What follows belongs to an exercise in optimizing a design on an open flow for small area and a short achievable clock period; a production flow would make more cautious choices.
Where RTL was checked, it was by simulation tests only, not by an equivalence proof against the original.
Not every run is shown, and edits may drop behaviour that the tests do not exercise.
For runs 3 and 4, only the layout was checked, not whether the RTL still works.
No activity file was given, so power comes from the tool's default toggle rates.

==> design.v <==
module ALU (
    input [6:0] opcode,
    input [2:0] func3,
    input [6:0]func7,
    input [31:0] operand1,
    input [31:0] operand2,
    output reg [31:0] alu_out
);
    always @(*)
    begin
        alu_out = 32'b0;
        case (opcode)
            7'b0010011:begin
                case (func3)
                    3'b000:alu_out = operand1 + operand2;
                    3'b010:alu_out=($signed(operand1) < $signed(operand2))?32'b1:32'b0;
                    3'b011:alu_out = (operand1 < operand2)?32'b1:32'b0;
                    3'b100:alu_out = operand1 ^ operand2;
                    3'b110:alu_out = operand1 | operand2;
                    3'b111:alu_out = operand1 & operand2;
                    3'b001:alu_out = operand1 << operand2[4:0];
                    3'b101:begin
                        case (func7)
                        7'b0000000:alu_out = operand1 >> operand2[4:0];
                        7'b0100000:alu_out = $signed(operand1) >>> operand2[4:0];
                        endcase
                    end
                    default:begin  
                        alu_out=32'b0;
                    end
                endcase
            end
            7'b0110011:begin
                case (func3)
                    3'b000:begin
                        case (func7)
                            7'b0000000:alu_out = operand1 + operand2;
                            7'b0100000:alu_out = operand1 - operand2;
                        endcase
                        end
                    3'b001:alu_out = operand1 << operand2[4:0];
                    3'b010:alu_out = ($signed(operand1) < $signed(operand2))?32'b1:32'b0;
                    3'b011:alu_out = (operand1 < operand2)?32'b1:32'b0;
                    3'b100:alu_out = operand1 ^ operand2;
                    3'b101:begin
                        case (func7)
                        7'b0000000:alu_out = operand1 >> operand2[4:0];
                        7'b0100000:alu_out = $signed(operand1) >>> operand2[4:0];
                        endcase
                    end
                    3'b110:alu_out = operand1 | operand2;
                    3'b111:alu_out = operand1 & operand2;
                    default:begin  
                        alu_out=32'b0;
                    end
                endcase
            end
           7'b1100011:begin
                case(func3)
                    3'b000:alu_out=(operand1 == operand2)?1:0;
                    3'b001:alu_out=(operand1 == operand2)?0:1;
                    3'b100:alu_out=($signed(operand1) <$signed(operand2))?1:0;  
                    3'b101:alu_out=($signed(operand1) >=$signed(operand2))?1:0; 
                    3'b110:alu_out=(operand1<operand2)?1:0;  
                    3'b111:alu_out=(operand1>=operand2)?1:0;
                    default:begin  
                        alu_out=32'b0;
                    end   
                endcase
           end
            7'b0000011:begin
                case (func3)
                    3'b000:alu_out=operand1+operand2;
                    3'b001:alu_out=operand1+operand2;
                    3'b010:alu_out=operand1+operand2;
                    3'b100:alu_out=operand1+operand2;
                    3'b101:alu_out=operand1+operand2;
                    default:begin  
                        alu_out=32'b0;
                    end
                endcase
            end
            7'b0100011:begin
                case(func3)
                    3'b000:alu_out=operand1+operand2;
                    3'b001:alu_out=operand1+operand2;
                    3'b010:alu_out=operand1+operand2;
                    default:begin  
                        alu_out=32'b0;
                    end
                endcase
            end
            7'b0110111:alu_out={operand2[31:12],12'b0};
            7'b0010111:alu_out=operand1+{operand2[31:12],12'b0};
            7'b1101111:alu_out=operand1+32'd4;
            7'b1100111:alu_out=operand1+32'd4;
            default:begin  
                alu_out=32'b0;
            end
        endcase
    end
endmodule
module controller(
  input [6:0] opcode,
  input stall, 
  output reg branch,
  output reg memread,
  output reg memtoreg,
  output reg memwrite,
  output reg aluSrc,
  output reg regwrite,
  output reg [1:0] Aluop);
  always @(*)
    begin
      if (stall == 1'b1) begin
        aluSrc = 1'b0;
        memtoreg = 1'b0;
        regwrite = 1'b0;
        memread = 1'b0;
        memwrite = 1'b0;
        branch = 1'b0;
        Aluop = 2'b00;
      end else begin
        case (opcode)
          7'b0000011: begin
            aluSrc = 1'b1;
            memtoreg = 1'b1;
            regwrite = 1'b1;
            memread = 1'b1;
            memwrite = 1'b0;
            branch = 1'b0;
            Aluop = 2'b00;
          end
          7'b0100011: begin
            aluSrc = 1'b1;
            memtoreg = 1'bx;
            regwrite = 1'b0;
            memread = 1'b0;
            memwrite = 1'b1;
            branch = 1'b0;
            Aluop = 2'b00;
          end
          7'b0110011: begin
            aluSrc = 1'b0;
            memtoreg = 1'b0;
            regwrite = 1'b1;
            memread = 1'b0;
            memwrite = 1'b0;
            branch = 1'b0;
            Aluop = 2'b10;
          end
          7'b1100011: begin
            aluSrc = 1'b0;
            memtoreg = 1'bx;
            regwrite = 1'b0;
            memread = 1'b0;
            memwrite = 1'b0;
            branch = 1'b1;
            Aluop = 2'b01;
          end
          7'b0010011: begin
            aluSrc = 1'b1;
            memtoreg = 1'b0;
            regwrite = 1'b1;
            memread = 1'b0;
            memwrite = 1'b0;
            branch = 1'b0;
            Aluop = 2'b00;
          end
          default: begin
            aluSrc = 1'b0;
            memtoreg = 1'b0;
            regwrite = 1'b0;
            memread = 1'b0;
            memwrite = 1'b0;
            branch = 1'b0;
            Aluop = 2'b00;
          end
        endcase
      end
    end
endmodule
module Decoder(
  input [31:0] ir,
  output [4:0] rs1,
  output [4:0] rs2,
  output [4:0] rd,
  output [6:0] opcode,
  output [2:0] fun3,
  output [6:0] fun7
  );
	assign rs1 = ir[19:15];
	assign rs2 = ir[24:20];
	assign rd = ir[11:7];
	assign opcode = ir[6:0];
	assign fun3 = ir[14:12];
	assign fun7 = ir[31:25];
endmodule
module imm(
  input [31:0] ir,
  output [31:0] imme
  );
	assign imme = (ir[6:0] == 7'b0000011 || ir[6:0] == 7'b0010011 || ir[6:0] == 7'b1100111) ? {20'b0, ir[31:20]} :  
			   (ir[6:0] == 7'b0100011) ? {20'b0, ir[31:25], ir[11:7]} :					     
			   (ir[6:0] == 7'b1100011) ? {19'b0, ir[31], ir[7], ir[30:25], ir[11:8], 1'b0} :		     
			   (ir[6:0] == 7'b0110111 || ir[6:0] == 7'b0010111) ? {ir[31:12], 12'b0} :			     
			   (ir[6:0] == 7'b1101111) ? {11'b0, ir[31], ir[19:12], ir[20], ir[30:21], 1'b0} : 32'b0;	     
endmodule
module IFID(
    input clk,
    input rst,
    input [31:0] ir,
    input [31:0] pc_IF, 
    input flush, 
    input hazard_ifid, 
    output reg [31:0] ir_out, 
    output reg [31:0] pc_ID
  );
  always @(posedge clk) begin
      if (rst == 1'b1 || flush == 1'b1) begin
          ir_out  <= 32'b0;
          pc_ID <= 32'b0;
      end
      else if (hazard_ifid) begin
          ir_out <= ir_out;
          pc_ID <= pc_ID;
      end 
	  else begin
          ir_out <= ir;
          pc_ID <= pc_IF;
      end
    end
endmodule
module MEMWB(
  input clk,rst,
  input [31:0] mem_rdata,
  input [31:0] result_alu_in, 
  input [4:0] Rd_in,                 
  input memtoreg_in, regwrite_in ,    
  output reg [31:0] mem_rdata_out, 
  output reg [31:0] result_alu_out,
  output reg [4:0] rd,
  output reg Memtoreg, Regwrite
);
  always @(posedge clk) begin
      if (rst == 1'b1)begin
          mem_rdata_out <= 31'b0;
          result_alu_out <= 31'b0;
          rd <= 5'b0;
          Memtoreg <= 1'b0;
          Regwrite <= 1'b0;  
      end
      else begin
          mem_rdata_out <= mem_rdata;
          result_alu_out <= result_alu_in;
          rd <= Rd_in;
          Memtoreg <= memtoreg_in;
          Regwrite <= regwrite_in;
        end
    end
endmodule
module registerFile(
  input clk,
  input [4:0] rs1,
  input [4:0] rs2,
  input [4:0] rd,
  input [31:0] wdata,
  input wen,
  output reg[31:0] rdata1,
  output reg[31:0] rdata2
);
  integer i;
  reg [31:0] registers [31:0];
  always @ (*)
    begin
          rdata1 = registers[rs1];
          rdata2 = registers[rs2];
        end
  always@(negedge clk)
    begin
      if (wen == 1)
        registers[rd] = wdata;
    end
endmodule
module mux_2to1 (in_0, in_1, sel, out);
input [31:0] in_0, in_1;
input sel;
output reg [31:0] out;
	always @(in_0 or in_1 or sel) begin
		case (sel)
		1'b0:
		  out = in_0;
		1'b1:
		  out = in_1;
		endcase
	end
endmodule
module mux_3to1 (in_0, in_1 , in_2, sel, out);
    input [31:0] in_0, in_1,in_2;
    input [1:0] sel;
    output reg [31:0] out;
    always @(*)
    casex(sel)
        2'b00:
            out = in_0;
        2'b01:
            out = in_1;
        2'b10:
            out = in_2;
        default:
            out = 32'bx;
    endcase
endmodule
module mux_4to1 (in_0, in_1 , in_2 , in_3 , sel , out);
    input [31:0] in_0, in_1,in_2,in_3;
    input [1:0] sel;
    output reg [31:0] out;
    always @(*)
    casex(sel)
        2'b00:
            out = in_0;
        2'b01:
            out = in_1;
        2'b10:
            out = in_2;
		2'b11:
            out = in_3;	
    endcase
endmodule
module adder(
    input  [31:0] a,b, 
    output [31:0] sum
);
assign sum = a + b;
endmodule
module rv_exu (
  input         clk,
  input         rst,
  input  [31:0] instr,
  input  [31:0] pc,
  input         stall,
  input         flush,
  input  [31:0] dmem_rdata,
  output        dmem_re,
  output        dmem_we,
  output [31:0] dmem_addr,
  output [31:0] dmem_wdata,
  output        br_taken,
  output [31:0] br_target,
  output        wb_we,
  output [4:0]  wb_rd,
  output [31:0] wb_data
);
  wire [31:0] ir_ID, pc_ID;
  wire [4:0]  rs1, rs2, rd;
  wire [6:0]  opcode, fun7;
  wire [2:0]  fun3;
  wire [31:0] imme, rdata1, rdata2, operand2, alu_out;
  wire        branch, memread, memtoreg, memwrite, aluSrc, regwrite;
  wire [1:0]  Aluop;
  wire [31:0] mem_rdata_WB, result_WB;
  wire        memtoreg_WB;
  IFID u_ifid (
    .clk(clk), .rst(rst), .ir(instr), .pc_IF(pc), .flush(flush),
    .hazard_ifid(stall), .ir_out(ir_ID), .pc_ID(pc_ID));
  Decoder u_dec (
    .ir(ir_ID), .rs1(rs1), .rs2(rs2), .rd(rd),
    .opcode(opcode), .fun3(fun3), .fun7(fun7));
  imm u_imm (.ir(ir_ID), .imme(imme));
  controller u_ctrl (
    .opcode(opcode), .stall(stall), .branch(branch), .memread(memread),
    .memtoreg(memtoreg), .memwrite(memwrite), .aluSrc(aluSrc),
    .regwrite(regwrite), .Aluop(Aluop));
  registerFile u_rf (
    .clk(clk), .rs1(rs1), .rs2(rs2), .rd(wb_rd), .wdata(wb_data),
    .wen(wb_we), .rdata1(rdata1), .rdata2(rdata2));
  mux_2to1 u_op2 (.in_0(rdata2), .in_1(imme), .sel(aluSrc), .out(operand2));
  ALU u_alu (
    .opcode(opcode), .func3(fun3), .func7(fun7),
    .operand1(rdata1), .operand2(operand2), .alu_out(alu_out));
  adder u_btgt (.a(pc_ID), .b(imme), .sum(br_target));
  MEMWB u_memwb (
    .clk(clk), .rst(rst), .mem_rdata(dmem_rdata), .result_alu_in(alu_out),
    .Rd_in(rd), .memtoreg_in(memtoreg), .regwrite_in(regwrite),
    .mem_rdata_out(mem_rdata_WB), .result_alu_out(result_WB), .rd(wb_rd),
    .Memtoreg(memtoreg_WB), .Regwrite(wb_we));
  mux_2to1 u_wb (.in_0(result_WB), .in_1(mem_rdata_WB), .sel(memtoreg_WB), .out(wb_data));
  assign dmem_re    = memread;
  assign dmem_we    = memwrite;
  assign dmem_addr  = alu_out;
  assign dmem_wdata = rdata2;
  assign br_taken   = branch & alu_out[0];
endmodule
==> run.sh <==
#!/bin/bash
# synth_recipe.tcl (not shown) runs the flow's synth.tcl, then flattens the netlist and writes it again
# the make line also repeats each setting of config.mk as NAME=value (left out here)
make -C /OpenROAD-flow-scripts/flow DESIGN_CONFIG=/design/flow/config.mk WORK_HOME=/design/flow/orfs CLKGATE_MAP_FILE= SYNTH_SCRIPT=/design/flow/synth_recipe.tcl finish
==> config.mk <==
export PLATFORM = sky130hd
export DESIGN_NAME = rv_exu
export DESIGN_NICKNAME = rv_exu
export VERILOG_FILES = /design/flow/design.v
export SDC_FILE = /design/flow/constraint.sdc
export NUM_CORES = 4
export LEC_CHECK = 0
export CAP_MARGIN = 20
export CORE_MARGIN = 2
export CORE_UTILIZATION = 40
export SLEW_MARGIN = 20
==> constraint.sdc <==
create_clock -name core_clock -period 24.0 [get_ports {clk}]
set_input_delay 4.8000 -clock core_clock [delete_from_list [all_inputs] [get_ports {clk}]]
set_output_delay 4.8000 -clock core_clock [all_outputs]
set_load 0.01 [all_outputs]
==> flow_summary.json, run 1 <==
{
  "synth_ff_type": "edfxtp_1",
  "worst-path-stages": 17,
  "slowest_delay_ns": 0.73,
  "postSynth.asyncResetShare": 0,
  "path_buf_inv": 2,
  "min_path_cells": 1,
  "required_ns": 19.20,
  "cp_max_fo": 7,
  "finalHoldViolations": 0,
  "grt_usage": 0.311,
  "grt_antenna_before_repair": 20,
  "critPathCaptureType": "output pin",
  "crit_end": "dmem_addr[22]",
  "post_synth_and_or_nand_nor_area_fraction": 0.0754,
  "hp-start": "u_ifid.ir_out[8]",
  "drc": 0,
  "antenna_left": 0,
  "crit_type": "register to output pin",
  "yosysTopAreaCell": "edfxtp_1",
  "synth_area_mm2": 0.0649,
  "pwr-share-comb": 0.134,
  "hold_buffers": 0,
  "ys_seq_elements": 1159,
  "seq_power_share": 0.385,
  "grt_overflow": 0,
  "synth_top_family_by_area": "multiplexers",
  "area_delta_synth_final_pct": 20.2,
  "cp_slowest_cell": "a31oi_1",
  "max_cap_viol_count": 0,
  "synth_compound_area_frac": 0.0995,
  "regArea_mm2": 0.0335,
  "reg2reg_depth": 18,
  "reg2reg_from": "u_rf.registers[28][18]",
  "vdd_ir_drop_max_v": 0.0000780,
  "layout-drive-gt1-share": 0.157,
  "synth_fa_ha_area_frac": 0.0261,
  "synth_edf_count": 1024,
  "start_util": 0.403,
  "core_mm2": 0.161,
  "tightest_slew_ns": 1.13,
  "slew-limit-headroom": 0.249,
  "cts_resized": 0,
  "crit_path_start_kind": "register",
  "multi_input_area_mm2": 0.0293,
  "final_common_cell": "inv_1",
  "gp_congestion": 1.04,
  "r2r-end": "u_memwb.result_alu_out[19]",
  "ios": 237,
  "rsz0062_at_grt": "true",
  "grt_pass1_wl_um": 364000,
  "die_h_um": 407,
  "holdPathEnd": "u_memwb.rd[1]",
  "critPathLaunch": "u_rf.registers[15][8]",
  "post_cts_buffers": 0,
  "cts_max_level": 4,
  "total_switching_power_mw": 1.88,
  "setup_viol": 0,
  "p_per_area_mw_per_mm2": 74.7,
  "dr_total_vias": 52000,
  "fin_area_mm2": 0.0781,
  "drt_iter0_markers": 6543,
  "cts_root_buffer": "clkbuf_16",
  "p_int_mw": 3.95,
  "switching_share": 0.322,
  "final_cell_mix": "inv_1, edfxtp_1, mux2i_1",
  "numCtsBuffers": 138,
  "fill_cells": 14400,
  "synth_seq_area_share": 0.515,
  "placed_area_mm2": 0.0695,
  "path_cells": "mux4_2 -> mux4_2 -> mux2_2 -> o21ai_0 -> ha_1 -> a21o_1 -> a21oi_1 -> o41ai_2 -> a31oi_1 -> nor3_1 -> buf_4 -> or2_2 -> a21oi_1 -> o22a_1 -> mux2i_1 -> or3_1 -> clkdlybuf4s50_1",
  "path_delay_family": "compound AO/OA/AOI/OAI gates",
  "r2r_slack_ns": 5.87,
  "fp-row-count": 147,
  "clockBufferDepth": 3,
  "grt_max_degree": 108,
  "cts_tree": "done",
  "status": "no timing/DRC/antenna violations",
  "ys_top_cells_by_area": "edfxtp_1, mux4_2, mux2i_1",
  "die-area_mm2": 0.166,
  "clk_pin_slew_ns": 0.06,
  "fin_nets": 6281,
  "synth_area_per_cell_um2": 13.4,
  "syn-num-nets": 5088,
  "drt_first_pass_iters": 6,
  "finalPower_mw": 5.83,
  "p_leak_nw": 29.8,
  "clkPwrFrac": 0.482,
  "synth_xor_area_frac": 0.0125,
  "first_global_vias": 52500,
  "synth.top_cell.area_share": 0.474,
  "cp.arrival_ns": 19.02,
  "hold_class": "register to register",
  "die_w_um": 407,
  "post_drt_via_cell_ratio": 6.24,
  "clock-sinks": 1159,
  "port_buffers": 236,
  "drt_wl_total_um": 261000,
  "ys.warnings.count": 6,
  "ys_types": 102,
  "synthMuxAreaShare": 0.232,
  "synthCells": 4855,
  "drv_slew": 0,
  "clock_skew_ns": 0.0643,
  "worstSkewPairLatency_ns": 0.79,
  "dp_hpwl_um": 163000
}
## run 1: cells by family after synthesis
kind of cell | count (synthesis)
AND/OR/NAND/NOR | 1016
adder cells (fa/ha/maj) | 133
XOR/XNOR | 93
multiplexers | 991
flip-flops | 1159
AO/OA/AOI/OAI | 970
buffers and inverters | 493
## run 1: cell usage after synthesis (all sizes together) (22+ instances only)
cell / instances
a21o: 22
mux2: 80
a211oi: 34
a22oi: 233
o22ai: 25
nand4: 36
o211ai: 23
dfxtp: 135
buf: 209
nor2b: 72
mux2i: 508
edfxtp: 1024
inv: 126
a21oi: 261
nand2: 254
and2: 43
nand2b: 22
o21ai: 170
nand3: 113
ha: 129
mux4: 403
clkbuf: 151
nor3: 57
xnor2: 74
nor2: 315
## run 1: area by class of cell
| type | instances | area share |
|---|---|---|
| Antenna cell | 5 | 0.000160 |
| Clock buffer | 145 | 0.0454 |
| Clock inverter | 1132 | 0.0633 |
| Inverter | 132 | 0.00635 |
| Multi-Input combinational cell | 3203 | 0.376 |
| Sequential cell | 1159 | 0.429 |
| Tap cell | 2160 | 0.0346 |
| Timing Repair Buffer | 390 | 0.0455 |
## run 1: through the flow
step	hold WS (ns)	utilization	worst slack [ns]	TNS, ns	instances
final	0.499	0.485	0.183	0	8326
after floorplan	0.460	-	2.28	0	4855
after global placement	0.479	0.432	0.869	0	7045
after detailed placement	0.490	0.432	0.921	0	7045
after CTS	0.496	0.485	0.0984	0	8321
after global routing	0.509	0.485	-0.0600	-0.0600	8322
## run 1: routing by layer
layer	wire length, µm	up-vias	part of all wire	track usage
met4	17000	4	0.065	0.207
met1	96800	26100	0.37	0.387
met2	120000	3439	0.46	0.477
li1	-	21600	-	-
met3	27300	765	0.10	0.0796
met5	27	-	0.00010	0
## run 1: power groups by stage
stage	Combinational, mW	Clock (mW)	Sequential, mW
6_report	0.782	2.81	2.24
5_1_grt	0.818	3.08	2.24
4_1_cts	0.759	2.87	2.24
3_5_place_dp	0.756	0.252	2.27
3_3_place_gp	0.758	0.252	2.27
2_1_floorplan	0.467	0.252	2.26
## run 1: state kept, by name, indices dropped and copies added, names as in the netlist
signal                  flops
u_memwb.Memtoreg            1
u_rf.registers           1024
u_ifid.ir_out              32
u_memwb.mem_rdata_out      32
u_memwb.rd                  5
u_memwb.Regwrite            1
u_memwb.result_alu_out     32
u_ifid.pc_ID               32
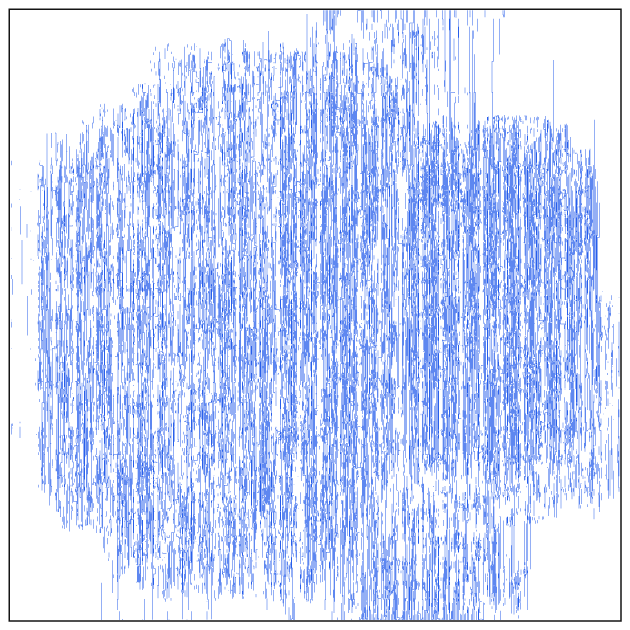
*M2 wires, run 1*
Drawn at 1.5 px/µm.
- main direction: vertical
- nets with wire on the layer: 5479
- wire length on this layer: 120 mm
- share of all routed wire: 46%
- longest straight run: 160 µm

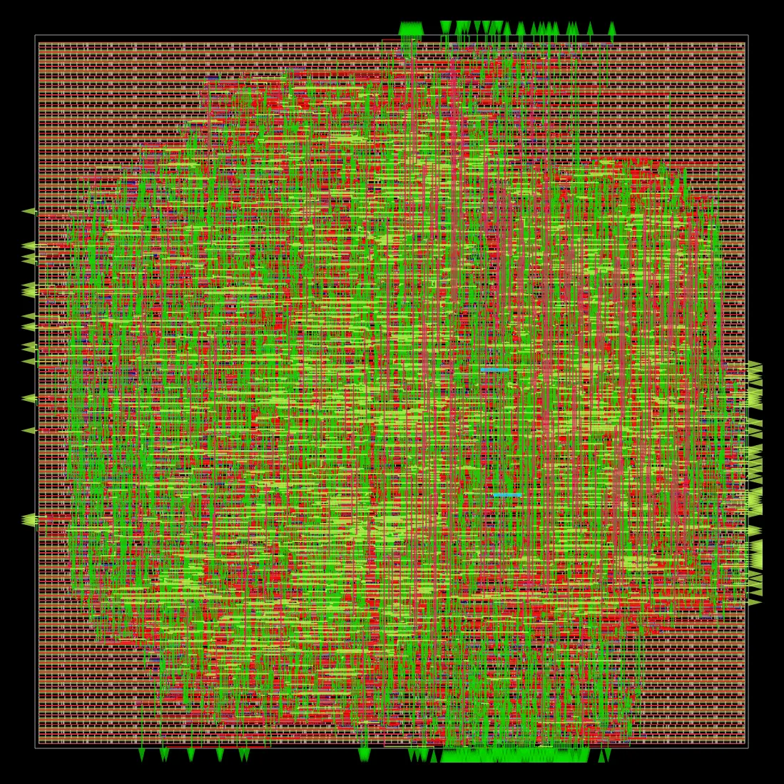
*The routed nets, run 1*
Wirelength per Cell: 31.3 µm
WL met1: 96800 µm

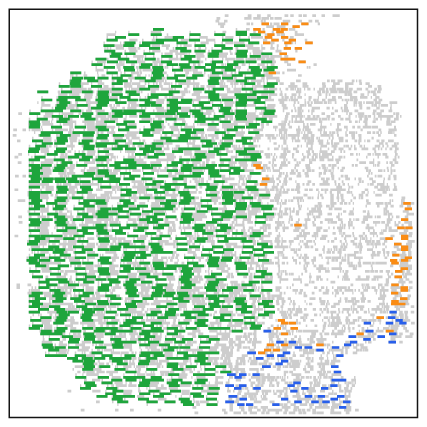
*Hierarchy map of the flops, run 1*
Drawn at 1 px/µm. Other cells in gray.
- u_rf: green (sequential cells 1024)
- u_memwb: orange (sequential cells 71)
- u_ifid: blue (sequential cells 64)

### The metal 1 layer, run 1

Drawn at 1 px/µm.
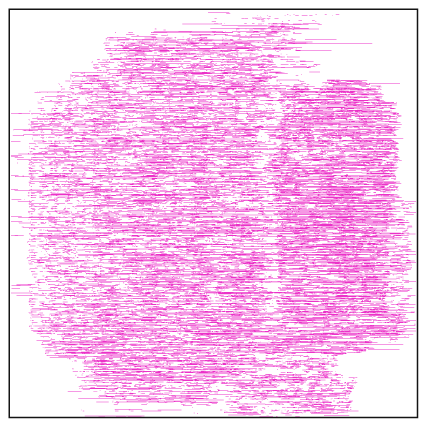

## Run 2: what changed since run 1
==> design.v (replaced) <==
module rv_exu (
  input         clk,
  input         rst,
  input  [31:0] instr,
  input  [31:0] pc,
  input         stall,
  input         flush,
  input  [31:0] dmem_rdata,
  output        dmem_re,
  output        dmem_we,
  output [31:0] dmem_addr,
  output [31:0] dmem_wdata,
  output        br_taken,
  output [31:0] br_target,
  output        wb_we,
  output [4:0]  wb_rd,
  output [31:0] wb_data
);
  reg [31:0] ir, pc_d;
  always @(posedge clk)
    if (rst | flush) begin
      ir   <= 32'b0;
      pc_d <= 32'b0;
    end else if (!stall) begin
      ir   <= instr;
      pc_d <= pc;
    end
  wire [6:0] op = ir[6:0];
  wire [2:0] f3 = ir[14:12];
  wire [6:0] f7 = ir[31:25];
  wire is_load  = op == 7'b0000011;
  wire is_store = op == 7'b0100011;
  wire is_op    = op == 7'b0110011;
  wire is_opi   = op == 7'b0010011;
  wire is_br    = op == 7'b1100011;
  wire regwrite = is_load | is_op | is_opi;
  reg [31:0] rf [0:31];
  wire [31:0] a  = rf[ir[19:15]];
  wire [31:0] x2 = rf[ir[24:20]];
  wire [31:0] b = is_store ? {20'b0, ir[31:25], ir[11:7]} :
                  (is_op | is_br) ? x2 : {20'b0, ir[31:20]};
  wire f7_zero = f7 == 7'b0000000;
  wire f7_alt  = f7 == 7'b0100000;
  wire sub = is_br | ((is_op | is_opi) & (f3[2:1] == 2'b01)) | (is_op & (f3 == 3'b000) & f7_alt);
  wire [31:0] bx = b ^ {32{sub}};
  wire [32:0] sum = {1'b0, a} + {1'b0, bx} + {32'b0, sub};
  wire ltu = ~sum[32];
  wire lt  = (a[31] ^ b[31]) ? a[31] : sum[31];
  wire eq  = a == b;
  wire [4:0] sh = b[4:0];
  wire [31:0] sll = a << sh;
  wire [31:0] srx = $signed({f7[5] & a[31], a}) >>> sh;
  reg [31:0] res;
  always @(*)
    case (f3)
      3'b000: res = (is_opi | f7_zero | f7_alt) ? sum[31:0] : 32'b0;
      3'b001: res = sll;
      3'b010: res = {31'b0, lt};
      3'b011: res = {31'b0, ltu};
      3'b100: res = a ^ b;
      3'b101: res = (f7_zero | f7_alt) ? srx : 32'b0;
      3'b110: res = a | b;
      default: res = a & b;
    endcase
  wire [31:0] wdata = is_load ? dmem_rdata : res;
  always @(posedge clk)
    if (regwrite & ~stall & ~rst)
      rf[ir[11:7]] <= wdata;
  reg        w_we;
  reg [4:0]  w_rd;
  reg [31:0] w_data;
  always @(posedge clk) begin
    w_we   <= ~rst & regwrite & ~stall;
    w_rd   <= ir[11:7];
    w_data <= wdata;
  end
  wire addr_ok = ~(f3[1] & f3[0]) & ~(f3[2] & (f3[1] | ir[5]));
  reg cond;
  always @(*)
    case (f3)
      3'b000: cond = eq;
      3'b001: cond = ~eq;
      3'b100: cond = lt;
      3'b101: cond = ~lt;
      3'b110: cond = ltu;
      3'b111: cond = ~ltu;
      default: cond = 1'b0;
    endcase
  assign dmem_re    = is_load & ~stall;
  assign dmem_we    = is_store & ~stall;
  assign dmem_addr  = addr_ok ? sum[31:0] : 32'b0;
  assign dmem_wdata = x2;
  assign br_taken   = is_br & ~stall & cond;
  assign br_target  = pc_d + {19'b0, ir[31], ir[7], ir[30:25], ir[11:8], 1'b0};
  assign wb_we      = w_we;
  assign wb_rd      = w_rd;
  assign wb_data    = w_data;
endmodule
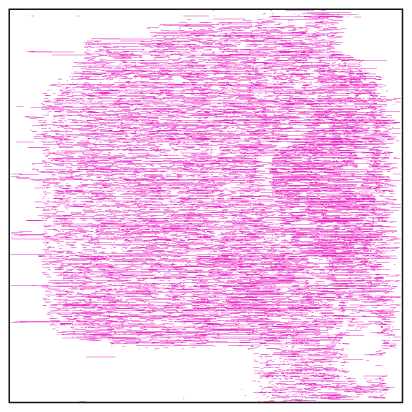
*The metal 1 layer, run 2*
Drawn at 1 px/µm.
- nets with wire on the layer: 4277
- longest straight run: 148 µm
- share of all routed wire: 38%
- main direction: horizontal
- wire length on this layer: 86.8 mm

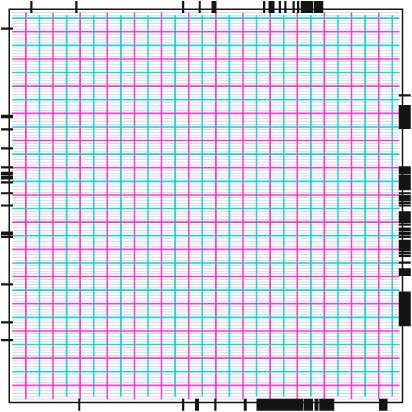
*PDN straps and rails, run 2*
Drawn at 1 px/µm. Pins as bars on the die edge.
- VDD: cyan
- VSS: magenta
- rows: 142
- met4 straps: 28

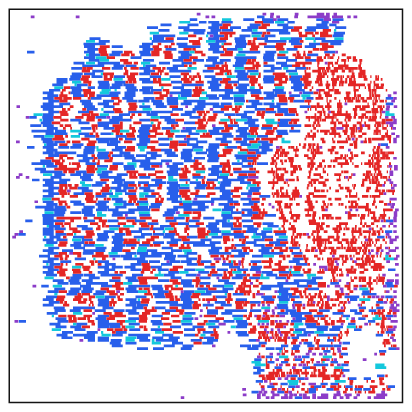
*Placed cells, one color a class, run 2*
Drawn at 1 px/µm.
- clock drivers and dummy loads: cyan (cells 228; share of their area 6.4%)
- flip-flops: blue (cells 1136; share of their area 49%)
- all other logic: red (cells 2679; share of their area 39%)
- other buffers and delay cells: purple (cells 366; share of their area 5.1%)

==> flow_summary.json, run 2 <==
{
  "synth.top_cell.area_share": 0.511,
  "clock_skew_ns": 0.0747,
  "ys.warnings.count": 1,
  "fin_nets": 4513,
  "dr_total_vias": 42100,
  "final_common_cell": "edfxtp_1",
  "fin_ws_ns": 9.40,
  "grt_usage": 0.290,
  "drt_wl_total_um": 226000,
  "post-place-ws_ns": 10.32,
  "r2r_slack_ns": 14.85,
  "required_ns": 19.20,
  "fin_util": 0.465,
  "finalHoldViolations": 0,
  "die_w_um": 392,
  "synth_most_common_cell": "edfxtp_1",
  "finalNonFillerCells": 6430,
  "ios": 237,
  "clk_pin_slew_ns": 0.06,
  "synth_edf_count": 1024,
  "crit_path_start_kind": "register",
  "p_per_area_mw_per_mm2": 70.0,
  "clock-sinks": 1136,
  "core_mm2": 0.150,
  "drv_slew": 0,
  "cts_max_level": 3,
  "path_cells": "buf_4 -> buf_4 -> buf_4 -> mux4_2 -> mux4_2 -> mux2_2 -> mux2i_1 -> xnor2_1 -> ha_1 -> a21oi_1 -> o21ai_0 -> and3_1 -> o311a_1 -> o21ai_0 -> o21ai_0 -> a31oi_1 -> nor2_1 -> a211o_1 -> a21o_1 -> clkdlybuf4s50_1",
  "hold_class": "register to register",
  "ys_types": 81,
  "drc": 0,
  "final_cell_mix": "edfxtp_1, mux2i_1, mux4_2",
  "status": "no timing/DRC/antenna violations",
  "ys_seq_elements": 1136,
  "netlist_top_cells_count": "edfxtp_1, mux2i_1, mux4_2",
  "critPathCaptureType": "output pin",
  "drt_first_pass_iters": 8,
  "tns_ns": 0,
  "wire_per_inst_um": 35.1,
  "largest_reg_flops": 1024,
  "cp.arrival_ns": 9.80,
  "rsz0062_at_grt": "false",
  "ys_top_cells_by_area": "edfxtp_1, mux4_2, mux2i_1",
  "cts_root_buffer": "clkbuf_16",
  "syn-num-nets": 4353,
  "die-area_mm2": 0.153,
  "cp_slowest_cell": "buf_4",
  "slew-limit-headroom": 0.195,
  "synth_area_per_cell_um2": 14.5,
  "fill_cells": 13000,
  "post-place-cells": 6194,
  "gp_congestion": 1.00,
  "post_drt_via_cell_ratio": 6.54,
  "synth_ff_type": "edfxtp_1",
  "port_buffers": 236,
  "yosysTopAreaCell": "edfxtp_1",
  "hold_buffers": 0,
  "slowest_delay_ns": 0.88,
  "dp_hpwl_um": 136000,
  "p_leak_nw": 22.9,
  "setup_viol": 0,
  "cts_resized": 0,
  "grt_antenna_before_repair": 12,
  "synth_area_mm2": 0.0601
}
## run 2: cell count changes after synthesis, sizes merged, moves of 60 or more
cell	before	now
a21oi	261	162
buf	209	117
clkbuf	151	211
nand2	254	108
nor2	315	218
o21ai	170	90
## run 2: final cells by class
cell class | instances | area, µm² | share of cell area
Clock inverter | 78 | 991 | 0.0142
Clock buffer | 150 | 3280 | 0.0471
Antenna cell | 5 | 12.5 | 0.000180
Sequential cell | 1136 | 33000 | 0.474
Multi-Input combinational cell | 2583 | 26000 | 0.374
Inverter | 96 | 360 | 0.00517
Timing Repair Buffer | 366 | 3410 | 0.0490
Tap cell | 2016 | 2520 | 0.0362
## run 2: cells by family after synthesis
logic type | count (synthesis) | synth area share
flip-flops | 1136 | 0.549
multiplexers | 944 | 0.245
adder cells (fa/ha/maj) | 110 | 0.0231
AND/OR/NAND/NOR | 707 | 0.0592
buffers and inverters | 424 | 0.0283
AO/OA/AOI/OAI | 738 | 0.0838
XOR/XNOR | 84 | 0.0122
## run 2: metal layers
metal | share of wire | vias up | global-route usage
met3 | 0.11 | 524 | 0.0642
met4 | 0.048 | 2 | 0.134
met2 | 0.45 | 2811 | 0.446
li1 | - | 17000 | -
met1 | 0.38 | 21800 | 0.391
met5 | 0.000075 | - | 0
## run 2: where the power goes
part | internal, mW | switching (mW) | total, mW
Combinational | 0.216 | 0.399 | 0.615
Sequential | 2.25 | 0.0166 | 2.26
Clock | 1.17 | 0.832 | 2.00
## run 2: metrics by stage
step,hold WS [ns],power [mW]
6_report,0.487,4.88
3_3_place_gp,0.474,2.90
5_1_grt,0.496,5.00
3_5_place_dp,0.483,2.90
2_1_floorplan,0.354,2.62
4_1_cts,0.490,4.88
## run 2: final timing paths
path                                  end  cells after the start     start
worst max register to register  rf[29][0]                     20  register
worst min-delay path              w_rd[0]                      0     ir[7]
worst min register to register    w_rd[0]                      0     ir[7]
worst max-delay path             br_taken                     20  register
## run 2: critical path: cells and delay by family, from the launching register on
| kind | cells | cell delay [ns] |
|---|---|---|
| adders and majority gates | 1 | 0.41 |
| and+or+nand+nor | 2 | 0.33 |
| buffers and inverters | 4 | 2.93 |
| xor gates and xnor gates | 1 | 0.14 |
| DFF | 1 | 0.49 |
| muxes | 4 | 2.10 |
| AOI/OAI and AO/OA | 8 | 2.47 |
### M2 wires, run 2

Drawn at 1.5 px/µm.
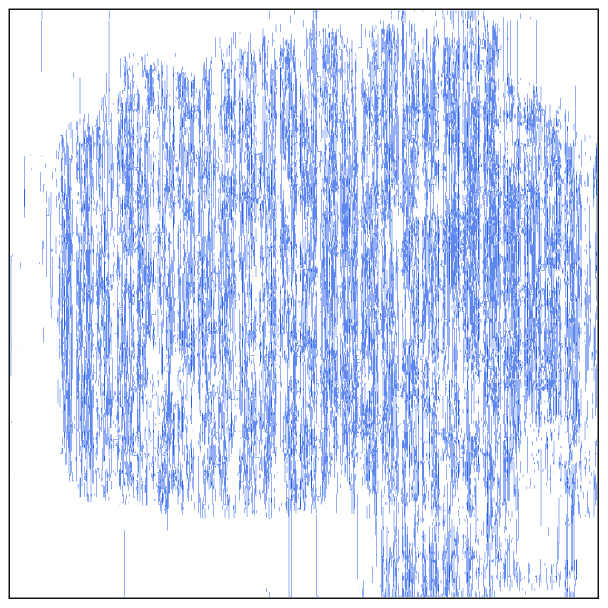

==> run 3: a larger rewrite; changed files in full <==
==> design.v <==
module rv_exu (
  input         clk,
  input         rst,
  input  [31:0] instr,
  input  [31:0] pc,
  input         stall,
  input         flush,
  input  [31:0] dmem_rdata,
  output        dmem_re,
  output        dmem_we,
  output [31:0] dmem_addr,
  output [31:0] dmem_wdata,
  output        br_taken,
  output [31:0] br_target,
  output        wb_we,
  output [4:0]  wb_rd,
  output [31:0] wb_data
);
  reg        f_load, f_store, f_op, f_opi, f_br;
  reg [31:7] ir;
  reg [31:0] pc_d;
  always @(posedge clk)
    if (rst | flush) begin
      f_load  <= 1'b0;
      f_store <= 1'b0;
      f_op    <= 1'b0;
      f_opi   <= 1'b0;
      f_br    <= 1'b0;
    end else if (!stall) begin
      f_load  <= instr[6:0] == 7'b0000011;
      f_store <= instr[6:0] == 7'b0100011;
      f_op    <= instr[6:0] == 7'b0110011;
      f_opi   <= instr[6:0] == 7'b0010011;
      f_br    <= instr[6:0] == 7'b1100011;
    end
  always @(posedge clk)
    if (!stall) begin
      ir   <= instr[31:7];
      pc_d <= pc;
    end
  wire [4:0] rd  = ir[11:7];
  wire [2:0] f3  = ir[14:12];
  wire [4:0] rs1 = ir[19:15];
  wire [4:0] rs2 = ir[24:20];
  wire [6:0] f7  = ir[31:25];
  wire regwrite = f_load | f_op | f_opi;
  reg  [31:0] rf [0:31];
  wire [31:0] s1, s2;
  dec5 u_s1 (.a(rs1), .y(s1));
  dec5 u_s2 (.a(rs2), .y(s2));
  wire [31:0] a, x2;
  genvar i, j;
  generate
    for (j = 0; j < 32; j = j + 1) begin : col
      wire [31:0] q;
      for (i = 0; i < 32; i = i + 1) begin : row
        assign q[i] = rf[i][j];
      end
      rd_slice u_a (.q(q), .s(s1), .d(a[j]));
      rd_slice u_b (.q(q), .s(s2), .d(x2[j]));
    end
  endgenerate
  wire f7ok   = (f7 == 7'b0000000) | (f7 == 7'b0100000);
  wire use_x2 = f_op | f_br;
  wire sub    = f_br | (~(f_load | f_store) &
                ((f3[2:1] == 2'b01) | (f_op & (f3 == 3'b000) & f7[5])));
  wire ex     = ~f_load;
  wire sel_sum = ex & (f3 == 3'b000) & (f_opi | f7ok);
  wire sel_p   = ex & ((f3 == 3'b100) | (f3 == 3'b110));
  wire sel_g   = ex & (f3[2:1] == 2'b11);
  wire sel_shr = ex & (f3 == 3'b101) & f7ok;
  wire sel_shl = ex & (f3 == 3'b001);
  wire sel_lt  = ex & (f3 == 3'b010);
  wire sel_ltu = ex & (f3 == 3'b011);
  wire left    = ~f3[2];
  wire arith   = f7[5];
  wire [31:0] b;
  assign b[31:12] = x2[31:12] & {20{use_x2}};
  assign b[11:5]  = use_x2 ? x2[11:5] : ir[31:25];
  assign b[4:0]   = use_x2 ? x2[4:0] : (f_store ? ir[11:7] : ir[24:20]);
  wire [31:0] sum, res;
  wire        lt, ltu, eq;
  alu u_alu (
    .a(a), .b(b), .sub(sub), .left(left), .arith(arith),
    .sel_sum(sel_sum), .sel_p(sel_p), .sel_g(sel_g), .sel_shr(sel_shr),
    .sel_shl(sel_shl), .sel_lt(sel_lt), .sel_ltu(sel_ltu), .sel_rd(f_load),
    .rdata(dmem_rdata), .sum(sum), .res(res), .lt(lt), .ltu(ltu), .eq(eq));
  wire rf_we = regwrite & ~stall & ~rst;
  wire [31:0] wsel;
  dec5 u_w (.a(rd), .y(wsel));
  integer k;
  always @(posedge clk)
    for (k = 0; k < 32; k = k + 1)
      if (rf_we & wsel[k])
        rf[k] <= res;
  reg        w_we;
  reg [4:0]  w_rd;
  reg [31:0] w_data;
  always @(posedge clk) begin
    w_we   <= ~rst & regwrite & ~stall;
    w_rd   <= rd;
    w_data <= res;
  end
  wire addr_ok = ~(f3[1] & f3[0]) & ~(f3[2] & (f3[1] | f_store));
  reg cond;
  always @(*)
    case (f3)
      3'b000: cond = eq;
      3'b001: cond = ~eq;
      3'b100: cond = lt;
      3'b101: cond = ~lt;
      3'b110: cond = ltu;
      3'b111: cond = ~ltu;
      default: cond = 1'b0;
    endcase
  assign dmem_re    = f_load & ~stall;
  assign dmem_we    = f_store & ~stall;
  assign dmem_addr  = sum & {32{addr_ok}};
  assign dmem_wdata = x2;
  assign br_taken   = f_br & ~stall & cond;
  bt_add u_bt (.pc(pc_d), .imm({ir[31], ir[7], ir[30:25], ir[11:8]}), .bt(br_target));
  assign wb_we      = w_we;
  assign wb_rd      = w_rd;
  assign wb_data    = w_data;
endmodule
module dec5 (input [4:0] a, output [31:0] y);
  assign y = 32'b1 << a;
endmodule
module rd_slice (input [31:0] q, input [31:0] s, output d);
  assign d = |(q & s);
endmodule
module bt_add (input [31:0] pc, input [11:0] imm, output [31:0] bt);
  assign bt = pc + {19'b0, imm, 1'b0};
endmodule
module alu (
  input  [31:0] a, b,
  input         sub, left, arith,
  input         sel_sum, sel_p, sel_g, sel_shr, sel_shl, sel_lt, sel_ltu, sel_rd,
  input  [31:0] rdata,
  output [31:0] sum,
  output [31:0] res,
  output        lt, ltu, eq
);
  wire [31:0] bx = b ^ {32{sub}};
  wire [31:0] p = a ^ bx;
  wire [31:0] g = a & bx;
  wire [32:0] c;
  prefix32 u_pfx (.p(p), .g(g), .cin(sub), .c(c));
  assign sum = p ^ c[31:0];
  assign ltu = ~c[32];
  assign lt  = (a[31] ^ b[31]) ? a[31] : sum[31];
  assign eq  = &p;
  wire [31:0] ar;
  genvar i;
  generate
    for (i = 0; i < 32; i = i + 1) begin : rev
      assign ar[i] = a[31 - i];
    end
  endgenerate
  wire [31:0] y0 = left ? ar : a;
  wire fill = ~left & arith & a[31];
  wire [31:0] y1 = b[0] ? {fill, y0[31:1]} : y0;
  wire [31:0] y2 = b[1] ? {{2{fill}}, y1[31:2]} : y1;
  wire [31:0] y3 = b[2] ? {{4{fill}}, y2[31:4]} : y2;
  wire [31:0] y4 = b[3] ? {{8{fill}}, y3[31:8]} : y3;
  wire [31:0] y5 = b[4] ? {{16{fill}}, y4[31:16]} : y4;
  wire [31:0] yr;
  generate
    for (i = 0; i < 32; i = i + 1) begin : rev2
      assign yr[i] = y5[31 - i];
    end
  endgenerate
  assign res = (sum & {32{sel_sum}}) | (p & {32{sel_p}}) | (g & {32{sel_g}}) |
               (y5 & {32{sel_shr}}) | (yr & {32{sel_shl}}) | (rdata & {32{sel_rd}}) |
               {31'b0, (lt & sel_lt) | (ltu & sel_ltu)};
endmodule
module prefix32 (input [31:0] p, g, input cin, output [32:0] c);
  wire [31:0] gg [0:5];
  wire [31:0] pp [0:5];
  assign gg[0] = {g[31:1], g[0] | (p[0] & cin)};
  assign pp[0] = p;
  genvar l, i;
  generate
    for (l = 0; l < 5; l = l + 1) begin : lvl
      for (i = 0; i < 32; i = i + 1) begin : bt
        if ((i >> l) & 1) begin : op
          localparam integer J = ((i >> l) << l) - 1;
          assign gg[l+1][i] = gg[l][i] | (pp[l][i] & gg[l][J]);
          assign pp[l+1][i] = pp[l][i] & pp[l][J];
        end else begin : pass
          assign gg[l+1][i] = gg[l][i];
          assign pp[l+1][i] = pp[l][i];
        end
      end
    end
  endgenerate
  assign c = {gg[5], cin};
endmodule
==> config.mk <==
export PLATFORM = sky130hd
export DESIGN_NAME = rv_exu
export DESIGN_NICKNAME = rv_exu
export VERILOG_FILES = /design/flow/design.v
export SDC_FILE = /design/flow/constraint.sdc
export NUM_CORES = 4
export LEC_CHECK = 0
export CAP_MARGIN = 20
export CORE_MARGIN = 2
export CORE_UTILIZATION = 55
export SLEW_MARGIN = 20
export SYNTH_HIERARCHICAL = 1
export SYNTH_MINIMUM_KEEP_SIZE = 0
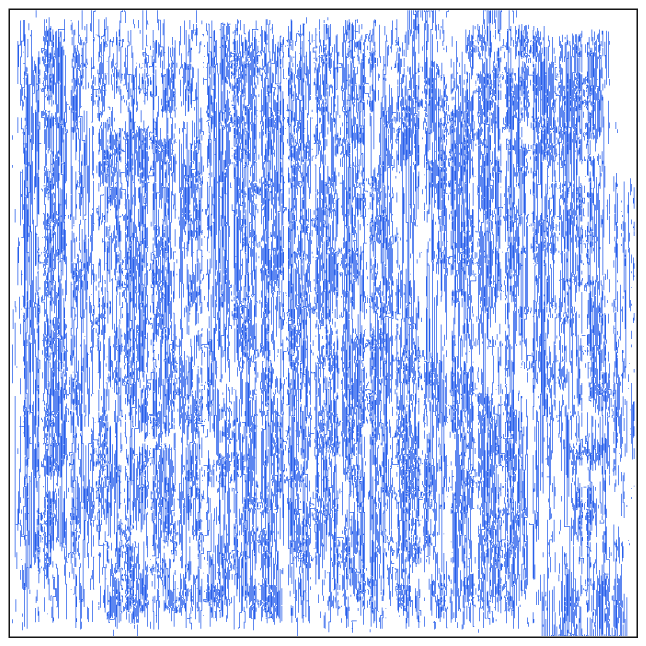
*M2 wires, run 3*
Drawn at 2 px/µm.
- main direction: vertical
- nets with wire on the layer: 3858
- longest straight run: 138 µm

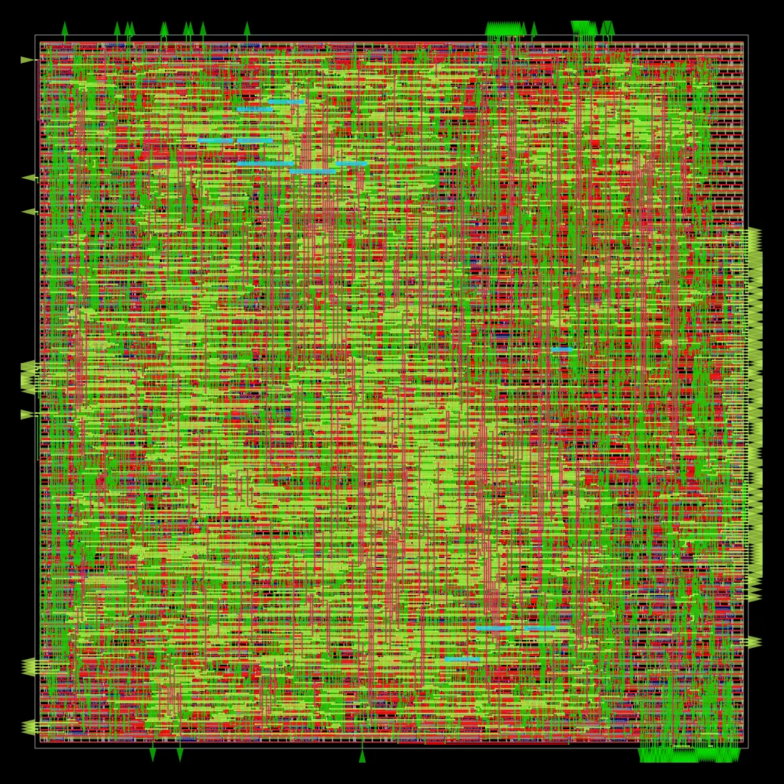
*The routed nets, run 3*
WL met1: 73500 µm
via count of the routed design: 42800

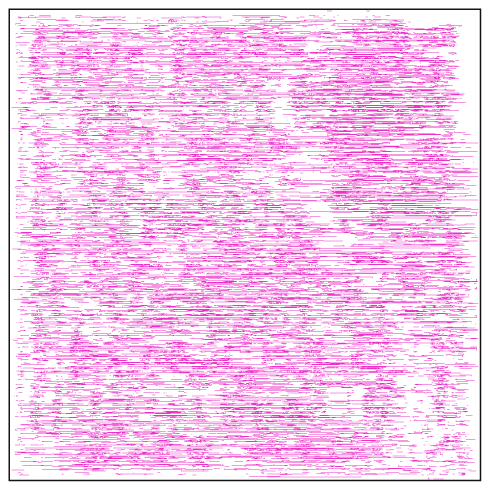
*The metal 1 layer, run 3*
Drawn at 1.5 px/µm.
- wire length on this layer: 73.5 mm
- share of all routed wire: 34%
- nets with wire on the layer: 3975
- longest straight run: 87.6 µm

==> flow_summary.json, run 3 <==
{
  "ys_seq_elements": 1124,
  "grt_max_degree": 68,
  "synth_area_per_cell_um2": 14.1,
  "wl_met2_um": 91000,
  "final_common_cell": "edfxtp_1",
  "crit_path_start_kind": "register",
  "clockBufferDepth": 3,
  "post_drt_via_cell_ratio": 7.77,
  "cts_tree": "done",
  "numCtsBuffers": 111,
  "status": "no timing/DRC/antenna violations",
  "synth_edf_count": 1081,
  "required_ns": 19.20,
  "synth_area_mm2": 0.0526,
  "clock_skew_ns": 0.0842,
  "dp_hpwl_um": 139000,
  "netlist_top_cells_count": "edfxtp_1, a22oi_1, nand4_1",
  "cp_slowest_cell": "nor2_2",
  "path_buf_inv": 3,
  "grt_overflow": 0,
  "grtUsageMet2": 0.623,
  "max_cap_viol_count": 0,
  "cp.arrival_ns": 8.04,
  "final_cell_mix": "edfxtp_1, a22oi_1, nand4_1",
  "port_buffers": 236,
  "hold_buffers": 0,
  "cts_max_level": 3,
  "ios": 237,
  "drt_wl_total_um": 213000,
  "finalNonFillerCells": 5503,
  "period_minus_slack_ns": 12.84,
  "fin_nets": 4281,
  "path_delay_family": "simple AND/OR/NAND/NOR gates",
  "use_met3": 0.175,
  "critPathCaptureType": "output pin",
  "synth.top_cell.area_share": 0.617,
  "synth_seq_area_share": 0.634,
  "start_util": 0.554,
  "p_per_area_mw_per_mm2": 83.9,
  "clock-sinks": 1124,
  "drv_slew": 0,
  "synth_ff_type": "edfxtp_1",
  "cts_root_buffer": "clkbuf_16",
  "placed_area_mm2": 0.0577,
  "p_leak_nw": 19.8,
  "cp_max_fo": 37,
  "rsz0062_at_grt": "false",
  "slew-limit-headroom": 0.163,
  "reg_top3": "rf (1024), pc_d (32), w_data (32)",
  "vdd_ir_drop_max_v": 0.0000770,
  "hold_class": "register to register",
  "drt_first_pass_iters": 9,
  "setup_viol": 0,
  "fin_area_mm2": 0.0616,
  "ys_types": 95,
  "slowest_delay_ns": 0.97,
  "cts_resized": 0,
  "first_global_vias": 40400,
  "die_w_um": 313,
  "antenna_left": 0,
  "grt_pass1_wl_um": 300000,
  "area_delta_synth_final_pct": 17.1,
  "fin_crit_sh": 0.535,
  "tightest_slew_ns": 1.25,
  "fp-row-count": 113,
  "post_cts_buffers": 0,
  "yosysTopAreaCell": "edfxtp_1",
  "worstSkewPairLatency_ns": 0.74,
  "tns_ns": 0,
  "drc": 0,
  "grt_antenna_before_repair": 24,
  "grt_util_met1": 0.562,
  "path_cells": "or3b_1 -> nor2_2 -> buf_4 -> a22oi_1 -> nand4_1 -> or4_1 -> nor2_1 -> a21oi_4 -> buf_4 -> xor2_1 -> ha_1 -> a21oi_2 -> o21ai_2 -> a21oi_4 -> o31ai_4 -> o21ai_1 -> a21oi_1 -> xor2_1 -> maj3_1 -> mux2i_1 -> xnor2_1 -> o41ai_2 -> clkdlybuf4s50_1",
  "wl_met3_um": 36100,
  "die-area_mm2": 0.0981,
  "layout-drive-gt1-share": 0.143,
  "ys_top_cells_by_area": "edfxtp_1, a22oi_1, nand4_1",
  "largest_reg_flops": 1024,
  "drt_iter0_markers": 7588,
  "fill_cells": 6856,
  "syn-num-nets": 3888,
  "gp_congestion": 1.01,
  "grt_usage": 0.427,
  "fmax_ghz": 0.0779,
  "die_h_um": 313,
  "grt_busiest_layer": "met2",
  "synthCells": 3743,
  "clk_pin_slew_ns": 0.07,
  "wire_per_inst_um": 38.8,
  "crit_type": "register to output pin",
  "post-place-cells": 5286,
  "finalHoldViolations": 0,
  "maxUsedRoutingLayer": "met5",
  "ys.warnings.count": 9,
  "postSynth.asyncResetShare": 0,
  "core_mm2": 0.0949,
  "synth_most_common_cell": "edfxtp_1"
}
[run 3: changes by cell type after synthesis, sizes merged, moves of 58 or more]
cell    delta
a22oi    +810
mux2i    -416
mux4     -371
nand4    +269
clkbuf   -169
a21oi    -106
nand3     -80
inv       -70
dfxtp     -69
buf       -66
or4       +65
ha        -64
nor2b     +58
[run 3: cells by family after synthesis]
family | count (synthesis) | share of synthesized area
AOI/OAI and AO/OA | 1343 | 0.198
DFF | 1124 | 0.634
and+or+nand+nor | 887 | 0.0945
muxes | 129 | 0.0360
buffers and inverters | 120 | 0.0109
xor gates and xnor gates | 94 | 0.0157
adders and majority gates | 46 | 0.0110
[run 3: layout make-up]
class | count | area [µm²] | share of cell area
Clock buffer | 157 | 3170 | 0.0514
Inverter | 27 | 101 | 0.00165
Tap cell | 1265 | 1580 | 0.0257
Sequential cell | 1124 | 33300 | 0.541
Multi-Input combinational cell | 2499 | 19300 | 0.314
Clock inverter | 52 | 641 | 0.0104
Timing Repair Buffer | 373 | 3420 | 0.0556
Antenna cell | 6 | 15.0 | 0.000244
[run 3: metrics by stage]
stage	power, mW	worst slack (ns)	hold WS, ns	util
2_1_floorplan	2.83	12.08	0.441	-
3_3_place_gp	3.34	11.98	0.529	0.608
3_5_place_dp	3.35	11.92	0.535	0.608
4_1_cts	5.12	11.32	0.547	0.648
5_1_grt	5.27	10.92	0.580	0.649
6_report	5.17	11.16	0.551	0.649
[run 3: final timing paths]
check	startpoint	end	slack, ns	cells past startpoint
max	ir[23]	br_taken	11.16	23
min	f_op	f_op	0.55	2
max reg2reg	ir[23]	rf[19][0]	16.00	21
min reg2reg	f_op	f_op	0.55	2
[run 3: tightest hold or removal path, stage by stage (launching register included)]
cell	delay [ns]
dfxtp_1	0.36
nand2_1	0.08
a21oi_1	0.06
[run 3: Yosys stat by module (local to each module, per instance)]
module | flops+latches | cell area, µm² | times used | cells inside
rv_exu | 1124 | 34400 | 1 | 1299
alu | 0 | 5760 | 1 | 716
bt_add | 0 | 956 | 1 | 131
prefix32 | 0 | 713 | 1 | 112
dec5 | 0 | 214 | 3 | 47
rd_slice | 0 | 158 | 64 | 21
[run 3: where the power goes]
part	switching, mW	internal [mW]	total (mW)
sequential	0.0111	2.25	2.27
clock	0.758	1.05	1.81
combinational	0.728	0.364	1.09
### PDN straps and rails, run 3

Drawn at 1.5 px/µm. Pins as bars on the die edge.
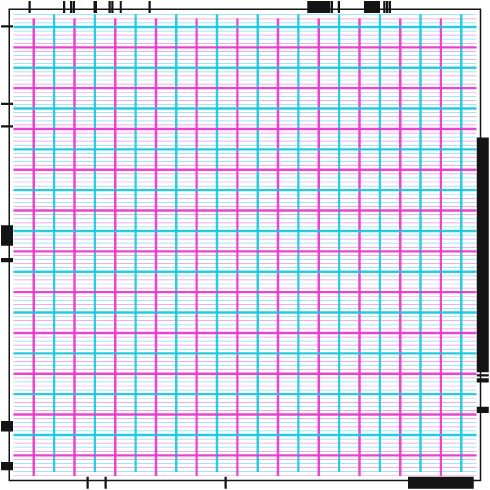

## Run 4: what changed since run 3
--- a/design.v
+++ b/design.v
@@ -17,8 +17,9 @@
   output [31:0] wb_data
 );
   reg        f_load, f_store, f_op, f_opi, f_br;
-  reg [31:7] ir;
-  reg [31:0] pc_d;
+  reg [31:20] ir_hi;
+  reg [14:7]  ir_lo;
+  reg [31:0]  pc_d;
   always @(posedge clk)
     if (rst | flush) begin
       f_load  <= 1'b0;
@@ -35,20 +36,19 @@
     end
   always @(posedge clk)
     if (!stall) begin
-      ir   <= instr[31:7];
-      pc_d <= pc;
-    end
-  wire [4:0] rd  = ir[11:7];
-  wire [2:0] f3  = ir[14:12];
-  wire [4:0] rs1 = ir[19:15];
-  wire [4:0] rs2 = ir[24:20];
-  wire [6:0] f7  = ir[31:25];
+      ir_hi <= instr[31:20];
+      ir_lo <= instr[14:7];
+      pc_d  <= pc;
+    end
+  wire [4:0] rd  = ir_lo[11:7];
+  wire [2:0] f3  = ir_lo[14:12];
+  wire [6:0] f7  = ir_hi[31:25];
   wire regwrite = f_load | f_op | f_opi;
   reg  [31:0] rf [0:31];
   wire [31:0] s1, s2;
-  dec5 u_s1 (.a(rs1), .y(s1));
-  dec5 u_s2 (.a(rs2), .y(s2));
-  wire [31:0] a, x2;
+  dec5 u_s1 (.a(instr[19:15]), .y(s1));
+  dec5 u_s2 (.a(instr[24:20]), .y(s2));
+  wire [31:0] r1, r2;
   genvar i, j;
   generate
     for (j = 0; j < 32; j = j + 1) begin : col
@@ -56,10 +56,19 @@
       for (i = 0; i < 32; i = i + 1) begin : row
         assign q[i] = rf[i][j];
       end
-      rd_slice u_a (.q(q), .s(s1), .d(a[j]));
-      rd_slice u_b (.q(q), .s(s2), .d(x2[j]));
-    end
-  endgenerate
+      rd_slice u_a (.q(q), .s(s1), .d(r1[j]));
+      rd_slice u_b (.q(q), .s(s2), .d(r2[j]));
+    end
+  endgenerate
+  wire [31:0] wdata;
+  wire byp1 = regwrite & (rd == instr[19:15]);
+  wire byp2 = regwrite & (rd == instr[24:20]);
+  reg  [31:0] a, x2;
+  always @(posedge clk)
+    if (!stall) begin
+      a  <= byp1 ? wdata : r1;
+      x2 <= byp2 ? wdata : r2;
+    end
   wire f7ok   = (f7 == 7'b0000000) | (f7 == 7'b0100000);
   wire use_x2 = f_op | f_br;
   wire sub    = f_br | (~(f_load | f_store) &
@@ -76,15 +85,15 @@
   wire arith   = f7[5];
   wire [31:0] b;
   assign b[31:12] = x2[31:12] & {20{use_x2}};
-  assign b[11:5]  = use_x2 ? x2[11:5] : ir[31:25];
-  assign b[4:0]   = use_x2 ? x2[4:0] : (f_store ? ir[11:7] : ir[24:20]);
-  wire [31:0] sum, res;
+  assign b[11:5]  = use_x2 ? x2[11:5] : ir_hi[31:25];
+  assign b[4:0]   = use_x2 ? x2[4:0] : (f_store ? ir_lo[11:7] : ir_hi[24:20]);
+  wire [31:0] sum;
   wire        lt, ltu, eq;
   alu u_alu (
     .a(a), .b(b), .sub(sub), .left(left), .arith(arith),
     .sel_sum(sel_sum), .sel_p(sel_p), .sel_g(sel_g), .sel_shr(sel_shr),
     .sel_shl(sel_shl), .sel_lt(sel_lt), .sel_ltu(sel_ltu), .sel_rd(f_load),
-    .rdata(dmem_rdata), .sum(sum), .res(res), .lt(lt), .ltu(ltu), .eq(eq));
+    .rdata(dmem_rdata), .sum(sum), .res(wdata), .lt(lt), .ltu(ltu), .eq(eq));
   wire rf_we = regwrite & ~stall & ~rst;
   wire [31:0] wsel;
   dec5 u_w (.a(rd), .y(wsel));
@@ -92,14 +101,14 @@
   always @(posedge clk)
     for (k = 0; k < 32; k = k + 1)
       if (rf_we & wsel[k])
-        rf[k] <= res;
+        rf[k] <= wdata;
   reg        w_we;
   reg [4:0]  w_rd;
   reg [31:0] w_data;
   always @(posedge clk) begin
     w_we   <= ~rst & regwrite & ~stall;
     w_rd   <= rd;
-    w_data <= res;
+    w_data <= wdata;
   end
   wire addr_ok = ~(f3[1] & f3[0]) & ~(f3[2] & (f3[1] | f_store));
   reg cond;
@@ -118,7 +127,7 @@
   assign dmem_addr  = sum & {32{addr_ok}};
   assign dmem_wdata = x2;
   assign br_taken   = f_br & ~stall & cond;
-  bt_add u_bt (.pc(pc_d), .imm({ir[31], ir[7], ir[30:25], ir[11:8]}), .bt(br_target));
+  bt_add u_bt (.pc(pc_d), .imm({ir_hi[31], ir_lo[7], ir_hi[30:25], ir_lo[11:8]}), .bt(br_target));
   assign wb_we      = w_we;
   assign wb_rd      = w_rd;
   assign wb_data    = w_data;
@@ -127,7 +136,25 @@
   assign y = 32'b1 << a;
 endmodule
 module rd_slice (input [31:0] q, input [31:0] s, output d);
-  assign d = |(q & s);
+  wire [10:0] n;
+  genvar t;
+  generate
+    for (t = 0; t < 10; t = t + 1) begin : g3
+      aoi222 u (.a(q[3*t]), .b(s[3*t]), .c(q[3*t+1]), .d(s[3*t+1]),
+                .e(q[3*t+2]), .f(s[3*t+2]), .y(n[t]));
+    end
+  endgenerate
+  aoi22 u_last (.a(q[30]), .b(s[30]), .c(q[31]), .d(s[31]), .y(n[10]));
+  nand_or11 u_or (.n(n), .d(d));
+endmodule
+module aoi222 (input a, b, c, d, e, f, output y);
+  assign y = ~((a & b) | (c & d) | (e & f));
+endmodule
+module aoi22 (input a, b, c, d, output y);
+  assign y = ~((a & b) | (c & d));
+endmodule
+module nand_or11 (input [10:0] n, output d);
+  assign d = ~&n[3:0] | ~&n[7:4] | ~&n[10:8];
 endmodule
 module bt_add (input [31:0] pc, input [11:0] imm, output [31:0] bt);
   assign bt = pc + {19'b0, imm, 1'b0};
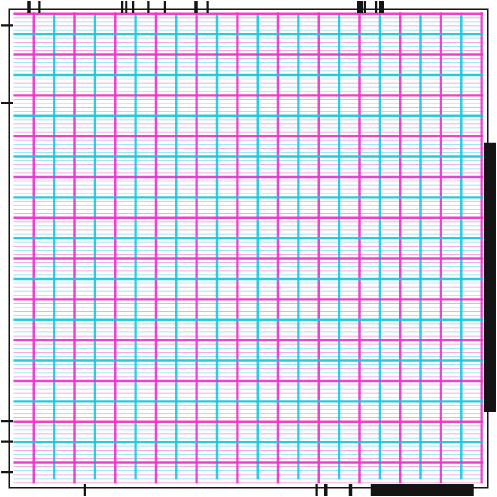
*PDN straps and rails, run 4*
Drawn at 1.5 px/µm. Pins as bars on the die edge.
- VSS: magenta
- VDD: cyan
- met5 straps: 23
- rows: 115
- signal pins: 237

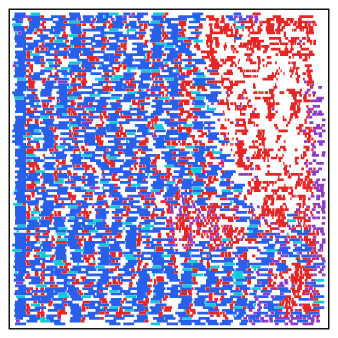
*Placed cells, one color a class, run 4*
Drawn at 1 px/µm.
- clock drivers and dummy loads: cyan (cells 216; share of their area 6.4%)
- other buffers and delay cells: purple (cells 373; share of their area 5.7%)
- flip-flops: blue (cells 1183; share of their area 57%)
- all other logic: red (cells 2231; share of their area 31%)

==> flow_summary.json, run 4 <==
{
  "status": "no timing/DRC/antenna violations",
  "start_util": 0.553,
  "fin_ws_ns": 12.85,
  "grt_antenna_before_repair": 13,
  "gp_congestion": 0.969,
  "crit_type": "input port to output pin",
  "post_cts_buffers": 0,
  "netlist_top_cells_count": "edfxtp_1, a222oi_1, nor2_1",
  "finalPower_mw": 5.09,
  "grt_busiest_layer": "met2",
  "grt_usage": 0.425,
  "largest_reg_flops": 1024,
  "dp_hpwl_um": 133000,
  "layout-drive-gt1-share": 0.169,
  "synth_most_common_cell": "edfxtp_1",
  "cp.arrival_ns": 6.35,
  "regArea_mm2": 0.0351,
  "final_common_cell": "edfxtp_1",
  "synth.top_cell.area_share": 0.631,
  "fmax_ghz": 0.0897,
  "finalHoldViolations": 0,
  "reg2reg_from": "ir_hi[30]",
  "vdd_ir_drop_max_v": 0.0000770,
  "crit_path_start_kind": "input port",
  "clock-sinks": 1183,
  "grt_pass1_wl_um": 305000,
  "multi_input_area_mm2": 0.0192,
  "cts_max_level": 3,
  "ios": 237,
  "grtUsageMet2": 0.619,
  "fin_crit_sh": 0.464,
  "cts_root_buffer": "clkbuf_16",
  "syn-num-nets": 3663,
  "grt_overflow": 0,
  "clock_skew_ns": 0.101,
  "die_h_um": 318,
  "cts_tree": "done",
  "grt_util_met1": 0.551,
  "period_minus_slack_ns": 11.15,
  "synth_seq_area_share": 0.647,
  "post-place-cells": 5067,
  "setup_viol": 0,
  "ys_types": 91,
  "clockBufferDepth": 3,
  "synth_edf_count": 1140,
  "ys_seq_elements": 1183,
  "yosysTopAreaCell": "edfxtp_1",
  "required_ns": 19.20,
  "cp_max_fo": 9,
  "ys_top_cells_by_area": "edfxtp_1, a222oi_1, nand4_1",
  "drt_wl_total_um": 221000,
  "post_drt_via_cell_ratio": 8.10,
  "hold_ws_ns": 0.509,
  "dr_total_vias": 42900,
  "synth_area_per_cell_um2": 15.4,
  "cts_resized": 0,
  "final_cell_mix": "edfxtp_1, a222oi_1, clkdlybuf4s50_1",
  "slew-limit-headroom": 0.114,
  "drt_first_pass_iters": 11,
  "max_cap_viol_count": 0,
  "post-place-ws_ns": 12.86,
  "drv_slew": 0,
  "rsz0062_at_grt": "false",
  "postSynth.asyncResetShare": 0,
  "die_w_um": 318,
  "critPathCaptureType": "output pin",
  "ys.warnings.count": 9,
  "tightest_slew_ns": 1.32,
  "hold_buffers": 0,
  "port_buffers": 236,
  "worstSkewPairLatency_ns": 0.77,
  "clk_pin_slew_ns": 0.06,
  "first_global_vias": 40700,
  "antenna_left": 0,
  "die-area_mm2": 0.101,
  "fin_nets": 4050,
  "tns_ns": 0,
  "core_mm2": 0.0980,
  "synth_ff_type": "edfxtp_1",
  "fill_cells": 6953,
  "numCtsBuffers": 116,
  "p_per_area_mw_per_mm2": 80.2,
  "finalNonFillerCells": 5299,
  "grt_max_degree": 73,
  "hp-start": "f_opi",
  "use_met3": 0.130,
  "synthCells": 3518,
  "critPathLaunch": "stall",
  "drc": 0,
  "hold_class": "register to register",
  "fp-row-count": 115,
  "p_leak_nw": 21.2,
  "area_delta_synth_final_pct": 17.0,
  "synth_area_mm2": 0.0542,
  "wire_per_inst_um": 41.8,
  "drt_iter0_markers": 10700
}
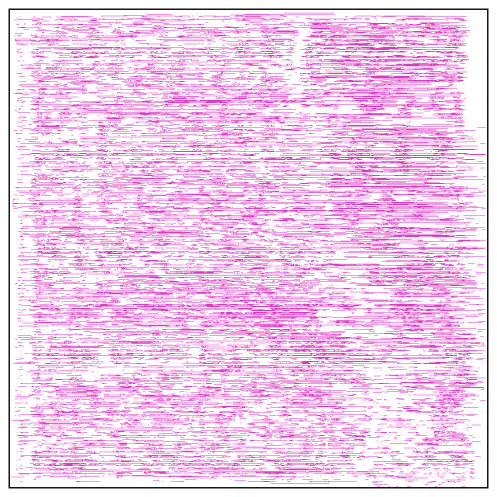
*The metal 1 layer, run 4*
Drawn at 1.5 px/µm.
- share of all routed wire: 33%
- wire length on this layer: 73.2 mm

run 4: worst max-delay path, cell delays in order:
cell	delay, ns
clkdlybuf4s50_1	0.62
nor3_1	0.34
clkdlybuf4s50_1	0.59
run 4: cell type report:
type | count | share of cell area
sequential | 1183 | 0.553
multi-input combinational | 2206 | 0.302
timing repair buffer | 373 | 0.0553
clock buffer | 154 | 0.0499
tap | 1287 | 0.0254
clock inverter | 62 | 0.0123
inverter | 25 | 0.00152
antenna | 9 | 0.000355
run 4: cell families (layout without fill, tap and decap cells):
family | count (synthesis) | in the layout | synth area share
flip-flops | 1183 | 1183 | 0.647
AO/OA/AOI/OAI | 1038 | 1038 | 0.180
AND/OR/NAND/NOR | 826 | 826 | 0.0816
multiplexers | 195 | 195 | 0.0527
buffers and inverters | 129 | 614 | 0.0117
XOR/XNOR | 101 | 101 | 0.0163
adder cells (fa/ha/maj) | 46 | 46 | 0.0107
other | 0 | 9 | 0
run 4: power breakdown:
part | switching (mW) | internal, mW
combinational | 0.512 | 0.293
sequential | 0.0515 | 2.36
clock | 0.792 | 1.08
run 4: metal layers:
layer / vias up / wire [µm]
met3: 840 / 35500
li1: 16800 / -
met5: - / 78
met2: 4374 / 94100
met4: 12 / 18300
met1: 20900 / 73200
run 4: stage by stage:
stage,cell area [µm²],util
final,63400,0.647
after global routing,63400,0.647
after CTS,63200,0.645
after detailed placement,59300,0.605
after global placement,59300,0.605
after floorplan,54200,-
run 4: final timing paths:
| path | depth (start not counted) | end | slack, ns |
|---|---|---|---|
| worst max register to register | 16 | a[0] | 17.76 |
| worst min register to register | 2 | f_opi | 0.51 |
| worst max-delay path | 3 | br_taken | 12.85 |
| worst min-delay path | 2 | f_opi | 0.51 |
run 4: modules after synthesis (local to each module, per instance), a selection:
module / area [µm²] / flip-flops and latches / times used
aoi22: 12.5 / 0 / 64
rv_exu: 37300 / 1183 / 1
aoi222: 10.0 / 0 / 640
bt_add: 1080 / 0 / 1
alu: 5760 / 0 / 1
dec5: 214 / 0 / 3
nand_or11: 23.8 / 0 / 64
prefix32: 713 / 0 / 1
### The routed nets, run 4

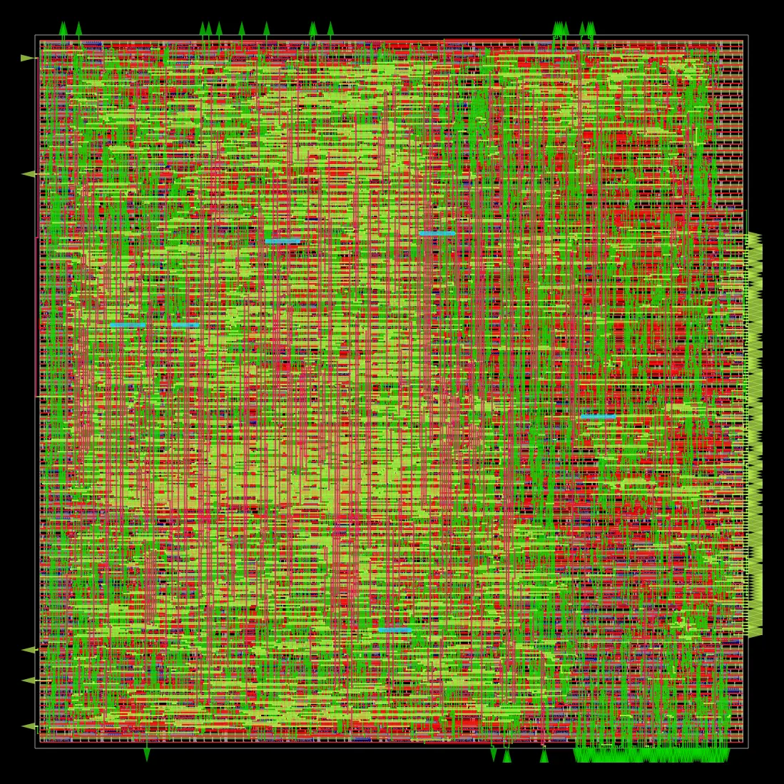

==> run 5: a larger rewrite; changed files in full <==
removed: run.sh
==> design.v <==
module rv_exu (
  input         clk,
  input         rst,
  input  [31:0] instr,
  input  [31:0] pc,
  input         stall,
  input         flush,
  input  [31:0] dmem_rdata,
  output        dmem_re,
  output        dmem_we,
  output [31:0] dmem_addr,
  output [31:0] dmem_wdata,
  output        br_taken,
  output [31:0] br_target,
  output        wb_we,
  output [4:0]  wb_rd,
  output [31:0] wb_data
);
  reg        f_load, f_store, f_op, f_opi, f_br;
  reg [31:7]  ir;
  reg [31:0]  bt;
  always @(posedge clk)
    if (rst | flush) begin
      f_load  <= 1'b0;
      f_store <= 1'b0;
      f_op    <= 1'b0;
      f_opi   <= 1'b0;
      f_br    <= 1'b0;
    end else if (!stall) begin
      f_load  <= instr[6:0] == 7'b0000011;
      f_store <= instr[6:0] == 7'b0100011;
      f_op    <= instr[6:0] == 7'b0110011;
      f_opi   <= instr[6:0] == 7'b0010011;
      f_br    <= instr[6:0] == 7'b1100011;
    end
  reg sub, use_x2;
  wire [6:0] i_op = instr[6:0];
  wire [2:0] i_f3 = instr[14:12];
  wire i_br = i_op == 7'b1100011;
  wire i_op_r = i_op == 7'b0110011;
  wire i_op_i = i_op == 7'b0010011;
  always @(posedge clk)
    if (!stall) begin
      ir     <= instr[31:7];
      bt     <= bt_next;
      sub    <= i_br | ((i_op_r | i_op_i) & (i_f3[2:1] == 2'b01)) |
                (i_op_r & (i_f3 == 3'b000) & instr[30]);
      use_x2 <= i_br | i_op_r;
    end
  wire [4:0] rd  = ir[11:7];
  wire [2:0] f3  = ir[14:12];
  wire [6:0] f7  = ir[31:25];
  wire regwrite = f_load | f_op | f_opi;
  wire [31:0] bt_next;
  bt_add u_bt (.pc(pc), .imm({instr[31], instr[7], instr[30:25], instr[11:8]}),
               .bt(bt_next));
  reg  [31:0] rf [0:31];
  wire [31:0] wdata;
  wire [4:0] ra1 = stall ? ir[19:15] : instr[19:15];
  wire [4:0] ra2 = stall ? ir[24:20] : instr[24:20];
  wire wr_now = regwrite & ~stall;
  wire byp2 = wr_now & (rd == instr[24:20]);
  wire nomem_i = ((i_op == 7'b0000011) & ((i_f3 == 3'b011) | (i_f3[2:1] == 2'b11))) |
                 ((i_op == 7'b0100011) & ((i_f3[1:0] == 2'b11) | i_f3[2]));
  wire nomem_d = (f_load & ((f3 == 3'b011) | (f3[2:1] == 2'b11))) |
                 (f_store & ((f3[1:0] == 2'b11) | f3[2]));
  wire nomem = stall ? nomem_d : nomem_i;
  wire byp1 = wr_now & (rd == instr[19:15]) & ~nomem;
  wire [31:0] s1, s2;
  dec5en u_s1 (.a(ra1), .en(~byp1 & ~nomem), .y(s1));
  dec5en u_s2 (.a(ra2), .en(~byp2), .y(s2));
  wire [31:0] r1, r2;
  genvar i, j;
  generate
    for (j = 0; j < 32; j = j + 1) begin : col
      wire [31:0] q;
      for (i = 0; i < 32; i = i + 1) begin : row
        assign q[i] = rf[i][j];
      end
      rd_slice u_a (.q(q), .s(s1), .w(wdata[j]), .sw(byp1), .d(r1[j]));
      rd_slice u_b (.q(q), .s(s2), .w(wdata[j]), .sw(byp2), .d(r2[j]));
    end
  endgenerate
  reg  [31:0] a, x2;
  always @(posedge clk) begin
    a  <= r1;
    x2 <= r2;
  end
  wire f7ok   = (f7 == 7'b0000000) | (f7 == 7'b0100000);
  wire ex     = ~f_load;
  wire sel_sum = ex & (f3 == 3'b000) & (f_opi | f7ok);
  wire sel_p   = ex & ((f3 == 3'b100) | (f3 == 3'b110));
  wire sel_g   = ex & (f3[2:1] == 2'b11);
  wire sel_shr = ex & (f3 == 3'b101) & f7ok;
  wire sel_shl = ex & (f3 == 3'b001);
  wire sel_lt  = ex & (f3 == 3'b010);
  wire sel_ltu = ex & (f3 == 3'b011);
  wire left    = ~f3[2];
  wire arith   = f7[5];
  wire [31:0] b;
  wire use_imm = ~use_x2 & ~nomem_d;
  assign b[31:12] = x2[31:12] & {20{use_x2}};
  assign b[11:5]  = (x2[11:5] & {7{use_x2}}) | (ir[31:25] & {7{use_imm}});
  assign b[4:0]   = (x2[4:0] & {5{use_x2}}) |
                    ((f_store ? ir[11:7] : ir[24:20]) & {5{use_imm}});
  wire [31:0] sum;
  wire        lt, ltu, eq;
  alu u_alu (
    .a(a), .b(b), .sub(sub), .left(left), .arith(arith),
    .sel_sum(sel_sum), .sel_p(sel_p), .sel_g(sel_g), .sel_shr(sel_shr),
    .sel_shl(sel_shl), .sel_lt(sel_lt), .sel_ltu(sel_ltu), .sel_rd(f_load),
    .rdata(dmem_rdata), .sum(sum), .res(wdata), .lt(lt), .ltu(ltu), .eq(eq));
  wire [31:0] wsel;
  dec5en u_w (.a(rd), .en(wr_now & ~rst), .y(wsel));
  integer k;
  always @(posedge clk)
    for (k = 0; k < 32; k = k + 1)
      if (wsel[k])
        rf[k] <= wdata;
  reg        w_we;
  reg [4:0]  w_rd;
  reg [31:0] w_data;
  always @(posedge clk) begin
    w_we   <= ~rst & regwrite & ~stall;
    w_rd   <= rd;
    w_data <= wdata;
  end
  reg cond;
  always @(*)
    case (f3)
      3'b000: cond = eq;
      3'b001: cond = ~eq;
      3'b100: cond = lt;
      3'b101: cond = ~lt;
      3'b110: cond = ltu;
      3'b111: cond = ~ltu;
      default: cond = 1'b0;
    endcase
  stall_gate u_re (.stall(stall), .n(~f_load), .y(dmem_re));
  stall_gate u_we (.stall(stall), .n(~f_store), .y(dmem_we));
  stall_gate u_brt (.stall(stall), .n(~(f_br & cond)), .y(br_taken));
  assign dmem_addr  = sum;
  assign dmem_wdata = x2;
  assign br_target  = bt;
  assign wb_we      = w_we;
  assign wb_rd      = w_rd;
  assign wb_data    = w_data;
endmodule
module stall_gate (input stall, input n, output y);
  assign y = ~(stall | n);
endmodule
module dec5 (input [4:0] a, output [31:0] y);
  assign y = 32'b1 << a;
endmodule
module dec5en (input [4:0] a, input en, output [31:0] y);
  assign y = {31'b0, en} << a;
endmodule
module rd_slice (input [31:0] q, input [31:0] s, input w, input sw, output d);
  wire [32:0] qq = {w, q};
  wire [32:0] ss = {sw, s};
  wire [10:0] n;
  genvar t;
  generate
    for (t = 0; t < 11; t = t + 1) begin : g3
      aoi222 u (.a(qq[3*t]), .b(ss[3*t]), .c(qq[3*t+1]), .d(ss[3*t+1]),
                .e(qq[3*t+2]), .f(ss[3*t+2]), .y(n[t]));
    end
  endgenerate
  nand_or11 u_or (.n(n), .d(d));
endmodule
module aoi222 (input a, b, c, d, e, f, output y);
  assign y = ~((a & b) | (c & d) | (e & f));
endmodule
module nand_or11 (input [10:0] n, output d);
  assign d = ~&n[3:0] | ~&n[7:4] | ~&n[10:8];
endmodule
module bt_add (input [31:0] pc, input [11:0] imm, output [31:0] bt);
  wire [31:0] g0, p0;
  assign g0[0] = 1'b0;
  assign p0[0] = 1'b0;
  genvar i, l;
  generate
    for (i = 1; i < 32; i = i + 1) begin : pg
      if (i <= 12) begin : lo
        assign g0[i] = pc[i] & imm[i-1];
        assign p0[i] = pc[i] ^ imm[i-1];
      end else begin : hi
        assign g0[i] = 1'b0;
        assign p0[i] = pc[i];
      end
    end
  endgenerate
  wire [31:0] gg [0:9];
  wire [31:0] pp [0:9];
  assign gg[0] = g0;
  assign pp[0] = p0;
  generate
    for (l = 0; l < 5; l = l + 1) begin : up
      for (i = 0; i < 32; i = i + 1) begin : b
        if (((i + 1) % (1 << (l + 1))) == 0) begin : op
          assign gg[l+1][i] = gg[l][i] | (pp[l][i] & gg[l][i - (1 << l)]);
          assign pp[l+1][i] = pp[l][i] & pp[l][i - (1 << l)];
        end else begin : pass
          assign gg[l+1][i] = gg[l][i];
          assign pp[l+1][i] = pp[l][i];
        end
      end
    end
    for (l = 3; l >= 0; l = l - 1) begin : dn
      for (i = 0; i < 32; i = i + 1) begin : b
        if (((i + 1) % (1 << (l + 1))) == (1 << l) && i >= (1 << (l + 1))) begin : op
          assign gg[9-l][i] = gg[8-l][i] | (pp[8-l][i] & gg[8-l][i - (1 << l)]);
        end else begin : pass
          assign gg[9-l][i] = gg[8-l][i];
        end
        assign pp[9-l][i] = pp[8-l][i];
      end
    end
  endgenerate
  assign bt[0] = pc[0];
  generate
    for (i = 1; i < 32; i = i + 1) begin : s
      assign bt[i] = p0[i] ^ gg[9][i-1];
    end
  endgenerate
endmodule
module alu (
  input  [31:0] a, b,
  input         sub, left, arith,
  input         sel_sum, sel_p, sel_g, sel_shr, sel_shl, sel_lt, sel_ltu, sel_rd,
  input  [31:0] rdata,
  output [31:0] sum,
  output [31:0] res,
  output        lt, ltu, eq
);
  wire [31:0] p, g;
  wire [32:0] c;
  genvar i;
  generate
    for (i = 0; i < 32; i = i + 1) begin : pgb
      pg_bit u (.a(a[i]), .b(b[i]), .sub(sub), .p(p[i]), .g(g[i]));
    end
  endgenerate
  prefix32 u_pfx (.p(p), .g(g), .cin(sub), .c(c));
  assign ltu = ~c[32];
  assign lt  = (a[31] ^ b[31]) ? a[31] : ltu;
  assign eq  = &p;
  wire fill = ~left & arith & a[31];
  wire [31:0] y1, y2, y3, y4, y5;
  generate
    for (i = 0; i < 32; i = i + 1) begin : sh
      sh_first u0 (.a0(a[i]), .a1(i < 31 ? a[i+1] : fill),
                   .r0(a[31-i]), .r1(i < 31 ? a[30-i] : 1'b0),
                   .left(left), .s(b[0]), .y(y1[i]));
      mux2i u1 (.a(y1[i]), .b(i + 2 < 32 ? y1[i+2] : fill), .s(b[1]), .y(y2[i]));
      mux2i u2 (.a(y2[i]), .b(i + 4 < 32 ? y2[i+4] : ~fill), .s(b[2]), .y(y3[i]));
      mux2i u3 (.a(y3[i]), .b(i + 8 < 32 ? y3[i+8] : fill), .s(b[3]), .y(y4[i]));
      mux2i u4 (.a(y4[i]), .b(i + 16 < 32 ? y4[i+16] : ~fill), .s(b[4]), .y(y5[i]));
      if (i == 0) begin : r0
        res_bit0 ur (.p(p[i]), .c(c[i]), .g(g[i]), .shr(y5[i]), .shl(y5[31-i]),
                     .rd(rdata[i]), .s_sum(sel_sum), .s_p(sel_p), .s_g(sel_g),
                     .s_shr(sel_shr), .s_shl(sel_shl), .s_rd(sel_rd),
                     .extra((lt & sel_lt) | (ltu & sel_ltu)),
                     .sum(sum[i]), .res(res[i]));
      end else begin : rn
        res_bit ur (.p(p[i]), .c(c[i]), .g(g[i]), .shr(y5[i]), .shl(y5[31-i]),
                    .rd(rdata[i]), .s_sum(sel_sum), .s_p(sel_p), .s_g(sel_g),
                    .s_shr(sel_shr), .s_shl(sel_shl), .s_rd(sel_rd),
                    .sum(sum[i]), .res(res[i]));
      end
    end
  endgenerate
endmodule
module pg_bit (input a, b, sub, output p, g);
  wire bx = b ^ sub;
  assign p = a ^ bx;
  assign g = a & bx;
endmodule
module sh_first (input a0, a1, r0, r1, left, s, output y);
  assign y = left ? (s ? r1 : r0) : (s ? a1 : a0);
endmodule
module mux2i (input a, b, s, output y);
  assign y = ~(s ? b : a);
endmodule
module res_bit (
  input  p, c, g, shr, shl, rd,
  input  s_sum, s_p, s_g, s_shr, s_shl, s_rd,
  output sum, res
);
  assign sum = p ^ c;
  assign res = (sum & s_sum) | (p & s_p) | (g & s_g) | (shr & s_shr) |
               (shl & s_shl) | (rd & s_rd);
endmodule
module res_bit0 (
  input  p, c, g, shr, shl, rd,
  input  s_sum, s_p, s_g, s_shr, s_shl, s_rd, extra,
  output sum, res
);
  assign sum = p ^ c;
  assign res = (sum & s_sum) | (p & s_p) | (g & s_g) | (shr & s_shr) |
               (shl & s_shl) | (rd & s_rd) | extra;
endmodule
module prefix32 (input [31:0] p, g, input cin, output [32:0] c);
  wire [31:0] gg [0:9];
  wire [31:0] pp [0:9];
  assign gg[0] = {g[31:1], g[0] | (p[0] & cin)};
  assign pp[0] = p;
  genvar l, i;
  generate
    for (l = 0; l < 5; l = l + 1) begin : up
      for (i = 0; i < 32; i = i + 1) begin : b
        if (((i + 1) % (1 << (l + 1))) == 0) begin : op
          assign gg[l+1][i] = gg[l][i] | (pp[l][i] & gg[l][i - (1 << l)]);
          assign pp[l+1][i] = pp[l][i] & pp[l][i - (1 << l)];
        end else begin : pass
          assign gg[l+1][i] = gg[l][i];
          assign pp[l+1][i] = pp[l][i];
        end
      end
    end
    for (l = 3; l >= 0; l = l - 1) begin : dn
      for (i = 0; i < 32; i = i + 1) begin : b
        if (((i + 1) % (1 << (l + 1))) == (1 << l) && i >= (1 << (l + 1))) begin : op
          assign gg[9-l][i] = gg[8-l][i] | (pp[8-l][i] & gg[8-l][i - (1 << l)]);
        end else begin : pass
          assign gg[9-l][i] = gg[8-l][i];
        end
        assign pp[9-l][i] = pp[8-l][i];
      end
    end
  endgenerate
  assign c = {gg[9], cin};
endmodule
==> flow/run.sh <==
#!/bin/bash
# The standard layout (standard.sh, all steps), with changes made only
# through ORFS's own variables:
#  - port buffers are buf_1 cells instead of the delay cell buffer_ports picks
#    by default (every port still gets its buffer);
#  - clock tree: no dummy loads, clkbuf_8/clkbuf_16, clusters of up to 24
#    sinks within 120 um;
#  - repair_timing aims for 13.9 ns of setup slack instead of 0, so that it
#    speeds up the paths that set the achieved period.
# make's output goes to flow.log here; each ORFS step logs under orfs/logs.
set -euo pipefail
export BUFFER_PORTS_ARGS="-buffer_cell sky130_fd_sc_hd__buf_1"
export CTS_ARGS="-sink_clustering_enable -repair_clock_nets -dont_use_dummy_load -buf_list {sky130_fd_sc_hd__clkbuf_8 sky130_fd_sc_hd__clkbuf_16} -sink_clustering_size 24 -sink_clustering_max_diameter 120"
export SETUP_SLACK_MARGIN=13.9
bash standard.sh > flow.log 2>&1
==> standard.sh <==
#!/bin/bash
# synth_recipe.tcl (not shown) runs the flow's synth.tcl, then flattens the netlist and writes it again
# the make line also repeats each setting of config.mk as NAME=value (left out here)
make -C /OpenROAD-flow-scripts/flow DESIGN_CONFIG=/design/flow/config.mk WORK_HOME=/design/flow/orfs CLKGATE_MAP_FILE= SYNTH_SCRIPT=/design/flow/synth_recipe.tcl "${@:-finish}"
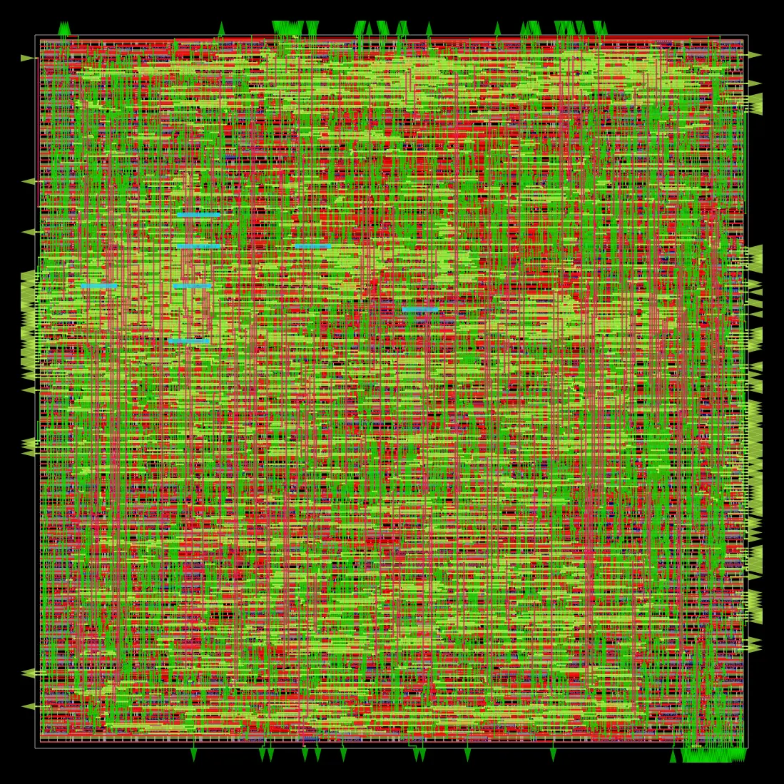
*The routed nets, run 5*
Tot GR Track Use: 0.418
WL met1: 68700 µm

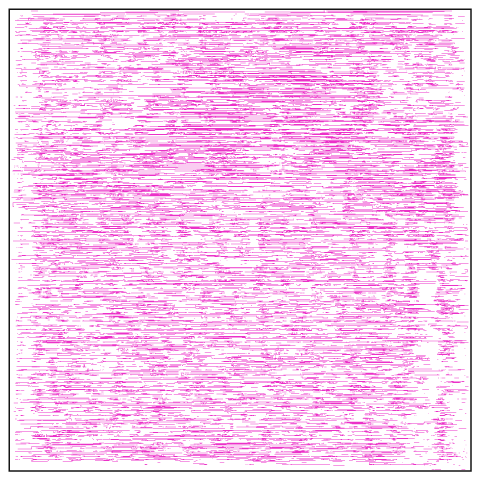
*The metal 1 layer, run 5*
Drawn at 1.5 px/µm.
- longest straight run: 94.8 µm
- wire length on this layer: 68.7 mm
- nets with wire on the layer: 3435

==> flow_summary.json, run 5 <==
{
  "status": "no timing/DRC/antenna violations",
  "fin_nets": 3668,
  "synthCells": 3059,
  "clock-sinks": 1190,
  "area_delta_synth_final_pct": 11.7,
  "drc": 0,
  "tightest_slew_ns": 1.06,
  "dr_total_vias": 38600,
  "max_cap_viol_count": 0,
  "clock_skew_ns": 0.0777,
  "synth_xor_area_frac": 0.0160,
  "cts_max_level": 2,
  "ios": 237,
  "fmax_ghz": 0.0992,
  "post_drt_via_cell_ratio": 8.21,
  "synth_area_per_cell_um2": 16.5,
  "rsz0062_at_grt": "true",
  "vdd_ir_drop_max_v": 0.0000807,
  "setup_viol": 0,
  "gp_congestion": 1.03,
  "ys_seq_elements": 1190,
  "start_util": 0.553,
  "fin_util": 0.617,
  "syn-num-nets": 3218,
  "fp-row-count": 111,
  "synth_area_mm2": 0.0504,
  "synthMuxAreaShare": 0.0431,
  "numCtsBuffers": 55,
  "cp_slowest_cell": "buf_2",
  "cts_root_buffer": "clkbuf_16",
  "grt_pass1_wl_um": 277000,
  "synth_seq_area_share": 0.687,
  "die-area_mm2": 0.0941,
  "grt_antenna_before_repair": 16,
  "post_synth_and_or_nand_nor_area_fraction": 0.0591,
  "largest_reg_flops": 1024,
  "die_w_um": 307,
  "drt_iter0_markers": 9651,
  "fin_area_mm2": 0.0563,
  "fin_crit_sh": 0.420,
  "tns_ns": 0,
  "drv_slew": 0,
  "synth_compound_area_frac": 0.170,
  "path_delay_family": "buffers and inverters",
  "slowest_delay_ns": 0.14,
  "synth.top_cell.area_share": 0.645,
  "finalPower_mw": 4.81,
  "period_minus_slack_ns": 10.08,
  "placed_area_mm2": 0.0543,
  "grt_overflow": 0,
  "clk_pin_slew_ns": 0.10,
  "switching_share": 0.326,
  "grt_max_degree": 60,
  "path_buf_inv": 3,
  "finalHoldViolations": 0,
  "p_per_area_mw_per_mm2": 85.5,
  "die_h_um": 307,
  "core_mm2": 0.0912,
  "synth_top_family_by_area": "compound AO/OA/AOI/OAI gates",
  "post-place-cells": 4602,
  "ys_top_cells_by_area": "edfxtp_1, a222oi_1, dfxtp_1",
  "finalNonFillerCells": 4699,
  "postSynth.asyncResetShare": 0,
  "crit_type": "input port to output pin",
  "synth_fa_ha_area_frac": 0.0157,
  "clockBufferDepth": 3,
  "fin_ws_ns": 13.92,
  "p_int_mw": 3.24,
  "critPathMostFrequentCell": "buf_2",
  "dp_hpwl_um": 121000,
  "yosysTopAreaCell": "edfxtp_1",
  "total_switching_power_mw": 1.57,
  "final_cell_mix": "edfxtp_1, a222oi_1, buf_1",
  "cts_tree": "done",
  "first_global_vias": 36900,
  "p_leak_nw": 18.2,
  "antenna_left": 0,
  "r2r_slack_ns": 18.26,
  "worstSkewPairLatency_ns": 0.72,
  "seq_power_share": 0.526,
  "wire_per_inst_um": 43.1,
  "netlist_top_cells_count": "edfxtp_1, a222oi_1, nand4_1",
  "ys.warnings.count": 10,
  "final_common_cell": "edfxtp_1",
  "crit_path_start_kind": "input port",
  "synth_ff_type": "edfxtp_1",
  "clkPwrFrac": 0.214,
  "required_ns": 19.20,
  "drt_first_pass_iters": 13,
  "post-place-ws_ns": 13.79,
  "critPathCaptureType": "output pin",
  "port_buffers": 236,
  "hold_ws_ns": 0.526,
  "hold_class": "register to register",
  "synth_most_common_cell": "edfxtp_1",
  "synth_edf_count": 1083,
  "cp_max_fo": 6,
  "path_cells": "buf_2 -> buf_12 -> nor2_2 -> buf_2",
  "drt_wl_total_um": 202000,
  "ys_types": 68,
  "pwr-share-comb": 0.260,
  "slew-limit-headroom": 0.291,
  "hold_buffers": 0,
  "layout-drive-gt1-share": 0.124,
  "cp.arrival_ns": 5.28
}
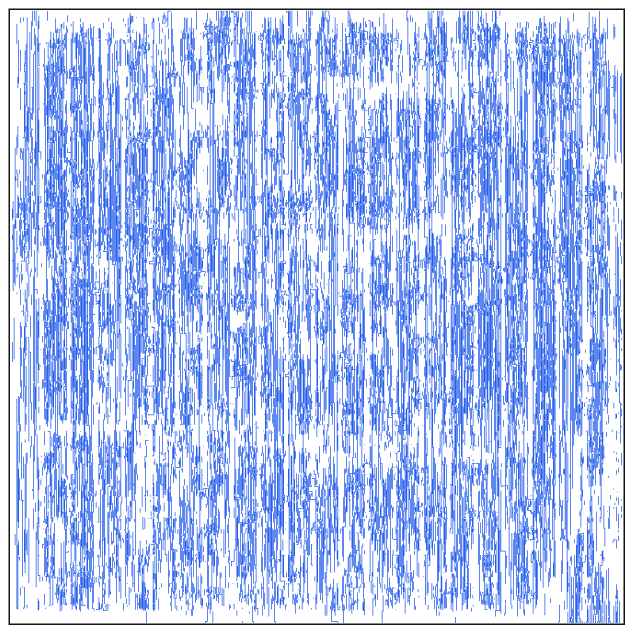
*M2 wires, run 5*
Drawn at 2 px/µm.
- longest straight run: 143 µm
- nets with wire on the layer: 3349

## run 5: worst min-delay path, cell delays in order (launching register included)
cell and delay, ns:
dfxtp_1 0.34, nand2_1 0.08, a211oi_2 0.06
## run 5: power by group through the flow
stage | sequential (mW) | combinational [mW] | clock (mW)
floorplan | 2.56 | 0.623 | 0
global placement | 2.57 | 1.13 | 0
detailed placement | 2.57 | 1.15 | 0
CTS | 2.53 | 1.18 | 1.03
global route | 2.53 | 1.29 | 1.10
finish | 2.53 | 1.25 | 1.03
## run 5: cells by family (layout without fill, tap and decap cells)
logic type	after synthesis	in the layout
AOI/OAI and AO/OA	899	899
xor gates and xnor gates	92	92
adders and majority gates	60	60
buffers and inverters	111	559
DFF	1190	1190
muxes	176	176
other	1	7
and+or+nand+nor	530	530
## run 5: final cells by class
type                    instances  area [µm²]
diodes                          6        15.0
fillers                      6830       35000
repair buffers                418        2500
clock buffers                  55        1380
multi-input cells            1758       15900
flip-flops and latches       1190       34700
well taps                    1186        1480
inverters                      86         323
## run 5: what timing repair did
item	CTS	global route
endpoints found under the setup margin	5	2
cloned	5	1
buffers inserted	18	12
pin swaps	8	17
gates resized for setup	32	17
hold endpoints to repair	0	0
## run 5: worst paths after layout
kind              cells after the start  startpoint      end
setup / recovery                      4       stall  dmem_re
hold / removal                        2        f_br     f_br
setup reg to reg                     24      ir[13]     a[0]
hold reg to reg                       2        f_br     f_br
## run 5: Yosys stat by module (local to each module, per instance), a selection
module,cells,area (µm²),times used,flops+latches
res_bit,6,41.3,31,0
prefix32,82,539,1,0
bt_add,95,823,1,0
alu,19,113,1,0
stall_gate,1,3.75,3,0
sh_first,1,22.5,32,0
res_bit0,5,37.5,1,0
mux2i,1,10.0,128,0
pg_bit,2,21.3,32,0
dec5en,47,234,3,0
aoi222,1,10.0,704,0
nand_or11,4,23.8,64,0
rv_exu,1344,35700,1,1190
## run 5: per-layer routing
layer | global-route usage | up-vias | share of wire
met2 | 0.627 | 3603 | 0.44
li1 | - | 15100 | -
met1 | 0.546 | 19200 | 0.34
met5 | 0.00207 | - | 0.00051
met4 | 0.240 | 14 | 0.067
met3 | 0.123 | 565 | 0.15
### PDN straps and rails, run 5

Drawn at 1.5 px/µm. Pins as bars on the die edge.
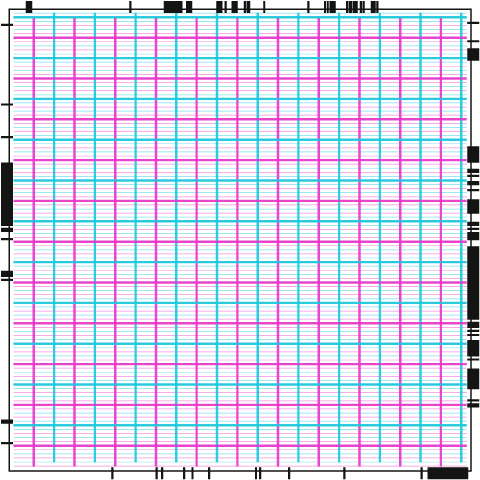

## Run 6: what changed since run 5
--- a/config.mk
+++ b/config.mk
@@ -7,7 +7,7 @@
 export LEC_CHECK = 0
 export CAP_MARGIN = 20
 export CORE_MARGIN = 2
-export CORE_UTILIZATION = 55
+export CORE_UTILIZATION = 45
 export SLEW_MARGIN = 20
 export SYNTH_HIERARCHICAL = 1
 export SYNTH_MINIMUM_KEEP_SIZE = 0
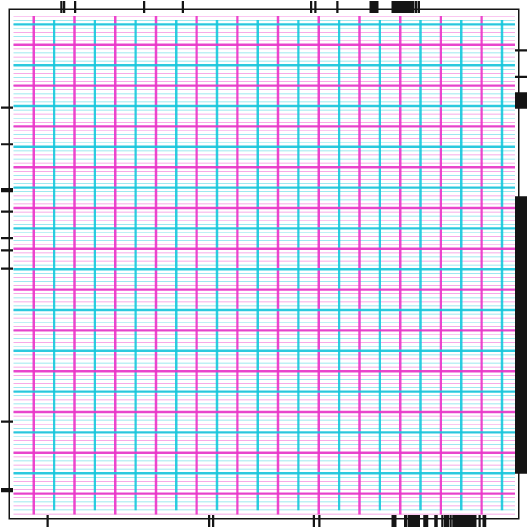
*PDN straps and rails, run 6*
Drawn at 1.5 px/µm. Pins as bars on the die edge.
- VSS: magenta
- VDD: cyan
- met5 straps: 24
- rows: 122
- signal pins: 237

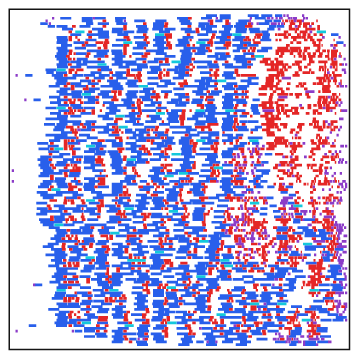
*Placed cells, one color a class, run 6*
Drawn at 1 px/µm.
- other buffers and delay cells: purple (cells 411; share of their area 4.4%)
- all other logic: red (cells 1844; share of their area 30%)
- cells driving clock nets: cyan (cells 56; share of their area 2.6%)
- flip-flops: blue (cells 1190; share of their area 63%)

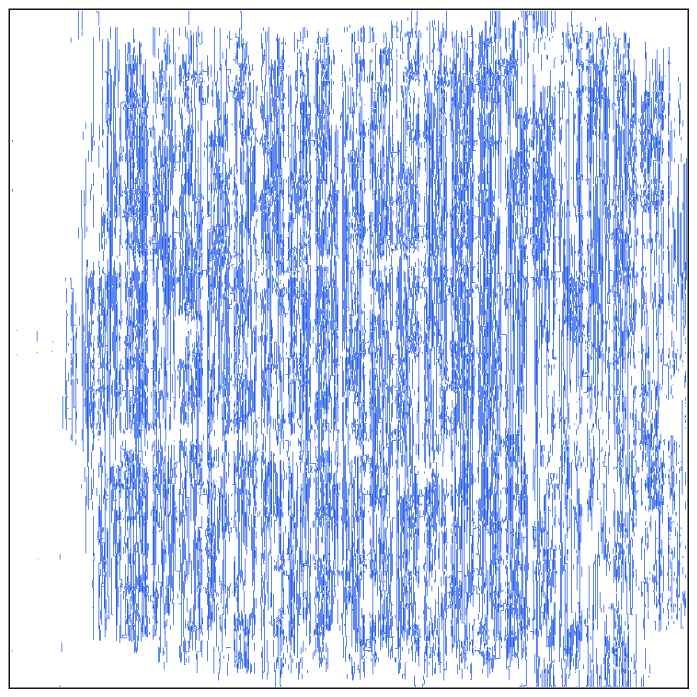
*M2 wires, run 6*
Drawn at 2 px/µm.
- main direction: vertical
- longest straight run: 148 µm
- nets with wire on the layer: 3317

==> flow_summary.json, run 6 <==
{
  "ios": 237,
  "drt_first_pass_iters": 15,
  "multi_input_area_mm2": 0.0159,
  "drc": 0,
  "numCtsBuffers": 56,
  "yosysTopAreaCell": "edfxtp_1",
  "required_ns": 19.20,
  "largest_reg_flops": 1024,
  "final_common_cell": "edfxtp_1",
  "ys_seq_elements": 1190,
  "regArea_mm2": 0.0347,
  "first_global_vias": 37100,
  "die_w_um": 339,
  "wire_per_inst_um": 40.5,
  "synthCells": 3059,
  "worstSkewPairLatency_ns": 0.68,
  "ys_types": 68,
  "clock_skew_ns": 0.0529,
  "fin_area_mm2": 0.0566,
  "synth_seq_area_share": 0.687,
  "die-area_mm2": 0.115,
  "critPathLaunch": "stall",
  "slowest_delay_ns": 0.14,
  "fin_crit_sh": 0.421,
  "vdd_ir_drop_max_v": 0.0000688,
  "hold_class": "register to register",
  "finalNonFillerCells": 4996,
  "synth_ff_type": "edfxtp_1",
  "reg2reg_from": "ir[14]",
  "core_mm2": 0.111,
  "clock-sinks": 1190,
  "syn-num-nets": 3218,
  "fin_ws_ns": 13.90,
  "final_cell_mix": "edfxtp_1, a222oi_1, buf_1",
  "gp_congestion": 0.976,
  "synth_most_common_cell": "edfxtp_1",
  "synth.top_cell.area_share": 0.645,
  "cts_root_buffer": "clkbuf_16",
  "fp-row-count": 122,
  "port_buffers": 236,
  "cp.arrival_ns": 5.30,
  "dr_total_vias": 38100,
  "drt_iter0_markers": 9223,
  "post_drt_via_cell_ratio": 7.63,
  "post-place-cells": 4903,
  "grt_overflow": 0,
  "cts_max_level": 2,
  "cp_max_fo": 5,
  "start_util": 0.454,
  "fin_nets": 3662,
  "crit_path_start_kind": "input port",
  "ys.warnings.count": 10,
  "grt_usage": 0.339,
  "grt_max_degree": 45,
  "ys_top_cells_by_area": "edfxtp_1, a222oi_1, dfxtp_1",
  "area_delta_synth_final_pct": 12.2,
  "max_cap_viol_count": 0,
  "drv_slew": 0,
  "clockBufferDepth": 3,
  "tightest_slew_ns": 1.07,
  "p_per_area_mw_per_mm2": 84.6,
  "slew-limit-headroom": 0.288,
  "path_cells": "buf_2 -> buf_12 -> nor2_1 -> buf_2",
  "netlist_top_cells_count": "edfxtp_1, a222oi_1, nand4_1",
  "synth_area_mm2": 0.0504,
  "antenna_left": 0,
  "cp_slowest_cell": "buf_2",
  "grt_pass1_wl_um": 278000,
  "period_minus_slack_ns": 10.10,
  "postSynth.asyncResetShare": 0,
  "post-place-ws_ns": 13.81,
  "layout-drive-gt1-share": 0.120,
  "finalHoldViolations": 0,
  "rsz0062_at_grt": "true",
  "tns_ns": 0,
  "fill_cells": 9128,
  "fmax_ghz": 0.0990,
  "status": "no timing/DRC/antenna violations",
  "hold_ws_ns": 0.534,
  "die_h_um": 339,
  "grt_antenna_before_repair": 16,
  "setup_viol": 0,
  "drt_wl_total_um": 202000,
  "hp-start": "f_br",
  "synth_area_per_cell_um2": 16.5,
  "p_leak_nw": 18.2,
  "crit_type": "input port to output pin",
  "dp_hpwl_um": 121000,
  "placed_area_mm2": 0.0547,
  "clk_pin_slew_ns": 0.10,
  "synth_edf_count": 1083,
  "finalPower_mw": 4.79,
  "cts_tree": "done",
  "fin_util": 0.510,
  "critPathCaptureType": "output pin",
  "critPathMostFrequentCell": "buf_2"
}
[run 6: cell count changes in the layout (fill, tap and decap cells not counted), moves of 2 or more]
cell / before / now
buf_4: 167 / 161
bufbuf_16: 5 / 2
clkbuf_16: 56 / 59
o21ai_1: 5 / 7
o21ai_2: 2 / 0
[run 6: critical path: cells and delay by family]
family	cells	cell delay, ns
simple gates	1	0.10
buf+inv	3	0.40
[run 6: cell type report]
cell class,count,area share
Antenna cell,7,0.000310
Sequential cell,1190,0.613
Tap cell,1488,0.0329
Clock buffer,56,0.0248
Timing Repair Buffer,411,0.0426
Inverter,86,0.00571
Multi-Input combinational cell,1758,0.281
[run 6: worst paths after layout]
check	end	slack (ns)	cells after the start
max	br_taken	13.90	4
max reg2reg	x2[28]	18.21	16
min	f_br	0.53	2
min reg2reg	f_br	0.53	2
[run 6: Yosys stat by module, one instance, submodules excluded, excerpt]
| module | copies in the design | area, µm² |
|---|---|---|
| pg_bit | 32 | 21.3 |
| res_bit0 | 1 | 37.5 |
| prefix32 | 1 | 539 |
| res_bit | 31 | 41.3 |
| sh_first | 32 | 22.5 |
| aoi222 | 704 | 10.0 |
| dec5en | 3 | 234 |
[run 6: layer usage]
| layer | part of all wire | track usage |
|---|---|---|
| met1 | 0.34 | 0.436 |
| met2 | 0.44 | 0.521 |
| met3 | 0.14 | 0.0831 |
| met4 | 0.074 | 0.204 |
| met5 | 0.00032 | 0 |
[run 6: kinds of logic (layout without fill, tap and decap cells)]
logic type	Yosys count	count (layout)	synth area share
AND/OR/NAND/NOR	530	530	0.0591
XOR/XNOR	92	92	0.0160
adder cells (fa/ha/maj)	60	60	0.0157
multiplexers	176	176	0.0431
other	1	8	0.0000744
AO/OA/AOI/OAI	899	899	0.170
flip-flops	1190	1190	0.687
buffers and inverters	111	553	0.00869
[run 6: repair_timing]
action,CTS,global route
gates cloned,2,3
gates resized for setup,23,17
setup buffers,13,12
hold buffers,0,0
setup endpoints to repair,3,2
pin swaps,2,7
[run 6: power by group]
group	internal [mW]	switching, mW	total (mW)
Sequential	2.45	0.0800	2.53
Combinational	0.370	0.849	1.22
Clock	0.415	0.619	1.03
### The routed nets, run 6

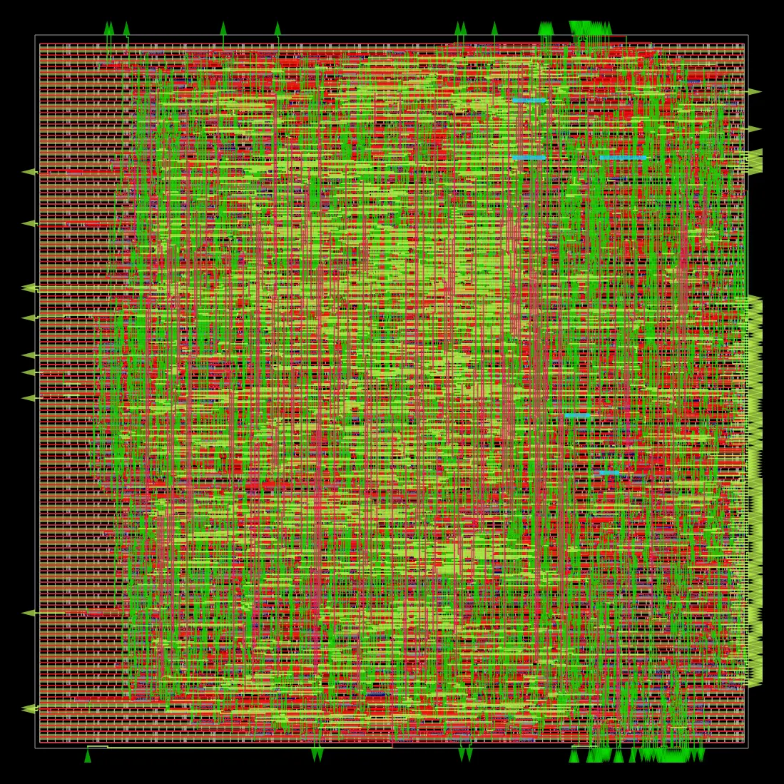

## Run 7: what changed since run 6
--- a/design.v
+++ b/design.v
@@ -287,9 +287,17 @@
   input  s_sum, s_p, s_g, s_shr, s_shl, s_rd,
   output sum, res
 );
-  assign sum = p ^ c;
-  assign res = (sum & s_sum) | (p & s_p) | (g & s_g) | (shr & s_shr) |
-               (shl & s_shl) | (rd & s_rd);
+  wire n1, n2;
+  xor2 u_s (.a(p), .b(c), .y(sum));
+  aoi222 u_1 (.a(sum), .b(s_sum), .c(p), .d(s_p), .e(g), .f(s_g), .y(n1));
+  aoi222 u_2 (.a(shr), .b(s_shr), .c(shl), .d(s_shl), .e(rd), .f(s_rd), .y(n2));
+  nand2 u_o (.a(n1), .b(n2), .y(res));
+endmodule
+module xor2 (input a, b, output y);
+  assign y = a ^ b;
+endmodule
+module nand2 (input a, b, output y);
+  assign y = ~(a & b);
 endmodule
 module res_bit0 (
   input  p, c, g, shr, shl, rd,
--- a/flow/run.sh
+++ b/flow/run.sh
@@ -5,11 +5,11 @@
 #    by default (every port still gets its buffer);
 #  - clock tree: no dummy loads, clkbuf_8/clkbuf_16, clusters of up to 24
 #    sinks within 120 um;
-#  - repair_timing aims for 13.9 ns of setup slack instead of 0, so that it
+#  - repair_timing aims for 14.0 ns of setup slack instead of 0, so that it
 #    speeds up the paths that set the achieved period.
 # make's output goes to flow.log here; each ORFS step logs under orfs/logs.
 set -euo pipefail
 export BUFFER_PORTS_ARGS="-buffer_cell sky130_fd_sc_hd__buf_1"
 export CTS_ARGS="-sink_clustering_enable -repair_clock_nets -dont_use_dummy_load -buf_list {sky130_fd_sc_hd__clkbuf_8 sky130_fd_sc_hd__clkbuf_16} -sink_clustering_size 24 -sink_clustering_max_diameter 120"
-export SETUP_SLACK_MARGIN=13.9
+export SETUP_SLACK_MARGIN=14.0
 bash standard.sh > flow.log 2>&1
--- a/config.mk
+++ b/config.mk
@@ -7,7 +7,7 @@
 export LEC_CHECK = 0
 export CAP_MARGIN = 20
 export CORE_MARGIN = 2
-export CORE_UTILIZATION = 45
+export CORE_UTILIZATION = 50
 export SLEW_MARGIN = 20
 export SYNTH_HIERARCHICAL = 1
 export SYNTH_MINIMUM_KEEP_SIZE = 0
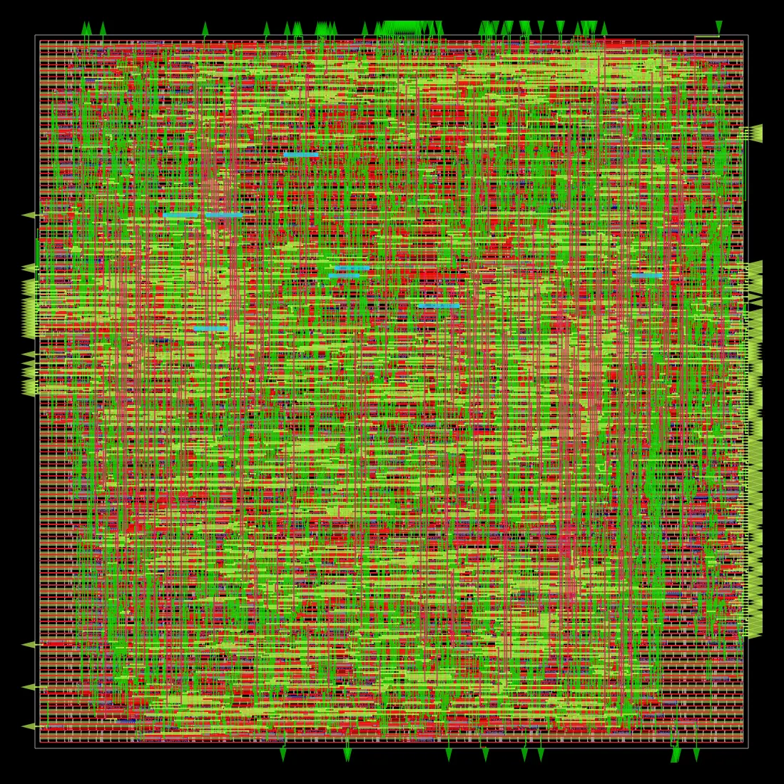
*The routed nets, run 7*
Tot GR Track Use: 0.376
met2 wire len: 88200 µm
via count of the routed design: 37900
WL met1: 67200 µm

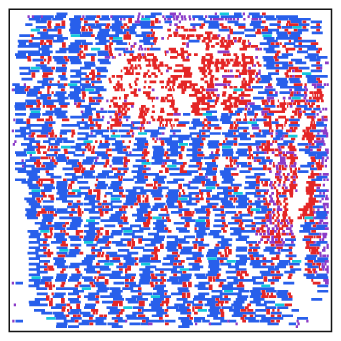
*Placed cells, one color a class, run 7*
Drawn at 1 px/µm.
- cells driving clock nets: cyan (cells 57; share of their area 2.6%)
- all other logic: red (cells 1782; share of their area 29%)
- other buffers and delay cells: purple (cells 419; share of their area 4.5%)
- flip-flops: blue (cells 1190; share of their area 64%)

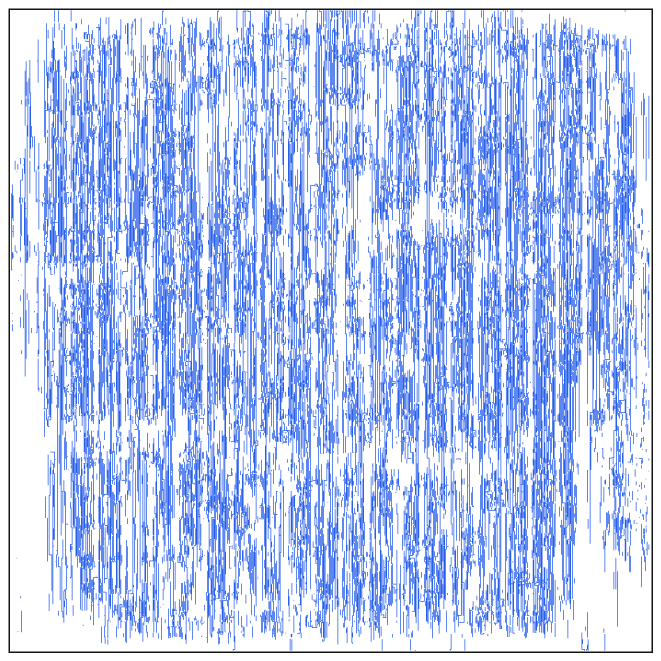
*M2 wires, run 7*
Drawn at 2 px/µm.
- longest straight run: 143 µm
- share of all routed wire: 44%
- wire length on this layer: 88.2 mm
- main direction: vertical
- nets with wire on the layer: 3302

==> flow_summary.json, run 7 <==
{
  "vdd_ir_drop_max_v": 0.0000538,
  "ys_seq_elements": 1190,
  "ys_top_cells_by_area": "edfxtp_1, a222oi_1, dfxtp_1",
  "postSynth.asyncResetShare": 0,
  "worstSkewPairLatency_ns": 0.75,
  "largest_reg_flops": 1024,
  "gp_congestion": 0.953,
  "ys_types": 68,
  "synth_area_mm2": 0.0501,
  "hold_class": "register to register",
  "ys.warnings.count": 10,
  "die-area_mm2": 0.103,
  "setup_viol": 0,
  "synth_edf_count": 1083,
  "core_mm2": 0.0997,
  "cts_tree": "done",
  "slew-limit-headroom": 0.330,
  "placed_area_mm2": 0.0541,
  "die_h_um": 321,
  "drc": 0,
  "synth.top_cell.area_share": 0.649,
  "final_common_cell": "edfxtp_1",
  "port_buffers": 236,
  "cp_max_fo": 24,
  "drv_slew": 0,
  "p_int_mw": 3.23,
  "switching_share": 0.320,
  "fp-row-count": 116,
  "status": "no timing/DRC/antenna violations",
  "start_util": 0.503,
  "post-place-cells": 4648,
  "clock_skew_ns": 0.0914,
  "hold_buffers": 0,
  "period_minus_slack_ns": 10.03,
  "fin_crit_sh": 0.418,
  "clk_pin_slew_ns": 0.09,
  "clock-sinks": 1190,
  "grt_antenna_before_repair": 10,
  "syn-num-nets": 3156,
  "die_w_um": 321,
  "p_per_area_mw_per_mm2": 84.6,
  "fin_nets": 3609,
  "synth_seq_area_share": 0.691,
  "clkPwrFrac": 0.220,
  "post-place-ws_ns": 13.25,
  "grt_overflow": 0,
  "finalHoldViolations": 0,
  "cts_max_level": 2,
  "final_cell_mix": "edfxtp_1, a222oi_1, buf_1",
  "hold_ws_ns": 0.560,
  "crit_path_start_kind": "input port",
  "crit_type": "input port to output pin",
  "ios": 237,
  "grt_max_degree": 55,
  "grt_pass1_wl_um": 273000,
  "finalPower_mw": 4.75,
  "fill_cells": 7856,
  "max_cap_viol_count": 0,
  "synth_area_per_cell_um2": 16.7,
  "cts_root_buffer": "clkbuf_16",
  "tightest_slew_ns": 1.01,
  "fin_ws_ns": 13.97
}
[run 7: cell count changes after synthesis, sizes merged]
cell    delta
inv       -62
a222oi    +31
a22oi     -31
nand2     +31
o211ai    -31
xnor2     -31
xor2      +31
[run 7: final timing paths]
path | startpoint | endpoint | slack [ns] | cells after the start
worst max-delay path | stall | br_taken | 13.97 | 3
worst min-delay path | f_br | f_br | 0.56 | 2
worst max register to register | ir[13] | a[30] | 17.96 | 22
worst min register to register | f_br | f_br | 0.56 | 2
[run 7: area by class of cell]
class,count,share of cell area
Antenna cell,2,0.0000891
Tap cell,1298,0.0289
Multi-Input combinational cell,1758,0.283
Inverter,24,0.00160
Timing Repair Buffer,419,0.0440
Sequential cell,1190,0.617
Clock buffer,57,0.0254
[run 7: what timing repair did]
item	CTS	global route
setup buffers	17	20
cloned	4	0
endpoints found under the setup margin	7	3
resized for setup	28	16
pin swaps	8	14
[run 7: power groups by stage]
stage               Clock [mW]  Sequential, mW  Combinational, mW
floorplan                    0            2.55              0.588
CTS                       1.05            2.52               1.13
global placement             0            2.57               1.08
finish                    1.04            2.52               1.18
detailed placement           0            2.57               1.10
global route              1.12            2.53               1.23
[run 7: layer usage]
| metal | routed length [µm] | track usage | share of wire |
|---|---|---|---|
| met1 | 67200 | 0.485 | 0.34 |
| met2 | 88200 | 0.572 | 0.44 |
| met3 | 29400 | 0.104 | 0.15 |
| met4 | 13800 | 0.219 | 0.069 |
| met5 | 110 | 0 | 0.00055 |
[run 7: cells by family after synthesis]
kind of cell | Yosys count | share of synthesized area
AOI/OAI and AO/OA | 868 | 0.168
xor gates and xnor gates | 92 | 0.0161
adders and majority gates | 60 | 0.0158
buffers and inverters | 49 | 0.00409
DFF | 1190 | 0.691
muxes | 176 | 0.0434
other | 1 | 0.0000748
and+or+nand+nor | 561 | 0.0618
[run 7: critical path, cell delays in order]
cell    delay, ns
buf_8        0.15
nor2_2       0.13
buf_2        0.14
[run 7: Yosys stat by module (local to each module, per instance), excerpt]
module	flip-flops and latches	area, µm²	cells
alu	0	113	19
aoi222	0	10.0	1
bt_add	0	823	95
dec5en	0	234	47
mux2i	0	10.0	1
nand2	0	3.75	1
nand_or11	0	23.8	4
pg_bit	0	21.3	2
res_bit0	0	37.5	5
sh_first	0	22.5	1
stall_gate	0	3.75	1
xor2	0	8.76	1
### The metal 1 layer, run 7

Drawn at 1.5 px/µm.
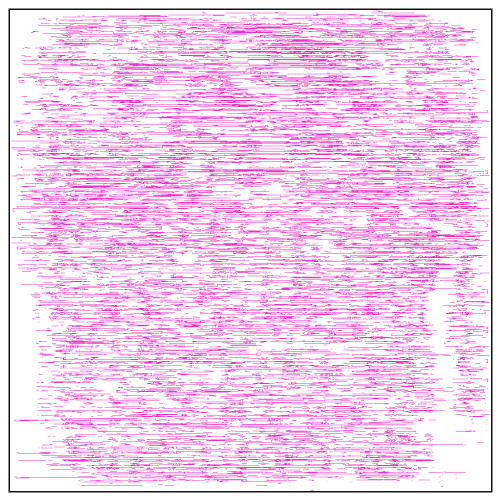

## Run 8: what changed since run 7
==> flow/run.sh (replaced) <==
#!/bin/bash
# The standard layout (standard.sh, all steps), with changes made only
# through ORFS's own variables:
#  - port buffers are buf_1 cells instead of the delay cell buffer_ports picks
#    by default (every port still gets its buffer);
#  - clock tree: no dummy loads, clkbuf_8/clkbuf_16, clusters of up to 30
#    sinks within 100 um;
#  - repair_timing aims for 14.0 ns of setup slack instead of 0, so that it
#    speeds up the paths that set the achieved period.
# make's output goes to flow.log here; each ORFS step logs under orfs/logs.
set -euo pipefail
export BUFFER_PORTS_ARGS="-buffer_cell sky130_fd_sc_hd__buf_1"
export CTS_ARGS="-sink_clustering_enable -repair_clock_nets -dont_use_dummy_load -buf_list {sky130_fd_sc_hd__clkbuf_8 sky130_fd_sc_hd__clkbuf_16} -sink_clustering_size 30 -sink_clustering_max_diameter 100"
export SETUP_SLACK_MARGIN=14.0
bash standard.sh > flow.log 2>&1
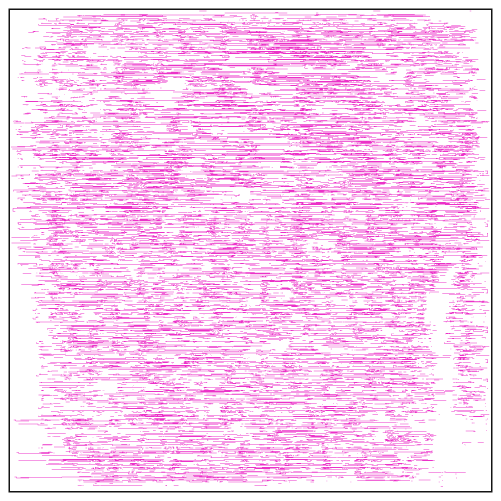
*The metal 1 layer, run 8*
Drawn at 1.5 px/µm.
- longest straight run: 95.2 µm
- wire length on this layer: 67.6 mm
- main direction: horizontal
- share of all routed wire: 34%

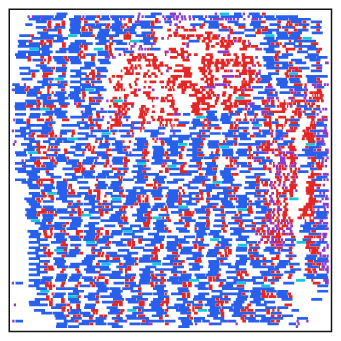
*Placed cells, one color a class, run 8*
Drawn at 1 px/µm.
- flip-flops: blue (cells 1190; share of their area 64%)
- cells driving clock nets: cyan (cells 48; share of their area 2.2%)
- all other logic: red (cells 1782; share of their area 29%)
- other buffers and delay cells: purple (cells 419; share of their area 4.6%)

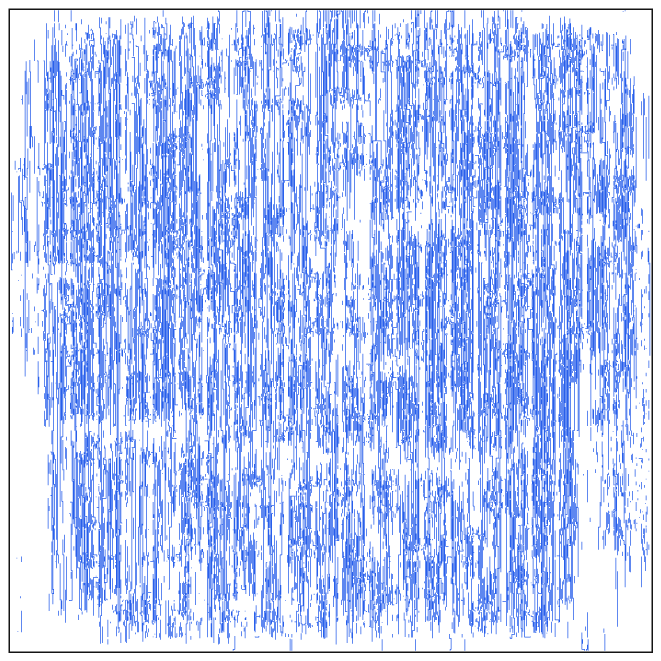
*M2 wires, run 8*
Drawn at 2 px/µm.
- nets with wire on the layer: 3299
- wire length on this layer: 88.1 mm

==> flow_summary.json, run 8 <==
{
  "drv_slew": 0,
  "port_buffers": 236,
  "ys.warnings.count": 10,
  "clock-sinks": 1190,
  "ys_types": 68,
  "yosysTopAreaCell": "edfxtp_1",
  "clkPwrFrac": 0.206,
  "worstSkewPairLatency_ns": 0.71,
  "postSynth.asyncResetShare": 0,
  "synth_most_common_cell": "edfxtp_1",
  "layout-drive-gt1-share": 0.123,
  "cp.arrival_ns": 5.23,
  "largest_reg_flops": 1024,
  "clk_pin_slew_ns": 0.11,
  "wire_per_inst_um": 41.8,
  "period_minus_slack_ns": 10.03,
  "clockBufferDepth": 3,
  "required_ns": 19.20,
  "max_cap_viol_count": 0,
  "fin_crit_sh": 0.418,
  "ys_seq_elements": 1190,
  "syn-num-nets": 3156,
  "cts_max_level": 2,
  "die_w_um": 321,
  "clock_skew_ns": 0.0788,
  "ys_top_cells_by_area": "edfxtp_1, a222oi_1, dfxtp_1",
  "hold_class": "register to register",
  "setup_viol": 0,
  "grt_antenna_before_repair": 10,
  "ios": 237,
  "cts_root_buffer": "clkbuf_16",
  "dr_total_vias": 38000,
  "fp-row-count": 116,
  "synth.top_cell.area_share": 0.649,
  "p_per_area_mw_per_mm2": 83.6,
  "grt_pass1_wl_um": 272000,
  "fin_nets": 3600,
  "synth_ff_type": "edfxtp_1",
  "p_int_mw": 3.17,
  "seq-power_mw": 2.52,
  "switching_share": 0.323,
  "tightest_slew_ns": 1.04,
  "dp_hpwl_um": 118000,
  "grt_overflow": 0,
  "slew-limit-headroom": 0.310,
  "synthCells": 2997,
  "cp_max_fo": 24,
  "grt_usage": 0.374,
  "start_util": 0.503,
  "reg2reg_depth": 22,
  "crit_type": "input port to output pin",
  "critPathCaptureType": "output pin",
  "vdd_ir_drop_max_v": 0.0000516,
  "first_global_vias": 36100,
  "p_leak_nw": 18.3,
  "drc": 0,
  "core_mm2": 0.0997,
  "hold_ws_ns": 0.549,
  "finalHoldViolations": 0,
  "die-area_mm2": 0.103,
  "post_drt_via_cell_ratio": 8.02,
  "status": "no timing/DRC/antenna violations",
  "pwr-share-comb": 0.254,
  "drt_iter0_markers": 8628,
  "combinationalPower_mw": 1.19,
  "antenna_left": 0,
  "final_common_cell": "edfxtp_1",
  "synth_edf_count": 1083,
  "cts_tree": "done",
  "fill_cells": 7873,
  "seq_power_share": 0.540,
  "rsz0062_at_grt": "true",
  "hold_buffers": 0,
  "numCtsBuffers": 48,
  "synth_seq_area_share": 0.691,
  "fmax_ghz": 0.0997,
  "drt_first_pass_iters": 15,
  "area_delta_synth_final_pct": 11.6,
  "drt_wl_total_um": 198000,
  "grt_max_degree": 55,
  "synth_area_mm2": 0.0501,
  "fin_util": 0.561,
  "pg_clk_uw": 964,
  "gp_congestion": 0.953,
  "crit_path_start_kind": "input port",
  "final_cell_mix": "edfxtp_1, a222oi_1, buf_1",
  "synth_area_per_cell_um2": 16.7,
  "total_switching_power_mw": 1.51,
  "power.group.top": "sequential cells",
  "netlist_top_cells_count": "edfxtp_1, a222oi_1, nand4_1",
  "tns_ns": 0,
  "min_path_cells": 2,
  "die_h_um": 321
}
[run 8: Yosys stat by module (local to each module, per instance), excerpt]
module,copies in the design,cells
sh_first,32,1
alu,1,19
rv_exu,1,1344
prefix32,1,82
xor2,31,1
mux2i,128,1
dec5en,3,47
pg_bit,32,2
nand2,31,1
stall_gate,3,1
aoi222,766,1
nand_or11,64,4
bt_add,1,95
res_bit0,1,5
[run 8: per-stage QoR]
| stage | cell area, µm² | total power [mW] | std cells | setup WS, ns |
|---|---|---|---|---|
| 3_5_place_dp | 54100 | 3.67 | 4648 | 13.25 |
| 6_report | 56000 | 4.68 | 4746 | 13.97 |
| 2_1_floorplan | 50300 | 3.14 | 2997 | 14.01 |
| 5_1_grt | 55900 | 4.79 | 4738 | 13.87 |
| 3_3_place_gp | 54100 | 3.65 | 4647 | 13.30 |
| 4_1_cts | 55700 | 4.62 | 4717 | 13.97 |
[run 8: timing repair]
| item | in CTS | in global routing |
|---|---|---|
| setup endpoints to repair | 8 | 3 |
| buffers inserted | 17 | 20 |
| cloned | 4 | 0 |
| resized for setup | 30 | 15 |
| pin swaps | 8 | 14 |
[run 8: cells by family after synthesis]
logic type               share of synthesized area
AO/OA/AOI/OAI                                0.168
XOR/XNOR                                    0.0161
adder cells (fa/ha/maj)                     0.0158
buffers and inverters                      0.00409
flip-flops                                   0.691
multiplexers                                0.0434
other                                    0.0000748
AND/OR/NAND/NOR                             0.0618
[run 8: area by class of cell]
type	count	area, µm²	area share
repair buffers	419	2470	0.0442
flip-flops and latches	1190	34700	0.620
clock buffers	48	1200	0.0215
diodes	9	22.5	0.000403
multi-input cells	1758	15900	0.284
well taps	1298	1620	0.0290
inverters	24	90.1	0.00161
[run 8: final timing paths]
| kind | from | slack (ns) | to |
|---|---|---|---|
| worst max register to register | ir[13] | 17.94 | a[30] |
| worst max-delay path | stall | 13.97 | br_taken |
| worst min register to register | f_br | 0.55 | f_br |
| worst min-delay path | f_br | 0.55 | f_br |
[run 8: metal layers]
layer | up-vias | global-route usage | wire length, µm
met5 | - | 0 | 85
met4 | 14 | 0.221 | 13800
met3 | 546 | 0.101 | 28800
met2 | 3338 | 0.568 | 88100
met1 | 19100 | 0.486 | 67600
li1 | 15000 | - | -
[run 8: critical path: stages]
cell and delay, ns:
buf_8 0.15, nor2_2 0.13, buf_2 0.14

==> layout pictures side by side <==
PDN straps and rails.
Plate I
Drawn at 1.5 px/µm. Pins as bars on the die edge.
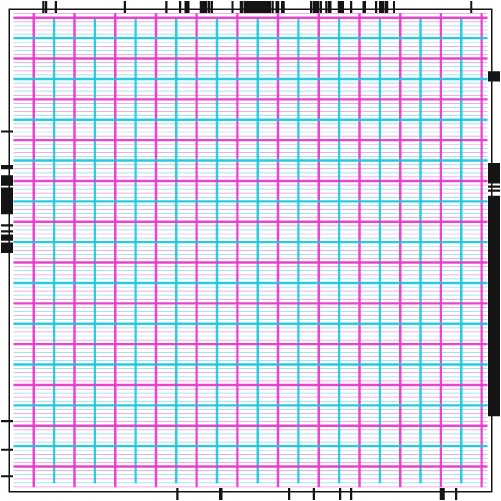
Plate II
Drawn at 1 px/µm. Pins as bars on the die edge.
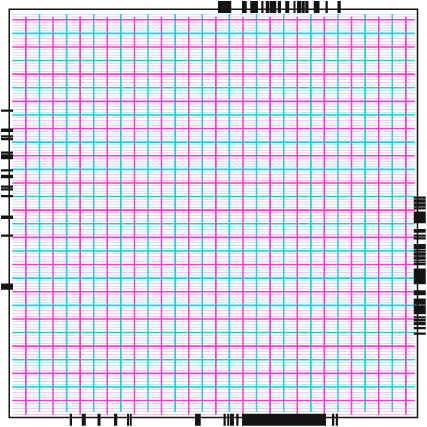
- Plate II = run 1
- Plate I = run 7
Of these, largest die: Plate II

-- afterwards: timing with drivers on the ports --
Ports are ideal in the flow. The routed layouts listed here were re-timed in OpenROAD.
Step 1 assumes that a clkbuf_16 drives the clock port and a buf_2 every other input.
Step 2, shift: input delay + t, output delay - t, t = (earliest + latest rising clock arrival at the registers) / 2. This alone moves slack from input paths to output paths.
a / b / c = no drivers / after step 1 / after step 2; a / b = the first two.
run | t (ns) | setup slack, ns | worst hold slack (ns) | worst slew at a driven data input, ns
run 2 | 0.838 | 9.402 / 9.319 / 10.156 | 0.487 / 0.487 / 0.487 | 0.10
run 3 | 0.771 | 11.164 / 11.090 / 11.862 | 0.551 / 0.551 / 0.551 | 0.10
run 4 | 0.789 | 12.854 / 12.827 / 12.827 | 0.509 / 0.509 / 0.509 | 0.13
run 5 | 0.753 | 13.922 / 13.902 / 13.902 | 0.526 / 0.526 / 0.526 | 0.15
run 6 | 0.724 | 13.903 / 13.877 / 13.877 | 0.534 / 0.534 / 0.534 | 0.09
run 7 | 0.782 | 13.968 / 13.899 / 13.927 | 0.560 / 0.560 / 0.560 | 0.07
run 8 | 0.748 | 13.972 / 13.931 / 13.931 | 0.549 / 0.549 / 0.549 | 0.08
After both steps setup and hold are still met in every run listed.
